Context: an optimization exercise on an open-source flow, tuned for a short achievable clock period and few clock cycles. The choices shown serve that exercise and are no tape-out recipe. The RTL was checked by simulation tests, not by an equivalence proof against the original design. Not every run is shown, and edits may drop behaviour that the tests do not exercise. Power and IR drop assume default switching activity.

## design/flow/design.v

```verilog
module Pc(
  input         clock,
  input         reset,
  input  [63:0] io_in,
  output [63:0] io_out,
  output [63:0] io_pc4
);
  reg [63:0] reg_;  
  assign io_out = reg_;  
  assign io_pc4 = $signed(reg_) + 64'sh4;  
  always @(posedge clock) begin
    if (reset) begin  
      reg_ <= 64'sh0;  
    end else begin
      reg_ <= io_in;  
    end
  end
endmodule
module RegFiles(
  input         clock,
  input         reset,
  input         io_reg_write,
  input  [4:0]  io_rs1,
  input  [4:0]  io_rs2,
  input  [4:0]  io_rd,
  input  [63:0] io_w_data,
  output [63:0] io_r_data1,
  output [63:0] io_r_data2
);
  reg [63:0] registers_0;  
  reg [63:0] registers_1;  
  reg [63:0] registers_2;  
  reg [63:0] registers_3;  
  reg [63:0] registers_4;  
  reg [63:0] registers_5;  
  reg [63:0] registers_6;  
  reg [63:0] registers_7;  
  reg [63:0] registers_8;  
  reg [63:0] registers_9;  
  reg [63:0] registers_10;  
  reg [63:0] registers_11;  
  reg [63:0] registers_12;  
  reg [63:0] registers_13;  
  reg [63:0] registers_14;  
  reg [63:0] registers_15;  
  reg [63:0] registers_16;  
  reg [63:0] registers_17;  
  reg [63:0] registers_18;  
  reg [63:0] registers_19;  
  reg [63:0] registers_20;  
  reg [63:0] registers_21;  
  reg [63:0] registers_22;  
  reg [63:0] registers_23;  
  reg [63:0] registers_24;  
  reg [63:0] registers_25;  
  reg [63:0] registers_26;  
  reg [63:0] registers_27;  
  reg [63:0] registers_28;  
  reg [63:0] registers_29;  
  reg [63:0] registers_30;  
  reg [63:0] registers_31;  
  wire [63:0] _GEN_1 = 5'h1 == io_rs1 ? $signed(registers_1) : $signed(registers_0);  
  wire [63:0] _GEN_2 = 5'h2 == io_rs1 ? $signed(registers_2) : $signed(_GEN_1);  
  wire [63:0] _GEN_3 = 5'h3 == io_rs1 ? $signed(registers_3) : $signed(_GEN_2);  
  wire [63:0] _GEN_4 = 5'h4 == io_rs1 ? $signed(registers_4) : $signed(_GEN_3);  
  wire [63:0] _GEN_5 = 5'h5 == io_rs1 ? $signed(registers_5) : $signed(_GEN_4);  
  wire [63:0] _GEN_6 = 5'h6 == io_rs1 ? $signed(registers_6) : $signed(_GEN_5);  
  wire [63:0] _GEN_7 = 5'h7 == io_rs1 ? $signed(registers_7) : $signed(_GEN_6);  
  wire [63:0] _GEN_8 = 5'h8 == io_rs1 ? $signed(registers_8) : $signed(_GEN_7);  
  wire [63:0] _GEN_9 = 5'h9 == io_rs1 ? $signed(registers_9) : $signed(_GEN_8);  
  wire [63:0] _GEN_10 = 5'ha == io_rs1 ? $signed(registers_10) : $signed(_GEN_9);  
  wire [63:0] _GEN_11 = 5'hb == io_rs1 ? $signed(registers_11) : $signed(_GEN_10);  
  wire [63:0] _GEN_12 = 5'hc == io_rs1 ? $signed(registers_12) : $signed(_GEN_11);  
  wire [63:0] _GEN_13 = 5'hd == io_rs1 ? $signed(registers_13) : $signed(_GEN_12);  
  wire [63:0] _GEN_14 = 5'he == io_rs1 ? $signed(registers_14) : $signed(_GEN_13);  
  wire [63:0] _GEN_15 = 5'hf == io_rs1 ? $signed(registers_15) : $signed(_GEN_14);  
  wire [63:0] _GEN_16 = 5'h10 == io_rs1 ? $signed(registers_16) : $signed(_GEN_15);  
  wire [63:0] _GEN_17 = 5'h11 == io_rs1 ? $signed(registers_17) : $signed(_GEN_16);  
  wire [63:0] _GEN_18 = 5'h12 == io_rs1 ? $signed(registers_18) : $signed(_GEN_17);  
  wire [63:0] _GEN_19 = 5'h13 == io_rs1 ? $signed(registers_19) : $signed(_GEN_18);  
  wire [63:0] _GEN_20 = 5'h14 == io_rs1 ? $signed(registers_20) : $signed(_GEN_19);  
  wire [63:0] _GEN_21 = 5'h15 == io_rs1 ? $signed(registers_21) : $signed(_GEN_20);  
  wire [63:0] _GEN_22 = 5'h16 == io_rs1 ? $signed(registers_22) : $signed(_GEN_21);  
  wire [63:0] _GEN_23 = 5'h17 == io_rs1 ? $signed(registers_23) : $signed(_GEN_22);  
  wire [63:0] _GEN_24 = 5'h18 == io_rs1 ? $signed(registers_24) : $signed(_GEN_23);  
  wire [63:0] _GEN_25 = 5'h19 == io_rs1 ? $signed(registers_25) : $signed(_GEN_24);  
  wire [63:0] _GEN_26 = 5'h1a == io_rs1 ? $signed(registers_26) : $signed(_GEN_25);  
  wire [63:0] _GEN_27 = 5'h1b == io_rs1 ? $signed(registers_27) : $signed(_GEN_26);  
  wire [63:0] _GEN_28 = 5'h1c == io_rs1 ? $signed(registers_28) : $signed(_GEN_27);  
  wire [63:0] _GEN_29 = 5'h1d == io_rs1 ? $signed(registers_29) : $signed(_GEN_28);  
  wire [63:0] _GEN_30 = 5'h1e == io_rs1 ? $signed(registers_30) : $signed(_GEN_29);  
  wire [63:0] _GEN_33 = 5'h1 == io_rs2 ? $signed(registers_1) : $signed(registers_0);  
  wire [63:0] _GEN_34 = 5'h2 == io_rs2 ? $signed(registers_2) : $signed(_GEN_33);  
  wire [63:0] _GEN_35 = 5'h3 == io_rs2 ? $signed(registers_3) : $signed(_GEN_34);  
  wire [63:0] _GEN_36 = 5'h4 == io_rs2 ? $signed(registers_4) : $signed(_GEN_35);  
  wire [63:0] _GEN_37 = 5'h5 == io_rs2 ? $signed(registers_5) : $signed(_GEN_36);  
  wire [63:0] _GEN_38 = 5'h6 == io_rs2 ? $signed(registers_6) : $signed(_GEN_37);  
  wire [63:0] _GEN_39 = 5'h7 == io_rs2 ? $signed(registers_7) : $signed(_GEN_38);  
  wire [63:0] _GEN_40 = 5'h8 == io_rs2 ? $signed(registers_8) : $signed(_GEN_39);  
  wire [63:0] _GEN_41 = 5'h9 == io_rs2 ? $signed(registers_9) : $signed(_GEN_40);  
  wire [63:0] _GEN_42 = 5'ha == io_rs2 ? $signed(registers_10) : $signed(_GEN_41);  
  wire [63:0] _GEN_43 = 5'hb == io_rs2 ? $signed(registers_11) : $signed(_GEN_42);  
  wire [63:0] _GEN_44 = 5'hc == io_rs2 ? $signed(registers_12) : $signed(_GEN_43);  
  wire [63:0] _GEN_45 = 5'hd == io_rs2 ? $signed(registers_13) : $signed(_GEN_44);  
  wire [63:0] _GEN_46 = 5'he == io_rs2 ? $signed(registers_14) : $signed(_GEN_45);  
  wire [63:0] _GEN_47 = 5'hf == io_rs2 ? $signed(registers_15) : $signed(_GEN_46);  
  wire [63:0] _GEN_48 = 5'h10 == io_rs2 ? $signed(registers_16) : $signed(_GEN_47);  
  wire [63:0] _GEN_49 = 5'h11 == io_rs2 ? $signed(registers_17) : $signed(_GEN_48);  
  wire [63:0] _GEN_50 = 5'h12 == io_rs2 ? $signed(registers_18) : $signed(_GEN_49);  
  wire [63:0] _GEN_51 = 5'h13 == io_rs2 ? $signed(registers_19) : $signed(_GEN_50);  
  wire [63:0] _GEN_52 = 5'h14 == io_rs2 ? $signed(registers_20) : $signed(_GEN_51);  
  wire [63:0] _GEN_53 = 5'h15 == io_rs2 ? $signed(registers_21) : $signed(_GEN_52);  
  wire [63:0] _GEN_54 = 5'h16 == io_rs2 ? $signed(registers_22) : $signed(_GEN_53);  
  wire [63:0] _GEN_55 = 5'h17 == io_rs2 ? $signed(registers_23) : $signed(_GEN_54);  
  wire [63:0] _GEN_56 = 5'h18 == io_rs2 ? $signed(registers_24) : $signed(_GEN_55);  
  wire [63:0] _GEN_57 = 5'h19 == io_rs2 ? $signed(registers_25) : $signed(_GEN_56);  
  wire [63:0] _GEN_58 = 5'h1a == io_rs2 ? $signed(registers_26) : $signed(_GEN_57);  
  wire [63:0] _GEN_59 = 5'h1b == io_rs2 ? $signed(registers_27) : $signed(_GEN_58);  
  wire [63:0] _GEN_60 = 5'h1c == io_rs2 ? $signed(registers_28) : $signed(_GEN_59);  
  wire [63:0] _GEN_61 = 5'h1d == io_rs2 ? $signed(registers_29) : $signed(_GEN_60);  
  wire [63:0] _GEN_62 = 5'h1e == io_rs2 ? $signed(registers_30) : $signed(_GEN_61);  
  assign io_r_data1 = 5'h1f == io_rs1 ? $signed(registers_31) : $signed(_GEN_30);  
  assign io_r_data2 = 5'h1f == io_rs2 ? $signed(registers_31) : $signed(_GEN_62);  
  always @(posedge clock) begin
    if (reset) begin  
      registers_0 <= 64'sh0;  
    end else if (io_reg_write) begin  
      if (io_rd != 5'h0) begin  
        if (5'h0 == io_rd) begin  
          registers_0 <= io_w_data;  
        end else begin
          registers_0 <= 64'sh0;  
        end
      end else begin
        registers_0 <= 64'sh0;  
      end
    end else begin
      registers_0 <= 64'sh0;  
    end
    if (reset) begin  
      registers_1 <= 64'sh0;  
    end else if (io_reg_write) begin  
      if (io_rd != 5'h0) begin  
        if (5'h1 == io_rd) begin  
          registers_1 <= io_w_data;  
        end
      end
    end
    if (reset) begin  
      registers_2 <= 64'sh0;  
    end else if (io_reg_write) begin  
      if (io_rd != 5'h0) begin  
        if (5'h2 == io_rd) begin  
          registers_2 <= io_w_data;  
        end
      end
    end
    if (reset) begin  
      registers_3 <= 64'sh0;  
    end else if (io_reg_write) begin  
      if (io_rd != 5'h0) begin  
        if (5'h3 == io_rd) begin  
          registers_3 <= io_w_data;  
        end
      end
    end
    if (reset) begin  
      registers_4 <= 64'sh0;  
    end else if (io_reg_write) begin  
      if (io_rd != 5'h0) begin  
        if (5'h4 == io_rd) begin  
          registers_4 <= io_w_data;  
        end
      end
    end
    if (reset) begin  
      registers_5 <= 64'sh0;  
    end else if (io_reg_write) begin  
      if (io_rd != 5'h0) begin  
        if (5'h5 == io_rd) begin  
          registers_5 <= io_w_data;  
        end
      end
    end
    if (reset) begin  
      registers_6 <= 64'sh0;  
    end else if (io_reg_write) begin  
      if (io_rd != 5'h0) begin  
        if (5'h6 == io_rd) begin  
          registers_6 <= io_w_data;  
        end
      end
    end
    if (reset) begin  
      registers_7 <= 64'sh0;  
    end else if (io_reg_write) begin  
      if (io_rd != 5'h0) begin  
        if (5'h7 == io_rd) begin  
          registers_7 <= io_w_data;  
        end
      end
    end
    if (reset) begin  
      registers_8 <= 64'sh0;  
    end else if (io_reg_write) begin  
      if (io_rd != 5'h0) begin  
        if (5'h8 == io_rd) begin  
          registers_8 <= io_w_data;  
        end
      end
    end
    if (reset) begin  
      registers_9 <= 64'sh0;  
    end else if (io_reg_write) begin  
      if (io_rd != 5'h0) begin  
        if (5'h9 == io_rd) begin  
          registers_9 <= io_w_data;  
        end
      end
    end
    if (reset) begin  
      registers_10 <= 64'sh0;  
    end else if (io_reg_write) begin  
      if (io_rd != 5'h0) begin  
        if (5'ha == io_rd) begin  
          registers_10 <= io_w_data;  
        end
      end
    end
    if (reset) begin  
      registers_11 <= 64'sh0;  
    end else if (io_reg_write) begin  
      if (io_rd != 5'h0) begin  
        if (5'hb == io_rd) begin  
          registers_11 <= io_w_data;  
        end
      end
    end
    if (reset) begin  
      registers_12 <= 64'sh0;  
    end else if (io_reg_write) begin  
      if (io_rd != 5'h0) begin  
        if (5'hc == io_rd) begin  
          registers_12 <= io_w_data;  
        end
      end
    end
    if (reset) begin  
      registers_13 <= 64'sh0;  
    end else if (io_reg_write) begin  
      if (io_rd != 5'h0) begin  
        if (5'hd == io_rd) begin  
          registers_13 <= io_w_data;  
        end
      end
    end
    if (reset) begin  
      registers_14 <= 64'sh0;  
    end else if (io_reg_write) begin  
      if (io_rd != 5'h0) begin  
        if (5'he == io_rd) begin  
          registers_14 <= io_w_data;  
        end
      end
    end
    if (reset) begin  
      registers_15 <= 64'sh0;  
    end else if (io_reg_write) begin  
      if (io_rd != 5'h0) begin  
        if (5'hf == io_rd) begin  
          registers_15 <= io_w_data;  
        end
      end
    end
    if (reset) begin  
      registers_16 <= 64'sh0;  
    end else if (io_reg_write) begin  
      if (io_rd != 5'h0) begin  
        if (5'h10 == io_rd) begin  
          registers_16 <= io_w_data;  
        end
      end
    end
    if (reset) begin  
      registers_17 <= 64'sh0;  
    end else if (io_reg_write) begin  
      if (io_rd != 5'h0) begin  
        if (5'h11 == io_rd) begin  
          registers_17 <= io_w_data;  
        end
      end
    end
    if (reset) begin  
      registers_18 <= 64'sh0;  
    end else if (io_reg_write) begin  
      if (io_rd != 5'h0) begin  
        if (5'h12 == io_rd) begin  
          registers_18 <= io_w_data;  
        end
      end
    end
    if (reset) begin  
      registers_19 <= 64'sh0;  
    end else if (io_reg_write) begin  
      if (io_rd != 5'h0) begin  
        if (5'h13 == io_rd) begin  
          registers_19 <= io_w_data;  
        end
      end
    end
    if (reset) begin  
      registers_20 <= 64'sh0;  
    end else if (io_reg_write) begin  
      if (io_rd != 5'h0) begin  
        if (5'h14 == io_rd) begin  
          registers_20 <= io_w_data;  
        end
      end
    end
    if (reset) begin  
      registers_21 <= 64'sh0;  
    end else if (io_reg_write) begin  
      if (io_rd != 5'h0) begin  
        if (5'h15 == io_rd) begin  
          registers_21 <= io_w_data;  
        end
      end
    end
    if (reset) begin  
      registers_22 <= 64'sh0;  
    end else if (io_reg_write) begin  
      if (io_rd != 5'h0) begin  
        if (5'h16 == io_rd) begin  
          registers_22 <= io_w_data;  
        end
      end
    end
    if (reset) begin  
      registers_23 <= 64'sh0;  
    end else if (io_reg_write) begin  
      if (io_rd != 5'h0) begin  
        if (5'h17 == io_rd) begin  
          registers_23 <= io_w_data;  
        end
      end
    end
    if (reset) begin  
      registers_24 <= 64'sh0;  
    end else if (io_reg_write) begin  
      if (io_rd != 5'h0) begin  
        if (5'h18 == io_rd) begin  
          registers_24 <= io_w_data;  
        end
      end
    end
    if (reset) begin  
      registers_25 <= 64'sh0;  
    end else if (io_reg_write) begin  
      if (io_rd != 5'h0) begin  
        if (5'h19 == io_rd) begin  
          registers_25 <= io_w_data;  
        end
      end
    end
    if (reset) begin  
      registers_26 <= 64'sh0;  
    end else if (io_reg_write) begin  
      if (io_rd != 5'h0) begin  
        if (5'h1a == io_rd) begin  
          registers_26 <= io_w_data;  
        end
      end
    end
    if (reset) begin  
      registers_27 <= 64'sh0;  
    end else if (io_reg_write) begin  
      if (io_rd != 5'h0) begin  
        if (5'h1b == io_rd) begin  
          registers_27 <= io_w_data;  
        end
      end
    end
    if (reset) begin  
      registers_28 <= 64'sh0;  
    end else if (io_reg_write) begin  
      if (io_rd != 5'h0) begin  
        if (5'h1c == io_rd) begin  
          registers_28 <= io_w_data;  
        end
      end
    end
    if (reset) begin  
      registers_29 <= 64'sh0;  
    end else if (io_reg_write) begin  
      if (io_rd != 5'h0) begin  
        if (5'h1d == io_rd) begin  
          registers_29 <= io_w_data;  
        end
      end
    end
    if (reset) begin  
      registers_30 <= 64'sh0;  
    end else if (io_reg_write) begin  
      if (io_rd != 5'h0) begin  
        if (5'h1e == io_rd) begin  
          registers_30 <= io_w_data;  
        end
      end
    end
    if (reset) begin  
      registers_31 <= 64'sh0;  
    end else if (io_reg_write) begin  
      if (io_rd != 5'h0) begin  
        if (5'h1f == io_rd) begin  
          registers_31 <= io_w_data;  
        end
      end
    end
  end
endmodule
module Alu(
  input  [63:0] io_oper_a,
  input  [63:0] io_oper_b,
  input  [4:0]  io_alu_ctrl,
  output [63:0] io_result,
  output        io_zero
);
  wire [63:0] _res_T_1 = $signed(io_oper_a) & $signed(io_oper_b);  
  wire [63:0] _res_T_3 = $signed(io_oper_a) | $signed(io_oper_b);  
  wire [63:0] _res_T_6 = $signed(io_oper_a) + $signed(io_oper_b);  
  wire [63:0] _res_T_9 = $signed(io_oper_a) - $signed(io_oper_b);  
  wire [63:0] _GEN_0 = 5'h6 == io_alu_ctrl ? $signed(_res_T_9) : $signed(64'sh0);  
  wire [63:0] _GEN_1 = 5'h2 == io_alu_ctrl ? $signed(_res_T_6) : $signed(_GEN_0);  
  wire [63:0] _GEN_2 = 5'h1 == io_alu_ctrl ? $signed(_res_T_3) : $signed(_GEN_1);  
  wire [63:0] res = 5'h0 == io_alu_ctrl ? $signed(_res_T_1) : $signed(_GEN_2);  
  assign io_result = 5'h0 == io_alu_ctrl ? $signed(_res_T_1) : $signed(_GEN_2);  
  assign io_zero = $signed(res) == 64'sh0;  
endmodule
module AluCtrl(
  input  [1:0] io_alu_op,
  input  [2:0] io_fun3,
  input        io_fun7,
  output [3:0] io_alu_ctrl
);
  wire [3:0] _io_alu_ctrl_T = {1'h0,io_fun7,2'h2};  
  wire [3:0] _GEN_0 = 3'h0 == io_fun3 ? _io_alu_ctrl_T : 4'h0;  
  wire [3:0] _GEN_1 = 3'h6 == io_fun3 ? 4'h1 : _GEN_0;  
  wire [3:0] _GEN_2 = 3'h7 == io_fun3 ? 4'h0 : _GEN_1;  
  wire [3:0] _GEN_3 = 2'h2 == io_alu_op ? _GEN_2 : 4'h0;  
  wire [3:0] _GEN_4 = 2'h1 == io_alu_op ? 4'h6 : _GEN_3;  
  assign io_alu_ctrl = 2'h0 == io_alu_op ? 4'h2 : _GEN_4;  
endmodule
module Ctrl(
  input  [31:0] io_inst,
  output        io_alu_src,
  output        io_mem_to_reg,
  output        io_reg_write,
  output        io_mem_read,
  output        io_mem_write,
  output        io_branch,
  output [1:0]  io_alu_op
);
  wire [6:0] opcode = io_inst[6:0];  
  wire  _io_alu_src_T_1 = ~io_inst[6];  
  wire  _io_mem_to_reg_T_4 = _io_alu_src_T_1 & ~io_inst[5];  
  wire  _io_mem_to_reg_T_6 = ~io_inst[4];  
  wire  _io_reg_write_T_5 = io_inst[5] & _io_mem_to_reg_T_6;  
  wire  alu_op0 = io_inst[6] & io_inst[5] & _io_mem_to_reg_T_6;  
  wire  alu_op1 = _io_alu_src_T_1 & io_inst[4];  
  assign io_alu_src = ~io_inst[6] & ~(io_inst[5] & io_inst[4]);  
  assign io_mem_to_reg = _io_alu_src_T_1 & ~io_inst[5] & ~io_inst[4];  
  assign io_reg_write = _io_alu_src_T_1 & ~(io_inst[5] & _io_mem_to_reg_T_6);  
  assign io_mem_read = _io_mem_to_reg_T_4 & _io_mem_to_reg_T_6;  
  assign io_mem_write = _io_alu_src_T_1 & _io_reg_write_T_5;  
  assign io_branch = opcode[6];  
  assign io_alu_op = {alu_op1,alu_op0};  
endmodule
module ImmGen(
  input  [31:0] io_instruction,
  output [63:0] io_i_imm,
  output [63:0] io_s_imm,
  output [63:0] io_b_imm,
  output [63:0] io_u_imm,
  output [63:0] io_j_imm
);
  wire [11:0] i_imm_12 = io_instruction[31:20];  
  wire [51:0] _i_imm_32_T_2 = i_imm_12[11] ? 52'hfffffffffffff : 52'h0;  
  wire [4:0] s_lower_half = io_instruction[11:7];  
  wire [6:0] s_upper_half = io_instruction[31:25];  
  wire [11:0] s_imm_12 = {s_upper_half,s_lower_half};  
  wire [51:0] _s_imm_64_T_2 = s_imm_12[11] ? 52'hfffffffffffff : 52'h0;  
  wire [3:0] sb_lower_half = io_instruction[11:8];  
  wire [5:0] sb_upper_half = io_instruction[30:25];  
  wire  sb_11thbit = io_instruction[7];  
  wire  sb_12thbit = io_instruction[31];  
  wire [12:0] sb_imm_13 = {sb_12thbit,sb_11thbit,sb_upper_half,sb_lower_half,1'h0};  
  wire [50:0] _sb_imm_64_T_2 = sb_imm_13[12] ? 51'h7ffffffffffff : 51'h0;  
  wire [19:0] u_imm_20 = io_instruction[31:12];  
  wire [43:0] _u_imm_64_T_2 = u_imm_20[19] ? 44'hfffffffffff : 44'h0;  
  wire [63:0] u_imm_64 = {_u_imm_64_T_2,u_imm_20};  
  wire [75:0] _GEN_0 = {u_imm_64, 12'h0};  
  wire [78:0] _io_u_imm_T = {{3'd0}, _GEN_0};  
  wire [9:0] uj_lower_half = io_instruction[30:21];  
  wire  uj_11thbit = io_instruction[20];  
  wire [7:0] uj_upper_half = io_instruction[19:12];  
  wire [20:0] uj_imm_21 = {sb_12thbit,uj_upper_half,uj_11thbit,uj_lower_half,1'h0};  
  wire [42:0] _uj_imm_64_T_2 = uj_imm_21[20] ? 43'h7ffffffffff : 43'h0;  
  assign io_i_imm = {_i_imm_32_T_2,i_imm_12};  
  assign io_s_imm = {_s_imm_64_T_2,s_upper_half,s_lower_half};  
  assign io_b_imm = {_sb_imm_64_T_2,sb_12thbit,sb_11thbit,sb_upper_half,sb_lower_half,1'h0};  
  assign io_u_imm = _io_u_imm_T[63:0];  
  assign io_j_imm = {_uj_imm_64_T_2,sb_12thbit,uj_upper_half,uj_11thbit,uj_lower_half,1'h0};  
endmodule
module Top(
  input         clock,
  input         reset,
  output [9:0]  imem_addr,
  input  [31:0] imem_inst,
  output [9:0]  dmem_addr,
  output [63:0] dmem_wdata,
  output        dmem_we,
  input  [63:0] dmem_rdata
);
  wire  pc_clock;  
  wire  pc_reset;  
  wire [63:0] pc_io_in;  
  wire [63:0] pc_io_out;  
  wire [63:0] pc_io_pc4;  
  wire [9:0] imem_io_address;  
  wire [31:0] imem_io_inst;  
  wire  reg_files_clock;  
  wire  reg_files_reset;  
  wire  reg_files_io_reg_write;  
  wire [4:0] reg_files_io_rs1;  
  wire [4:0] reg_files_io_rs2;  
  wire [4:0] reg_files_io_rd;  
  wire [63:0] reg_files_io_w_data;  
  wire [63:0] reg_files_io_r_data1;  
  wire [63:0] reg_files_io_r_data2;  
  wire [63:0] alu_io_oper_a;  
  wire [63:0] alu_io_oper_b;  
  wire [4:0] alu_io_alu_ctrl;  
  wire [63:0] alu_io_result;  
  wire  alu_io_zero;  
  wire [1:0] alu_ctrl_io_alu_op;  
  wire [2:0] alu_ctrl_io_fun3;  
  wire  alu_ctrl_io_fun7;  
  wire [3:0] alu_ctrl_io_alu_ctrl;  
  wire [31:0] ctrl_io_inst;  
  wire  ctrl_io_alu_src;  
  wire  ctrl_io_mem_to_reg;  
  wire  ctrl_io_reg_write;  
  wire  ctrl_io_mem_read;  
  wire  ctrl_io_mem_write;  
  wire  ctrl_io_branch;  
  wire [1:0] ctrl_io_alu_op;  
  wire [31:0] imm_gen_io_instruction;  
  wire [63:0] imm_gen_io_i_imm;  
  wire [63:0] imm_gen_io_s_imm;  
  wire [63:0] imm_gen_io_b_imm;  
  wire [63:0] imm_gen_io_u_imm;  
  wire [63:0] imm_gen_io_j_imm;  
  wire  dmem_io_mem_write;  
  wire  dmem_io_mem_read;  
  wire [9:0] dmem_io_address;  
  wire [63:0] dmem_io_write_data;  
  wire [63:0] dmem_io_read_data;  
  wire [63:0] _GEN_0 = imem_io_inst[6:0] == 7'h37 ? $signed(imm_gen_io_u_imm) : $signed(64'sh0);  
  wire [63:0] _GEN_1 = imem_io_inst[6:0] == 7'h17 ? $signed(imm_gen_io_u_imm) : $signed(_GEN_0);  
  wire [63:0] _GEN_2 = imem_io_inst[6:0] == 7'h6f ? $signed(imm_gen_io_j_imm) : $signed(_GEN_1);  
  wire [63:0] _GEN_3 = imem_io_inst[6:0] == 7'h63 ? $signed(imm_gen_io_b_imm) : $signed(_GEN_2);  
  wire [63:0] _GEN_4 = imem_io_inst[6:0] == 7'h23 ? $signed(imm_gen_io_s_imm) : $signed(_GEN_3);  
  wire [63:0] _GEN_5 = imem_io_inst[6:0] == 7'h13 ? $signed(imm_gen_io_i_imm) : $signed(_GEN_4);  
  wire [63:0] imm = imem_io_inst[6:0] == 7'h3 ? $signed(imm_gen_io_i_imm) : $signed(_GEN_5);  
  wire [63:0] _pc_io_in_T_2 = $signed(pc_io_out) + $signed(imm);  
  Pc pc (  
    .clock(pc_clock),
    .reset(pc_reset),
    .io_in(pc_io_in),
    .io_out(pc_io_out),
    .io_pc4(pc_io_pc4)
  );
  RegFiles reg_files (  
    .clock(reg_files_clock),
    .reset(reg_files_reset),
    .io_reg_write(reg_files_io_reg_write),
    .io_rs1(reg_files_io_rs1),
    .io_rs2(reg_files_io_rs2),
    .io_rd(reg_files_io_rd),
    .io_w_data(reg_files_io_w_data),
    .io_r_data1(reg_files_io_r_data1),
    .io_r_data2(reg_files_io_r_data2)
  );
  Alu alu (  
    .io_oper_a(alu_io_oper_a),
    .io_oper_b(alu_io_oper_b),
    .io_alu_ctrl(alu_io_alu_ctrl),
    .io_result(alu_io_result),
    .io_zero(alu_io_zero)
  );
  AluCtrl alu_ctrl (  
    .io_alu_op(alu_ctrl_io_alu_op),
    .io_fun3(alu_ctrl_io_fun3),
    .io_fun7(alu_ctrl_io_fun7),
    .io_alu_ctrl(alu_ctrl_io_alu_ctrl)
  );
  Ctrl ctrl (  
    .io_inst(ctrl_io_inst),
    .io_alu_src(ctrl_io_alu_src),
    .io_mem_to_reg(ctrl_io_mem_to_reg),
    .io_reg_write(ctrl_io_reg_write),
    .io_mem_read(ctrl_io_mem_read),
    .io_mem_write(ctrl_io_mem_write),
    .io_branch(ctrl_io_branch),
    .io_alu_op(ctrl_io_alu_op)
  );
  ImmGen imm_gen (  
    .io_instruction(imm_gen_io_instruction),
    .io_i_imm(imm_gen_io_i_imm),
    .io_s_imm(imm_gen_io_s_imm),
    .io_b_imm(imm_gen_io_b_imm),
    .io_u_imm(imm_gen_io_u_imm),
    .io_j_imm(imm_gen_io_j_imm)
  );
  assign imem_addr = imem_io_address;
  assign imem_io_inst = imem_inst;
  assign dmem_addr = dmem_io_address;
  assign dmem_wdata = dmem_io_write_data;
  assign dmem_we = dmem_io_mem_write & ~dmem_io_mem_read;  
  assign dmem_io_read_data = dmem_rdata;
  assign pc_clock = clock;
  assign pc_reset = reset;
  assign pc_io_in = alu_io_zero & ctrl_io_branch ? $signed(_pc_io_in_T_2) : $signed(pc_io_pc4);  
  assign imem_io_address = pc_io_out[11:2];  
  assign reg_files_clock = clock;
  assign reg_files_reset = reset;
  assign reg_files_io_reg_write = ctrl_io_reg_write;  
  assign reg_files_io_rs1 = imem_io_inst[19:15];  
  assign reg_files_io_rs2 = imem_io_inst[24:20];  
  assign reg_files_io_rd = imem_io_inst[11:7];  
  assign reg_files_io_w_data = ctrl_io_mem_to_reg ? $signed(dmem_io_read_data) : $signed(alu_io_result);  
  assign alu_io_oper_a = reg_files_io_r_data1;  
  assign alu_io_oper_b = ctrl_io_alu_src ? $signed(imm) : $signed(reg_files_io_r_data2);  
  assign alu_io_alu_ctrl = {{1'd0}, alu_ctrl_io_alu_ctrl};  
  assign alu_ctrl_io_alu_op = ctrl_io_alu_op;  
  assign alu_ctrl_io_fun3 = imem_io_inst[14:12];  
  assign alu_ctrl_io_fun7 = imem_io_inst[30];  
  assign ctrl_io_inst = imem_io_inst;  
  assign imm_gen_io_instruction = imem_io_inst;  
  assign dmem_io_mem_write = ctrl_io_mem_write;  
  assign dmem_io_mem_read = ctrl_io_mem_read;  
  assign dmem_io_address = alu_io_result[11:2];  
  assign dmem_io_write_data = reg_files_io_r_data2;  
endmodule
```

## design/flow/constraint.sdc

```tcl
create_clock -name core_clock -period 11.0 [get_ports {clock}]
set_input_delay 2.2000 -clock core_clock [delete_from_list [all_inputs] [get_ports {clock}]]
set_output_delay 2.2000 -clock core_clock [all_outputs]
set_load 0.01 [all_outputs]
```

## design/flow/run.sh

```bash
#!/bin/bash
# synth_recipe.tcl (not shown) runs the flow's synth.tcl, then flattens the netlist and writes it again
# the make line also repeats each setting of config.mk as NAME=value (left out here)
make -C /OpenROAD-flow-scripts/flow DESIGN_CONFIG=/design/flow/config.mk WORK_HOME=/design/flow/orfs CLKGATE_MAP_FILE= SYNTH_SCRIPT=/design/flow/synth_recipe.tcl finish
```

## design/flow/config.mk

```make
export PLATFORM = sky130hd
export DESIGN_NAME = Top
export DESIGN_NICKNAME = Top
export VERILOG_FILES = /design/flow/design.v
export SDC_FILE = /design/flow/constraint.sdc
export NUM_CORES = 8
export LEC_CHECK = 0
export CAP_MARGIN = 20
export CORE_MARGIN = 2
export CORE_UTILIZATION = 40
export SETUP_SLACK_MARGIN = 0.2
export SLEW_MARGIN = 20
```

==> run_1/layer_met1.png <==
(1 px per µm) Supply wires on this layer in gray.
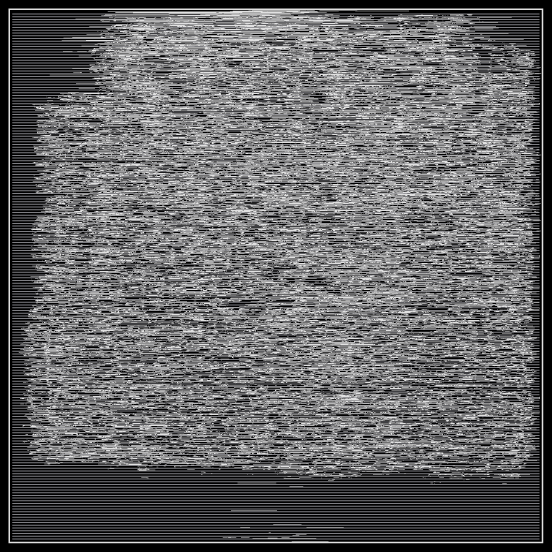
The layer holds 42% of the routed length. 14947 nets have wire on it.

==> run_1/layer_met2.png <==
(1 px per µm)
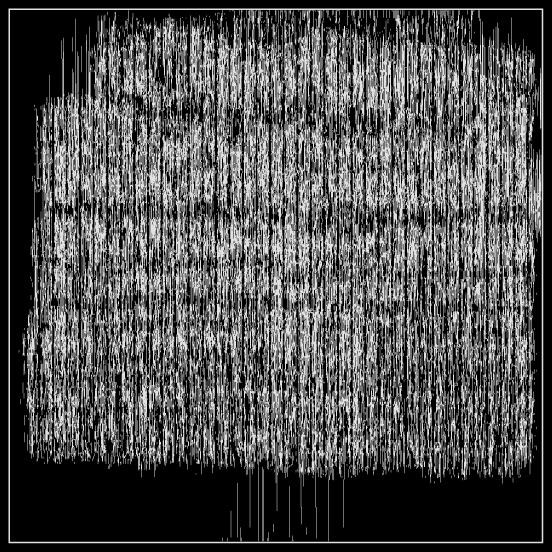
11795 nets have wire on it. The layer holds 45% of the routed length. The longest straight run is 139 µm. The layer carries 213 mm of wire.

==> run_1/layer_met3.png <==
(1 px per µm)
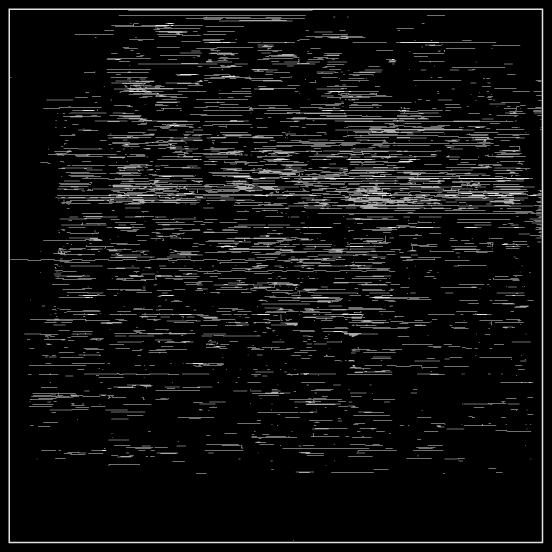
The layer carries 39.8 mm of wire. The wires run mostly horizontal. The longest straight run is 210 µm.
Routed WL: 477700 µm
vias: 118443
met3 Use GR: 4.397%

==> run_1/layer_met4.png <==
(1 px per µm) Supply wires on this layer in gray.
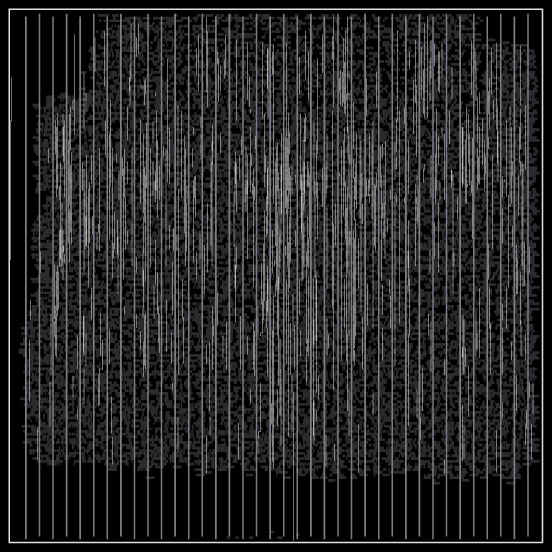
The layer holds 5.4% of the routed length. The layer carries 25.9 mm of wire. 390 nets have wire on it.

==> impl_metrics.csv, run 1 <==
group,metric,value,unit
status,status,"finished clean",
critical_path,reg2reg_setup_slack,2.60,ns
layout,fin_util,48.53,%
sta,fin_setup_tns,0,ns
power_and_ir_drop,p_switching,0.007229,W
sta,rsz0062_at_grt,"true",
critical_path,cp.arrival,11.51,ns
sta,min_period_over_period,96.83,%
layout,syn_to_final_growth,20.60,%
cts,clk_latency,0.92,ns
placement,dpl_cell_area,125800,µm²
drt,dr_wl_met3,39810,µm
min_path,min_to,"reg_files.registers_28[14]$_SDFFE_PP0P_",
placement,io_buffers,182,
sta,worst_slack,0.3482,ns
floorplan,pin_count,183,
synth,synth_area_leaders,"dfxtp_1, a21oi_1, nand2_1",
sta,hold_ws,0.4664,ns
critical_path,cp-endpoint,"pc.reg_[2]$_SDFF_PP0_",
layout,seq_share,30.71,%
critical_path,max_stage_delay,0.60,ns
synth,synth_top_family_by_area,"compound AO/OA/AOI/OAI gates",
power_and_ir_drop,ir_drop,0.1650,mV
power_and_ir_drop,largestPowerGroup,"the clock network",
global_routing,use_met1,43.24,%
power_and_ir_drop,p_clk,0.00772,W
synth,synth-xor-area-share,0.4640,%
synth,yosysSeqAreaShare,37.03,%
power_and_ir_drop,seqPwrFrac,35.1,%
power_and_ir_drop,combPwrFrac,29.2,%
placement,gp_congestion,0.9673,
floorplan,core,276700,µm²
sta,fin_skew,0.07326,ns
placement,hpwl,333300,µm
synth,synth_area_leader_cell,"dfxtp_1",
critical_path,end_kind,"flop",
sta,max_freq,0.09388,GHz
layout,seq_cells,2060,
critical_path,cp_max_fo,19,
power_and_ir_drop,switching_share,33.39,%
floorplan,rows,193,
synth,synthMostInstantiatedCell,"nand2_1",
layout,nMultiInputCombCells,11428,
synth,async_reset_ff_share,0,%
synth,synth.avg_cell_area,7.323,µm²
global_routing,antenna_found_initial,15,
floorplan,nWellTaps,3705,
power_and_ir_drop,p_comb,0.00632,W
layout,layout-drive-gt1-share,14.40,%
layout,multi_input_area,65770,µm²
synth,synth_edf_count,0,
layout,final_common_cell,"nand2_1",
sta,min_period,10.65,ns
synth,synth_cells,15207,
layout,nets,15877,
critical_path,crit_type,"in -> reg",
critical_path,path_delay_family,"compound AO/OA/AOI/OAI gates",
floorplan,die_area,282600,µm²
critical_path,r2r_cells,42,
sta,timing.final.max_slew_violations,0,
critical_path,cp_slowest_cell,"or4_1",
drt,drtAntennaViolNets,0,
drt,firstDrtPassIters,9,
synth,synth-simple-area-share,19.26,%
drt,wl_met2,212700,µm
job,max_cap_viol_count,0,
cts,clock-root-buffer,"clkbuf_16",
layout,dominant_cells,"multi-input gates",
layout,final_cell_area,134300,µm²
floorplan,die_w,531.6,µm
min_path,hold_start,"reg_files.registers_28[14]$_SDFFE_PP0P_",
cts,cts_buffers,224,
layout,num-nonclk-buffers,1656,
critical_path,startpoint,"imem_inst[23]",
drt,drtIter0Drc,14502,
synth,synth_common_cells,"nand2_1, dfxtp_1, nor2_1, a21oi_1, clkbuf_1",
critical_path,path_common_cell,"buf_4",
global_routing,grt_pass1_vias,108993,
critical_path,r2r-end,"pc.reg_[2]$_SDFF_PP0_",
global_routing,met2_usage,50.14,%
critical_path,worstPathRequired,11.85,ns
synth,synth_top_area_share,37.03,%
drt,wire_per_inst,24.55,µm
global_routing,track_usage,32.01,%
min_path,hold_path_depth,2,
layout,non_clock_inverter_count,203,
drt,highest_layer,"met5",
drt,post-route-drc-count,0,
floorplan,die_h,531.6,µm
drt,viasPerCell,6.086,
global_routing,overflow,0,
cts,cts_resized,69,
cts,cts_buffer_depth,4,
sta,worstMarginPinSlew,1.155,ns
global_routing,grt_busiest_layer,"met2",
power_and_ir_drop,clkPwrFrac,35.7,%
cts,clk_pin_slew,0.06,ns
layout,buffer_area_share,10.80,%
synth,synthFlopType,"dfxtp_1",
sta,slew_headroom,22.98,%
layout,clock_area_share,5.497,%
critical_path,cp.depth,39,
cts,post-cts-setup-buffer-count,12,
synth,ys_types,92,
placement,place_ws,-1.343,ns
synth,synth_mux_area_share,3.289,%
sta,finalSetupViolations,0,
global_routing,grt_max_degree,201,
power_and_ir_drop,power_per_cell_area,161.2,nW/µm²
critical_path,crit_path_start_kind,"primary input",
cts,cts_tree,"built",
synth,yosys_warnings,2,
power_and_ir_drop,p_leak,50.10,nW
cts,cts.sinks,2060,
layout,clkbuf_count,342,
cts,ctsHtreeMaxLevel,4,
synth,synth-seq-cells,2060,
synth,synth_compound_area_share,31.56,%
power_and_ir_drop,p_int,0.01442,W
power_and_ir_drop,p_seq,0.00761,W
floorplan,initial_core_util,40.24,%
synth,netlist_area,111400,µm²
power_and_ir_drop,total_power,0.02165,W
layout,register_area,41240,µm²
cts,hold_buffers,0,
sta,hold_viol,0,
min_path,hold_class,"reg -> reg",
layout,antenna_cells,5,
synth,synthAdderAreaFrac,2.335,%
placement,place_inst,19028,
layout,multi_input_area_share,48.97,%
drt,wl_met1,199300,µm
critical_path,reg2reg_from,"reg_files.registers_1[0]$_SDFFE_PP0P_",
layout,instances_no_fill,19461,
global_routing,grt_pass1_wl,709300,µm
critical_path,cp_num_buf_inv,10,
layout,nFillCells,27495,
layout,layout_common_cells,"nand2_1, dfxtp_1, nor2_1, a21oi_1, buf_4",
Testbench counts for the RTL of run 1, summed over its fixed seeds: cycles 23,908.
--- run 2 (changed files replaced; the others as in run 1) ---
removed: design/flow/run.sh
==> design/flow/design.v <==
module Top(
  input         clock,
  input         reset,
  output [9:0]  imem_addr,
  input  [31:0] imem_inst,
  output [9:0]  dmem_addr,
  output [63:0] dmem_wdata,
  output        dmem_we,
  input  [63:0] dmem_rdata
);
  parameter LW = 6;                  
  parameter AHEAD = 40;
  localparam NW = 1 << LW;
  reg  [9:0]  ipa;             
  reg         fill_v;
  reg  [9:0]  fill_a;
  reg  [31:0] fill_d;
  reg  [9:0]  hi;              
  reg  [46:0] ib [0:NW-1];       
  reg  [NW-1:0] ibv;             
  assign imem_addr = ipa;
  reg  [9:0]  fpc;             
  reg  [9:0]  fpc1;            
  reg         rmis;
  reg  [9:0]  rnpc, rnpc1;
  reg         rdred;
  reg  [9:0]  rdtg, rdtg1;
  wire [9:0]  fad  = fpc;
  wire [9:0]  fad1 = fpc1;
  reg         dv0, dv1;
  reg  [31:0] di0, di1;
  reg  [9:0]  dp0, dp1;
  reg         dpt0, dpt1;        
  reg  [9:0]  dtg0, dtg1;
  reg         ev0, ev1;
  reg         ewen0, ewen1, eld0, eld1, est0, est1, ebr0, ebr1, ept0, ept1;
  reg         esub0, esub1, eand0, eand1, eor0, eor1;
  reg         eq0b1;              
  reg  [4:0]  erd0, erd1;
  reg  [63:0] ea0, ea1, eb0, eb1;
  reg  [11:0] eimm0, eimm1;
  reg  [4:0]  fa0, fa1, fb0, fb1;      
  reg         fbld0, fbld1;            
  reg  [9:0]  etg0, etg1, epc10, epc11;
  reg  [9:0]  etg0p, etg1p, epc10p, epc11p;    
  reg         m_we;
  reg  [9:0]  m_addr;
  reg  [63:0] m_wdata;
  reg         mwen0, mwen1, mld0, mld1;
  reg  [4:0]  mrd0, mrd1;
  reg  [63:0] mres0, mres1;
  reg         wwen0, wwen1;
  reg  [4:0]  wrd0, wrd1;
  reg  [63:0] wres0, wres1;
  parameter SBN = 4;
  reg  [9:0]  sba [0:SBN-1];
  reg  [63:0] sbd [0:SBN-1];
  reg  [3:0]  sbn;             
  reg  [2:0]  mcnt;            
  assign dmem_addr  = m_addr;
  assign dmem_wdata = m_wdata;
  assign dmem_we    = m_we;
  wire [63:0] rf [0:31];
  assign rf[0] = 64'd0;
  genvar gi;
  generate
    for (gi = 1; gi < 32; gi = gi + 1) begin : RF
      reg [63:0] r;
      always @(posedge clock) begin
        if (reset) r <= 64'd0;
        else if (wwen1 && wrd1 == gi) r <= wres1;
        else if (wwen0 && wrd0 == gi) r <= wres0;
      end
      assign rf[gi] = r;
    end
  endgenerate
  reg  [31:1] zf;
  wire wz0 = (wres0 == 64'd0), wz1 = (wres1 == 64'd0);
  wire mz0 = (mres0 == 64'd0), mz1 = (mres1 == 64'd0);
  function [63:0] rdreg(input [4:0] a);
    rdreg = (wwen1 && wrd1 == a) ? wres1 :
            (wwen0 && wrd0 == a) ? wres0 : rf[a];
  endfunction
  wire [46:0] r0e = ib[fad[LW-1:0]];
  wire [46:0] r1e = ib[fad1[LW-1:0]];
  wire       r0v  = ibv[fad[LW-1:0]]  & (r0e[46:43] == fad[9:LW]);
  wire       r1v  = ibv[fad1[LW-1:0]] & (r1e[46:43] == fad1[9:LW]);
  wire [31:0] r0  = r0e[31:0],  r1  = r1e[31:0];
  wire [9:0]  r0t = r0e[41:32], r1t = r1e[41:32];
  wire        r0p = r0e[42],    r1p = r1e[42];
  wire        fl_pt  = fill_d[6] & (fill_d[31] | (fill_d[19:15] == fill_d[24:20]));
  wire [9:0]  fl_tgt = fill_a + {fill_d[7], fill_d[30:25], fill_d[11:9]};
  wire [4:0] rd0 = di0[11:7],  rd1 = di1[11:7];
  wire [4:0] s10 = di0[19:15], s11 = di1[19:15];
  wire [4:0] s20 = di0[24:20], s21 = di1[24:20];
  wire br0 = di0[6], br1 = di1[6];
  wire isr0  = ~di0[6] &  di0[5] &  di0[4], isr1  = ~di1[6] &  di1[5] &  di1[4];
  wire ori0  = ~di0[6] & ~di0[5] &  di0[4], ori1  = ~di1[6] & ~di1[5] &  di1[4];
  wire lw0   = ~di0[6] & ~di0[5] & ~di0[4], lw1   = ~di1[6] & ~di1[5] & ~di1[4];
  wire sw0   = ~di0[6] &  di0[5] & ~di0[4], sw1   = ~di1[6] &  di1[5] & ~di1[4];
  wire wr0   = (isr0 | ori0 | lw0) & (rd0 != 5'd0);
  wire wr1   = (isr1 | ori1 | lw1) & (rd1 != 5'd0);
  wire u20   = isr0 | sw0 | br0,  u21 = isr1 | sw1 | br1;
  wire mem0  = lw0 | sw0,         mem1 = lw1 | sw1;
  function ldhit(input [4:0] a, input v1, input l1, input w1, input [4:0] r1,
                 input v0, input l0, input w0, input [4:0] r0);
    ldhit = (v1 & l1 & w1 & (r1 == a)) | (v0 & l0 & w0 & (r0 == a) & ~(v1 & w1 & (r1 == a)));
  endfunction
  wire haz0 = ldhit(s10, ev1, eld1, ewen1, erd1, ev0, eld0, ewen0, erd0) | (u20 & ~sw0 & ldhit(s20, ev1, eld1, ewen1, erd1, ev0, eld0, ewen0, erd0));
  wire haz1 = ldhit(s11, ev1, eld1, ewen1, erd1, ev0, eld0, ewen0, erd0) | (u21 & ~sw1 & ldhit(s21, ev1, eld1, ewen1, erd1, ev0, eld0, ewen0, erd0));
  wire sub0  = isr0 & di0[30] & (di0[14:12] == 3'b000);
  wire bz1   = br1 & (((s11 == rd0) & (s21 == 5'd0)) | ((s11 == 5'd0) & (s21 == rd0)));
  wire sbq1d = sub0 & (rd0 != 5'd0) & bz1;
  wire dep10 = wr0 & ((s11 == rd0) | (u21 & (s21 == rd0))) & ~sbq1d;
  function [4:0] fsel(input [4:0] a);
    reg hm1, hm0, hw1, hw0;
    begin
      hm1 = ev1 & ewen1 & (erd1 == a);
      hm0 = ev0 & ewen0 & (erd0 == a);
      hw1 = mwen1 & (mrd1 == a);
      hw0 = mwen0 & (mrd0 == a);
      fsel[0] = hm1;
      fsel[1] = ~hm1 & hm0;
      fsel[2] = ~hm1 & ~hm0 & hw1;
      fsel[3] = ~hm1 & ~hm0 & ~hw1 & hw0;
      fsel[4] = ~hm1 & ~hm0 & ~hw1 & ~hw0;
    end
  endfunction
  function fldsel(input [4:0] a);    
    fldsel = (ev1 & ewen1 & (erd1 == a)) ? eld1 : (ev0 & ewen0 & (erd0 == a) & eld0);
  endfunction
  wire [63:0] A0, B0, A1, B1, res0, res1;
  wire        eq0, eq1;
  ExFwd fw0 (.fa(fa0), .fb(fb0), .ra(ea0), .rb(eb0), .m1(mres1), .m0(mres0),
             .w1(wres1), .w0(wres0), .a(A0), .b(B0));
  ExFwd fw1 (.fa(fa1), .fb(fb1), .ra(ea1), .rb(eb1), .m1(mres1), .m0(mres0),
             .w1(wres1), .w0(wres0), .a(A1), .b(B1));
  wire [63:0] sum0, sum1;
  KsAdd add0 (.a(A0), .b(B0), .sub(esub0), .s(sum0));
  KsAdd add1 (.a(A1), .b(B1), .sub(esub1), .s(sum1));
  EqCmp cmp0 (.a(A0), .b(B0), .eq(eq0));
  EqCmp cmp1 (.a(A1), .b(B1), .eq(eq1));
  assign res0 = eand0 ? (A0 & B0) : eor0 ? (A0 | B0) : sum0;
  assign res1 = eand1 ? (A1 & B1) : eor1 ? (A1 | B1) : sum1;
  wire xv0 = ev0 & ~rmis, xv1 = ev1 & ~rmis & ~rdred;
  wire mis0 = xv0 & ebr0 & (eq0 != ept0);
  wire eq1b = eq0b1 ? eq0 : eq1;
  wire mis1 = xv1 & ebr1 & (eq1b != ept1) & ~mis0;
  wire emis = mis0 | mis1;
  wire [9:0] enpc  = mis0 ? (eq0 ? etg0 : epc10) : (eq1b ? etg1 : epc11);
  wire [9:0] enpc1 = mis0 ? (eq0 ? etg0p : epc10p) : (eq1b ? etg1p : epc11p);
  wire [11:0] ad0 = A0[11:0] + eimm0;
  wire [11:0] ad1 = A1[11:0] + eimm1;
  reg         mhit;
  reg  [63:0] mhd;
  integer k;
  always @(*) begin
    mhit = 1'b0;
    mhd  = 64'd0;
    for (k = 0; k < SBN; k = k + 1)
      if (k < mcnt && sba[k] == m_addr) begin
        mhit = 1'b1;
        mhd  = sbd[k];
      end
  end
  wire [63:0] ldv = mhit ? mhd : dmem_rdata;
  wire [63:0] sd0 = fbld0 ? ldv : B0;
  wire [63:0] sd1 = fbld1 ? ldv : B1;
  wire        eld  = (xv0 & eld0) | (xv1 & eld1);
  wire [9:0]  lda  = eld0 ? ad0[11:2] : ad1[11:2];
  wire [4:0] sbe    = sbn + {4'd0, ev0 & est0} + {4'd0, ev1 & est1};
  wire       sbok1  = sbe <= SBN - 1;
  wire       sbok2  = sbe <= SBN - 2;
  wire iss0n = dv0 & ~haz0 & (~sw0 | sbok1);
  wire iss1n = iss0n & dv1 & ~haz1 & ~dep10 & ~(lw0 & lw1) & ~(br0 & sw1) &
               (~sw1 | (sw0 ? sbok2 : sbok1));
  wire iss0 = iss0n & ~rmis & ~rdred;
  wire iss1 = iss1n & ~rmis & ~rdred;
  wire keep0n = dv0 & ~iss0n;
  function kz(input [4:0] a,
              input e1, input [4:0] r1, input s1, input q1,
              input e0, input [4:0] r0, input s0, input q0,
              input m1, input [4:0] n1, input l1, input z1,
              input m0, input [4:0] n0, input l0, input z0,
              input x1, input [4:0] t1, input y1,
              input x0, input [4:0] t0, input y0,
              input [31:1] zz);
    if (a == 5'd0)               kz = 1'b1;
    else if (e1 && r1 == a)      kz = 1'b0;      
    else if (e0 && r0 == a)      kz = 1'b0;
    else if (m1 && n1 == a)      kz = ~l1 & z1;
    else if (m0 && n0 == a)      kz = ~l0 & z0;
    else if (x1 && t1 == a)      kz = y1;
    else if (x0 && t0 == a)      kz = y0;
    else                         kz = zz[a];
  endfunction
  wire kz1 = kz(s10, ev1 & ewen1, erd1, esub1, eq1, ev0 & ewen0, erd0, esub0, eq0,
                mwen1, mrd1, mld1, mz1, mwen0, mrd0, mld0, mz0,
                wwen1, wrd1, wz1, wwen0, wrd0, wz0, zf);
  wire kz2 = kz(s20, ev1 & ewen1, erd1, esub1, eq1, ev0 & ewen0, erd0, esub0, eq0,
                mwen1, mrd1, mld1, mz1, mwen0, mrd0, mld0, mz0,
                wwen1, wrd1, wz1, wwen0, wrd0, wz0, zf);
  wire zp0  = br0 & kz1 & kz2;
  wire dred = iss0 & ~dpt0 & zp0;
  wire keep1n = dv1 & iss0n & ~iss1n;
  wire keep0 = dv0 & ~iss0 & ~rmis & ~rdred;          
  wire keep1 = dv1 & iss0 & ~iss1 & ~rmis & ~rdred;     
  wire [9:0] ahead    = ipa - fpc;
  wire [9:0] need     = fpc - hi;
  wire [9:0] inflight = ipa - hi;
  wire       restart  = ~rmis & ~r0v & (need > inflight + 10'd2);
  wire       pf_go    = (ahead < AHEAD) | ahead[9];
  always @(posedge clock) begin
    if (reset) begin
      ipa <= 10'd0; fill_v <= 1'b0; hi <= 10'd0; ibv <= {NW{1'b0}};
      fpc <= 10'd0; fpc1 <= 10'd1;
      rmis <= 1'b0;
      rdred <= 1'b0;
      dv0 <= 1'b0; dv1 <= 1'b0;
      ev0 <= 1'b0; ev1 <= 1'b0;
      zf <= {31{1'b1}};
      ewen0 <= 1'b0; ewen1 <= 1'b0; eld0 <= 1'b0; eld1 <= 1'b0;
      est0 <= 1'b0; est1 <= 1'b0; ebr0 <= 1'b0; ebr1 <= 1'b0;
      m_we <= 1'b0; mwen0 <= 1'b0; mwen1 <= 1'b0; mld0 <= 1'b0; mld1 <= 1'b0;
      sbn <= 5'd0;
      wwen0 <= 1'b0; wwen1 <= 1'b0;
    end else begin
      if (fill_v) ibv[fill_a[LW-1:0]] <= 1'b1;
      if (fill_v & ~restart) hi <= fill_a + 10'd1;
      if (restart) begin
        ipa <= fpc; fill_v <= 1'b0; hi <= fpc;
      end else if (pf_go) begin
        ipa <= ipa + 10'd1; fill_v <= 1'b1;
      end else begin
        fill_v <= 1'b0;
      end
      rmis <= emis;
      rdred <= dred;
      if (rmis) begin
        dv0 <= 1'b0; dv1 <= 1'b0;
        fpc <= rnpc; fpc1 <= rnpc1;
      end else if (rdred) begin
        dv0 <= 1'b0; dv1 <= 1'b0;
        fpc <= rdtg; fpc1 <= rdtg1;
      end else if (keep0) begin
        if (~dv1 & r0v) begin
          dv1 <= 1'b1;
          fpc <= r0p ? r0t : fad1; fpc1 <= (r0p ? r0t : fad1) + 10'd1;
        end
      end else if (keep1) begin
        dv0 <= 1'b1;
        dv1 <= r0v;
        if (r0v) begin fpc <= r0p ? r0t : fad1; fpc1 <= (r0p ? r0t : fad1) + 10'd1; end
      end else begin
        dv0 <= r0v;
        dv1 <= r0v & ~r0p & r1v;
        if (r0v & r0p) begin fpc <= r0t; fpc1 <= r0t + 10'd1; end
        else if (r0v & r1v) begin fpc <= r1p ? r1t : fad + 10'd2; fpc1 <= (r1p ? r1t : fad + 10'd2) + 10'd1; end
        else if (r0v) begin fpc <= fad1; fpc1 <= fad1 + 10'd1; end
        else begin fpc <= fad; fpc1 <= fad1; end
      end
      ev0 <= iss0; ev1 <= iss1;
      ewen0 <= iss0 & wr0;  ewen1 <= iss1 & wr1;
      eld0  <= iss0 & lw0;  eld1  <= iss1 & lw1;
      est0  <= iss0 & sw0;  est1  <= iss1 & sw1;
      ebr0  <= iss0 & br0;  ebr1  <= iss1 & br1;
      m_we    <= ~eld & (sbn != 5'd0);
      sbn     <= sbn - {4'd0, sbdq} + {4'd0, sbq0} + {4'd0, sbq1};
      mwen0   <= xv0 & ewen0;
      mwen1   <= xv1 & ewen1 & ~mis0;
      mld0    <= xv0 & eld0;
      mld1    <= xv1 & eld1 & ~mis0;
      begin : zfu
        integer i;
        for (i = 1; i < 32; i = i + 1)
          if (wwen1 && wrd1 == i) zf[i] <= wz1;
          else if (wwen0 && wrd0 == i) zf[i] <= wz0;
      end
      wwen0 <= mwen0; wwen1 <= mwen1;
    end
  end
  wire       sbq0 = xv0 & est0;
  wire       sbq1w = xv1 & est1;
  wire       sbq1 = sbq1w;
  wire       sbdq = ~eld & (sbn != 5'd0);
  wire [4:0] sbn1 = sbn - {4'd0, sbdq};           
  wire [4:0] sbn2 = sbq0 ? sbn1 + 5'd1 : sbn1;
  always @(posedge clock) begin
    if (fill_v)
      ib[fill_a[LW-1:0]] <= {fill_a[9:LW], fl_pt, fl_tgt, fill_d};
    fill_a <= ipa;
    fill_d <= imem_inst;
    if (keep0n) begin
      if (~dv1) begin di1 <= r0; dp1 <= fad; dpt1 <= r0p; dtg1 <= r0t; end
    end else if (keep1n) begin
      di0 <= di1; dp0 <= dp1; dpt0 <= dpt1; dtg0 <= dtg1;
      di1 <= r0;  dp1 <= fad; dpt1 <= r0p;  dtg1 <= r0t;
    end else begin
      di0 <= r0;  dp0 <= fad;  dpt0 <= r0p; dtg0 <= r0t;
      di1 <= r1;  dp1 <= fad1; dpt1 <= r1p; dtg1 <= r1t;
    end
    rnpc  <= enpc; rnpc1 <= enpc1;
    rdtg  <= dtg0; rdtg1 <= dtg0 + 10'd1;
    ept0  <= dpt0 | zp0;  ept1  <= dpt1;
    esub0 <= isr0 & di0[30] & (di0[14:12] == 3'b000);
    esub1 <= isr1 & di1[30] & (di1[14:12] == 3'b000);
    eq0b1 <= sbq1d;
    eand0 <= isr0 & (di0[14:12] == 3'b111);
    eand1 <= isr1 & (di1[14:12] == 3'b111);
    eor0  <= ori0 | (isr0 & (di0[14:12] == 3'b110));
    eor1  <= ori1 | (isr1 & (di1[14:12] == 3'b110));
    erd0  <= rd0; erd1 <= rd1;
    ea0   <= rdreg(s10);
    ea1   <= rdreg(s11);
    eb0   <= ori0 ? {{52{di0[31]}}, di0[31:20]} : rdreg(s20);
    eb1   <= ori1 ? {{52{di1[31]}}, di1[31:20]} : rdreg(s21);
    eimm0 <= sw0 ? {di0[31:25], di0[11:7]} : di0[31:20];
    eimm1 <= sw1 ? {di1[31:25], di1[11:7]} : di1[31:20];
    fa0   <= fsel(s10);
    fa1   <= fsel(s11);
    fb0   <= ori0 ? 5'b10000 : fsel(s20);
    fb1   <= ori1 ? 5'b10000 : fsel(s21);
    fbld0 <= fldsel(s20);
    fbld1 <= fldsel(s21);
    etg0  <= dtg0; etg1 <= dtg1;
    epc10 <= dp0 + 10'd1; epc11 <= dp1 + 10'd1;
    etg0p <= dtg0 + 10'd1; etg1p <= dtg1 + 10'd1;
    epc10p <= dp0 + 10'd2; epc11p <= dp1 + 10'd2;
    m_addr  <= eld ? lda : sba[0];
    m_wdata <= sbd[0];
    mcnt    <= sbn[2:0] + {2'd0, eld1 & est0};
    begin : sbw
      integer j;
      for (j = 0; j < SBN; j = j + 1) begin
        if (sbq0 && j == sbn1) begin
          sba[j] <= ad0[11:2]; sbd[j] <= sd0;
        end else if (sbq1w && j == sbn2) begin
          sba[j] <= ad1[11:2]; sbd[j] <= sd1;
        end else if (sbdq && j < SBN - 1) begin
          sba[j] <= sba[j + 1]; sbd[j] <= sbd[j + 1];
        end
      end
    end
    mrd0    <= erd0; mrd1 <= erd1;
    mres0   <= res0; mres1 <= res1;
    wrd0  <= mrd0;  wrd1  <= mrd1;
    wres0 <= mld0 ? ldv : mres0;
    wres1 <= mld1 ? ldv : mres1;
  end
endmodule
module KsAdd(
  input  [63:0] a,
  input  [63:0] b,
  input         sub,
  output [63:0] s
);
  wire [63:0] bb = b ^ {64{sub}};
  wire [63:0] g0 = a & bb;
  wire [63:0] p0 = a ^ bb;
  wire [63:0] g [0:6];
  wire [63:0] p [0:6];
  assign g[0] = {g0[63:1], g0[0] | (p0[0] & sub)};
  assign p[0] = p0;
  genvar l, i;
  generate
    for (l = 0; l < 6; l = l + 1) begin : L
      for (i = 0; i < 64; i = i + 1) begin : B
        if (i >= (1 << l)) begin : M
          assign g[l+1][i] = g[l][i] | (p[l][i] & g[l][i - (1 << l)]);
          assign p[l+1][i] = p[l][i] & p[l][i - (1 << l)];
        end else begin : T
          assign g[l+1][i] = g[l][i];
          assign p[l+1][i] = p[l][i];
        end
      end
    end
  endgenerate
  assign s = p0 ^ {g[6][62:0], sub};
endmodule
module ExFwd(
  input  [4:0]  fa,
  input  [4:0]  fb,
  input  [63:0] ra,
  input  [63:0] rb,
  input  [63:0] m1,
  input  [63:0] m0,
  input  [63:0] w1,
  input  [63:0] w0,
  output [63:0] a,
  output [63:0] b
);
  assign a = ({64{fa[0]}} & m1) | ({64{fa[1]}} & m0) | ({64{fa[2]}} & w1) |
             ({64{fa[3]}} & w0) | ({64{fa[4]}} & ra);
  assign b = ({64{fb[0]}} & m1) | ({64{fb[1]}} & m0) | ({64{fb[2]}} & w1) |
             ({64{fb[3]}} & w0) | ({64{fb[4]}} & rb);
endmodule
module EqCmp(
  input  [63:0] a,
  input  [63:0] b,
  output        eq
);
  assign eq = (a == b);
endmodule
==> design/flow/flow/run.sh <==
#!/bin/bash
# Layout flow: the standard synthesis unchanged, then the standard ORFS
# steps with a larger setup-slack margin for the timing repair (the clock,
# its period and the I/O constraints are the design's, as in constraint.sdc).
set -uo pipefail
REPAIR_MARGIN=7.5
sed -e "s/SETUP_SLACK_MARGIN=[^ ]*/SETUP_SLACK_MARGIN=${REPAIR_MARGIN}/" standard.sh > layout_standard.sh
bash standard.sh synth > synth_make.log 2>&1 || { echo "synthesis failed"; exit 1; }
bash layout_standard.sh finish > layout_make.log 2>&1 || { echo "layout failed"; exit 1; }
test -f out/final.def || { echo "no final.def"; exit 1; }
==> design/flow/standard.sh <==
#!/bin/bash
# synth_recipe.tcl (not shown) runs the flow's synth.tcl, then flattens the netlist and writes it again
# the make line also repeats each setting of config.mk as NAME=value (left out here)
make -C /OpenROAD-flow-scripts/flow DESIGN_CONFIG=/design/flow/config.mk WORK_HOME=/design/flow/orfs CLKGATE_MAP_FILE= SYNTH_SCRIPT=/design/flow/synth_recipe.tcl "${@:-finish}"
==> design/flow/config.mk <==
export PLATFORM = sky130hd
export DESIGN_NAME = Top
export DESIGN_NICKNAME = Top
export VERILOG_FILES = /design/flow/design.v
export SDC_FILE = /design/flow/constraint.sdc
export NUM_CORES = 8
export LEC_CHECK = 0
export ABC_CLOCK_PERIOD_IN_PS = 1000
export CAP_MARGIN = 30
export CORE_MARGIN = 2
export CORE_UTILIZATION = 30
export SETUP_SLACK_MARGIN = 5
export SLEW_MARGIN = 30
export SYNTH_HIERARCHICAL = 1
export SYNTH_MEMORY_MAX_BITS = 16384
export SYNTH_MINIMUM_KEEP_SIZE = 0
==> impl_metrics.csv, run 2 <==
group,metric,value,unit
cts,cts_buffers,659,
synth,yosysSeqAreaShare,45.52,%
placement,io_buffers,178,
synth,netlist_area,338100,µm²
synth,synth_common_cells,"nor2_1, edfxtp_1, dfxtp_1, clkbuf_1, mux2i_1",
cts,cts_buffer_depth,5,
synth,synth_top_area_share,27.94,%
synth,synth_compound_area_share,20.85,%
synth,synth.avg_cell_area,10.96,µm²
synth,synth_cells,30845,
global_routing,track_usage,41.80,%
placement,gp_congestion,1.120,
synth,synth_mux_area_share,18.14,%
global_routing,grt_max_degree,208,
synth,synth-xor-area-share,1.792,%
floorplan,die_h,1066,µm
placement,dpl_cell_area,359000,µm²
status,stop_stage,"global routing (5_1_grt)",
placement,place_ws,4.522,ns
synth,synth_top_family_by_area,"compound AO/OA/AOI/OAI gates",
synth,synth_area_leaders,"edfxtp_1, dfxtp_1, mux4_2",
synth,synth_area_leader_cell,"edfxtp_1",
synth,synthMostInstantiatedCell,"nor2_1",
cts,hold_buffers,0,
synth,synth-simple-area-share,8.549,%
cts,post-cts-setup-buffer-count,1179,
synth,synthFlopType,"edfxtp_1",
global_routing,use_met1,43.90,%
cts,ctsHtreeMaxLevel,6,
cts,clock-root-buffer,"clkbuf_16",
floorplan,die_w,1066,µm
cts,cts_resized,3905,
floorplan,pin_count,183,
global_routing,grt_busiest_layer,"met2",
synth,synth-seq-cells,6115,
synth,synth_edf_count,3146,
synth,yosys_warnings,10,
global_routing,overflow,1,
floorplan,rows,390,
placement,hpwl,1217000,µm
synth,async_reset_ff_share,0,%
status,error,"[ERROR GRT-0232] Routing congestion too high. Check the congestion heatmap in the GUI.",
cts,cts.sinks,6115,
status,status,"stopped before the end",
synth,ys_types,103,
placement,place_inst,43687,
floorplan,initial_core_util,30.04,%
global_routing,met2_usage,49.46,%
synth,synthAdderAreaFrac,0.9444,%
global_routing,grt_util_met3,34.48,%
Testbench counts for the RTL of run 2, summed over its fixed seeds: cycles 17,334.
--- run 3 (diff from run 2) ---
--- a/design/flow/design.v
+++ b/design/flow/design.v
@@ -24,6 +24,7 @@
   reg         rmis;
   reg  [9:0]  rnpc, rnpc1;
   reg         rdred;
+  reg         rkill1;            
   reg  [9:0]  rdtg, rdtg1;
   wire [9:0]  fad  = fpc;
   wire [9:0]  fad1 = fpc1;
@@ -77,6 +78,9 @@
   reg  [31:1] zf;
   wire wz0 = (wres0 == 64'd0), wz1 = (wres1 == 64'd0);
   wire mz0 = (mres0 == 64'd0), mz1 = (mres1 == 64'd0);
+  reg  [31:1] of;
+  wire wo0 = (wres0 == 64'd1), wo1 = (wres1 == 64'd1);
+  wire mo0 = (mres0 == 64'd1), mo1 = (mres1 == 64'd1);
   function [63:0] rdreg(input [4:0] a);
     rdreg = (wwen1 && wrd1 == a) ? wres1 :
             (wwen0 && wrd0 == a) ? wres0 : rf[a];
@@ -142,7 +146,7 @@
   EqCmp cmp1 (.a(A1), .b(B1), .eq(eq1));
   assign res0 = eand0 ? (A0 & B0) : eor0 ? (A0 | B0) : sum0;
   assign res1 = eand1 ? (A1 & B1) : eor1 ? (A1 | B1) : sum1;
-  wire xv0 = ev0 & ~rmis, xv1 = ev1 & ~rmis & ~rdred;
+  wire xv0 = ev0 & ~rmis, xv1 = ev1 & ~rmis & ~rkill1;
   wire mis0 = xv0 & ebr0 & (eq0 != ept0);
   wire eq1b = eq0b1 ? eq0 : eq1;
   wire mis1 = xv1 & ebr1 & (eq1b != ept1) & ~mis0;
@@ -200,8 +204,19 @@
   wire kz2 = kz(s20, ev1 & ewen1, erd1, esub1, eq1, ev0 & ewen0, erd0, esub0, eq0,
                 mwen1, mrd1, mld1, mz1, mwen0, mrd0, mld0, mz0,
                 wwen1, wrd1, wz1, wwen0, wrd0, wz0, zf);
+  wire ko1 = (s10 != 5'd0) &
+             kz(s10, ev1 & ewen1, erd1, esub1, eq1, ev0 & ewen0, erd0, esub0, eq0,
+                mwen1, mrd1, mld1, mo1, mwen0, mrd0, mld0, mo0,
+                wwen1, wrd1, wo1, wwen0, wrd0, wo0, of);
+  wire ko2 = (s20 != 5'd0) &
+             kz(s20, ev1 & ewen1, erd1, esub1, eq1, ev0 & ewen0, erd0, esub0, eq0,
+                mwen1, mrd1, mld1, mo1, mwen0, mrd0, mld0, mo0,
+                wwen1, wrd1, wo1, wwen0, wrd0, wo0, of);
   wire zp0  = br0 & kz1 & kz2;
-  wire dred = iss0 & ~dpt0 & zp0;
+  wire zp1  = sbq1d & ((kz1 & kz2) | (ko1 & ko2));
+  wire dred0 = iss0 & ~dpt0 & zp0;
+  wire dred1 = iss1 & ~dpt1 & zp1;
+  wire dred = dred0 | dred1;
   wire keep1n = dv1 & iss0n & ~iss1n;
   wire keep0 = dv0 & ~iss0 & ~rmis & ~rdred;          
   wire keep1 = dv1 & iss0 & ~iss1 & ~rmis & ~rdred;     
@@ -216,6 +231,8 @@
       fpc <= 10'd0; fpc1 <= 10'd1;
       rmis <= 1'b0;
       rdred <= 1'b0;
+      rkill1 <= 1'b0;
+      of <= {31{1'b0}};
       dv0 <= 1'b0; dv1 <= 1'b0;
       ev0 <= 1'b0; ev1 <= 1'b0;
       zf <= {31{1'b1}};
@@ -236,6 +253,7 @@
       end
       rmis <= emis;
       rdred <= dred;
+      rkill1 <= dred0;
       if (rmis) begin
         dv0 <= 1'b0; dv1 <= 1'b0;
         fpc <= rnpc; fpc1 <= rnpc1;
@@ -273,8 +291,8 @@
       begin : zfu
         integer i;
         for (i = 1; i < 32; i = i + 1)
-          if (wwen1 && wrd1 == i) zf[i] <= wz1;
-          else if (wwen0 && wrd0 == i) zf[i] <= wz0;
+          if (wwen1 && wrd1 == i) begin zf[i] <= wz1; of[i] <= wo1; end
+          else if (wwen0 && wrd0 == i) begin zf[i] <= wz0; of[i] <= wo0; end
       end
       wwen0 <= mwen0; wwen1 <= mwen1;
     end
@@ -300,8 +318,8 @@
       di1 <= r1;  dp1 <= fad1; dpt1 <= r1p; dtg1 <= r1t;
     end
     rnpc  <= enpc; rnpc1 <= enpc1;
-    rdtg  <= dtg0; rdtg1 <= dtg0 + 10'd1;
-    ept0  <= dpt0 | zp0;  ept1  <= dpt1;
+    rdtg  <= dred0 ? dtg0 : dtg1; rdtg1 <= (dred0 ? dtg0 : dtg1) + 10'd1;
+    ept0  <= dpt0 | zp0;  ept1  <= dpt1 | zp1;
     esub0 <= isr0 & di0[30] & (di0[14:12] == 3'b000);
     esub1 <= isr1 & di1[30] & (di1[14:12] == 3'b000);
     eq0b1 <= sbq1d;
--- a/design/flow/flow/run.sh
+++ b/design/flow/flow/run.sh
@@ -3,7 +3,7 @@
 # steps with a larger setup-slack margin for the timing repair (the clock,
 # its period and the I/O constraints are the design's, as in constraint.sdc).
 set -uo pipefail
-REPAIR_MARGIN=7.5
+REPAIR_MARGIN=6.5
 sed -e "s/SETUP_SLACK_MARGIN=[^ ]*/SETUP_SLACK_MARGIN=${REPAIR_MARGIN}/" standard.sh > layout_standard.sh
 bash standard.sh synth > synth_make.log 2>&1 || { echo "synthesis failed"; exit 1; }
 bash layout_standard.sh finish > layout_make.log 2>&1 || { echo "layout failed"; exit 1; }
--- a/design/flow/config.mk
+++ b/design/flow/config.mk
@@ -7,8 +7,11 @@
 export LEC_CHECK = 0
 export ABC_CLOCK_PERIOD_IN_PS = 1000
 export CAP_MARGIN = 30
+export CELL_PAD_IN_SITES_DETAIL_PLACEMENT = 1
+export CELL_PAD_IN_SITES_GLOBAL_PLACEMENT = 2
 export CORE_MARGIN = 2
 export CORE_UTILIZATION = 30
+export PLACE_DENSITY = 0.5
 export SETUP_SLACK_MARGIN = 5
 export SLEW_MARGIN = 30
 export SYNTH_HIERARCHICAL = 1
==> run_3/congestion.png <==
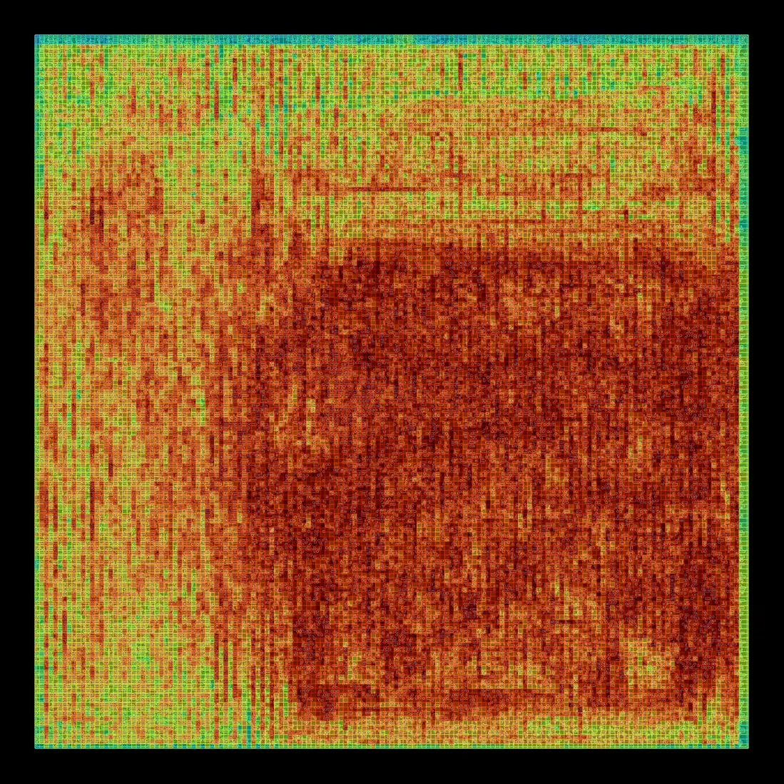
routed len/inst: 57.85 µm
GR Util met2: 67.12%
GRT Util Overall: 48.17%

==> run_3/layer_met4.png <==
Supply wires on this layer in gray.
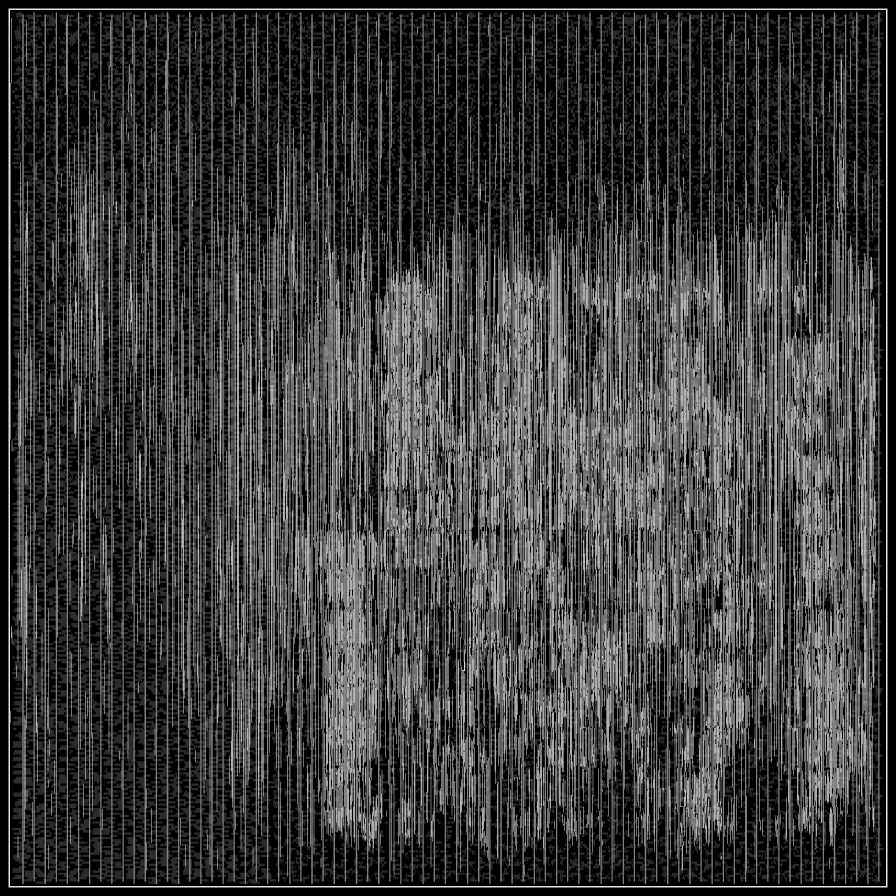
The longest straight run is 671 µm. The layer carries 311 mm of wire.

==> run_3/layer_met3.png <==
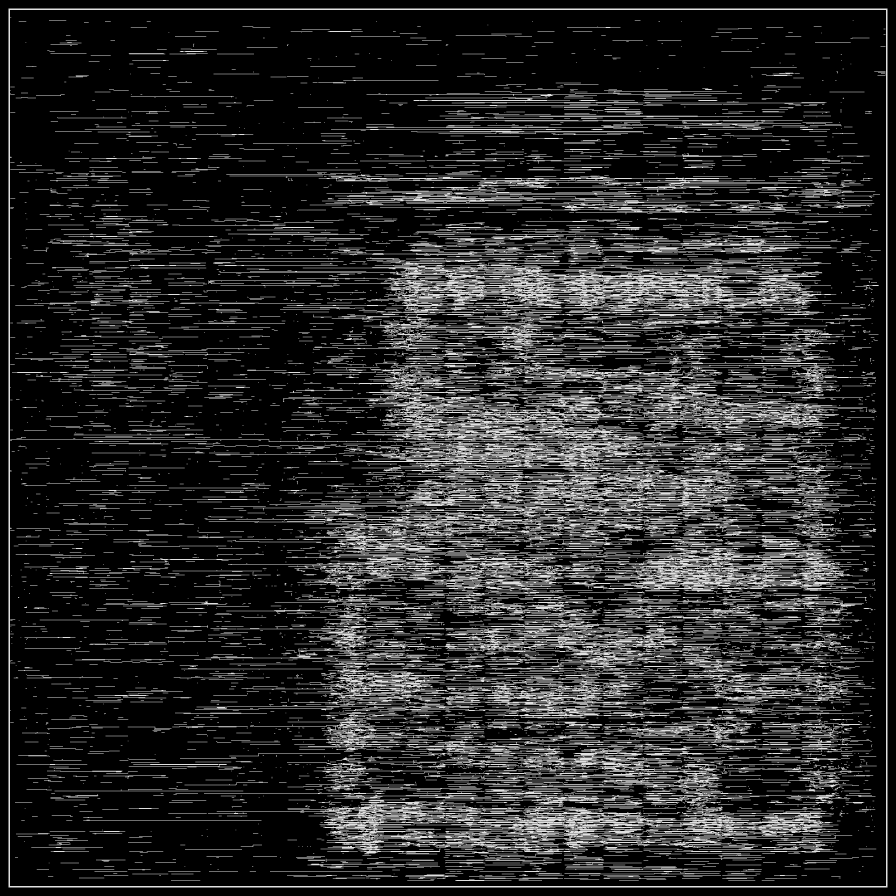
The wires run mostly horizontal. The longest straight run is 355 µm. 5376 nets have wire on it.
vias: 374744
met3 Use GR: 18.60%

==> impl_metrics.csv, run 3 <==
group,metric,value,unit
status,status,"failed layout checks",
status,violations,"antenna violations",
layout,seq_cells,6167,
placement,hpwl,1697000,µm
synth,synth_edf_count,3146,
critical_path,cp_num_buf_inv,5,
global_routing,grt_busiest_layer,"met2",
layout,nMultiInputCombCells,23222,
drt,wl_met1,1052000,µm
synth,synth_compound_area_share,20.98,%
critical_path,crit_path_start_kind,"flop",
synth,synth_top_area_share,27.75,%
synth,synth-simple-area-share,12.88,%
drt,wl_met2,1169000,µm
critical_path,cp_slowest_cell,"nor4_4",
power_and_ir_drop,power_per_cell_area,159.3,nW/µm²
critical_path,cp_max_fo,40,
placement,place_ws,4.298,ns
floorplan,die_h,1069,µm
synth,async_reset_ff_share,0,%
drt,highest_layer,"met5",
critical_path,cp.depth,19,
drt,dr_wl_met3,341300,µm
global_routing,use_met1,58.38,%
layout,instances_no_fill,49690,
synth,yosysSeqAreaShare,45.51,%
layout,layout_common_cells,"nand2_1, edfxtp_1, nor2_1, dfxtp_1, a311oi_1",
sta,hold_viol,0,
critical_path,cp-endpoint,"rdtg1[4]$_DFF_P_",
sta,worstMarginPinSlew,1.372,ns
global_routing,antenna_found_initial,541,
floorplan,pin_count,183,
synth,synth_mux_area_share,13.40,%
global_routing,grt_max_degree,156,
cts,cts.sinks,6167,
floorplan,initial_core_util,30.06,%
power_and_ir_drop,p_int,0.04396,W
sta,max_freq,0.1783,GHz
synth,ys_types,96,
layout,seq_share,38.05,%
synth,synth_common_cells,"nand2_1, nor2_1, edfxtp_1, dfxtp_1, clkbuf_1",
placement,io_buffers,178,
layout,non_clock_inverter_count,148,
power_and_ir_drop,ir_drop,0.2067,mV
layout,nets,32966,
layout,syn_to_final_growth,19.95,%
placement,dpl_cell_area,363700,µm²
cts,cts_tree,"built",
global_routing,grt_pass1_wl,3625000,µm
sta,rsz0062_at_grt,"true",
layout,fin_util,36.06,%
sta,finalSetupViolations,0,
critical_path,r2r_cells,19,
min_path,hold_path_depth,0,
job,max_cap_viol_count,0,
floorplan,die_w,1069,µm
critical_path,max_stage_delay,0.78,ns
synth,synthMostInstantiatedCell,"nand2_1",
synth,synth_area_leaders,"edfxtp_1, dfxtp_1, mux4_2",
power_and_ir_drop,total_power,0.06505,W
floorplan,core,1133000,µm²
power_and_ir_drop,combPwrFrac,17.3,%
drt,firstDrtPassIters,14,
sta,timing.final.max_slew_violations,0,
min_path,min_to,"m_wdata[22]$_DFF_P_",
critical_path,crit_type,"reg -> reg",
floorplan,rows,391,
cts,clock-root-buffer,"clkbuf_16",
cts,cts_resized,1200,
sta,fin_skew,0.1107,ns
critical_path,r2r-end,"rdtg1[4]$_DFF_P_",
synth,synth_cells,33157,
floorplan,nWellTaps,15130,
drt,viasPerCell,7.542,
drt,drtAntennaViolNets,9,
cts,cts_buffers,778,
power_and_ir_drop,p_seq,0.0268,W
sta,fin_setup_tns,0,ns
sta,worst_slack,5.392,ns
layout,num-nonclk-buffers,2299,
layout,final_cell_area,408400,µm²
critical_path,reg2reg_from,"wres0[54]$_DFF_P_",
synth,synth-xor-area-share,1.834,%
cts,clk_latency,1.29,ns
min_path,hold_start,"sbd[0][22]$_DFFE_PP_",
layout,multi_input_area,178800,µm²
placement,gp_congestion,0.9830,
layout,clock_area_share,6.260,%
synth,synth-seq-cells,6167,
layout,dominant_cells,"multi-input gates",
cts,ctsHtreeMaxLevel,6,
power_and_ir_drop,seqPwrFrac,41.2,%
power_and_ir_drop,largestPowerGroup,"the clock network",
global_routing,overflow,0,
layout,nFillCells,122571,
synth,synthAdderAreaFrac,0.9414,%
synth,synthFlopType,"edfxtp_1",
synth,yosys_warnings,10,
sta,slew_headroom,8.506,%
layout,register_area,155400,µm²
sta,hold_ws,0.3665,ns
layout,buffer_area_share,6.321,%
power_and_ir_drop,p_clk,0.0270,W
critical_path,worstPathRequired,12.13,ns
power_and_ir_drop,p_comb,0.0113,W
layout,antenna_cells,1302,
drt,post-route-drc-count,0,
sta,min_period,5.608,ns
critical_path,end_kind,"flop",
cts,post-cts-setup-buffer-count,361,
synth,synth_area_leader_cell,"edfxtp_1",
layout,multi_input_area_share,43.77,%
critical_path,cp.arrival,6.74,ns
power_and_ir_drop,p_leak,137.3,nW
critical_path,startpoint,"wres0[54]$_DFF_P_",
floorplan,die_area,1144000,µm²
drt,drt-total-wl,2874000,µm
min_path,hold_class,"reg -> reg",
drt,drtIter0Drc,73210,
placement,place_inst,46278,
Testbench counts for the RTL of run 3, summed over its fixed seeds: cycles 17,239.

[re-timing with driven ports]
The flow's constraints put no driver on any port. The routed layouts listed below were extracted and timed again, unchanged, in two steps. Step 1: set_driving_cell puts a clkbuf_16 on clock and a buf_2 on each other input, an assumption about the parent block. Step 2 times the ports against the registers' clock, not the clock port: input delays grow and output delays shrink by t, the midpoint of the rising clock arrivals with the driver on. Slacks: no drivers / after step 1 / after step 2; pairs: no drivers / after step 1.
run | t (ns) | slack for setup (ns) | worst setup path at the end
run 1 | 0.978 | 0.348 / 0.321 / -0.578 | input to register
run 3 | 1.423 | 5.392 / 5.392 / 5.392 | register to register
With both steps, setup timing fails in run 1, where it was met with ideal ports. The setup slack of run 1, which loses most, moves by -0.027 ns with the drivers and by -0.926 ns with both steps.
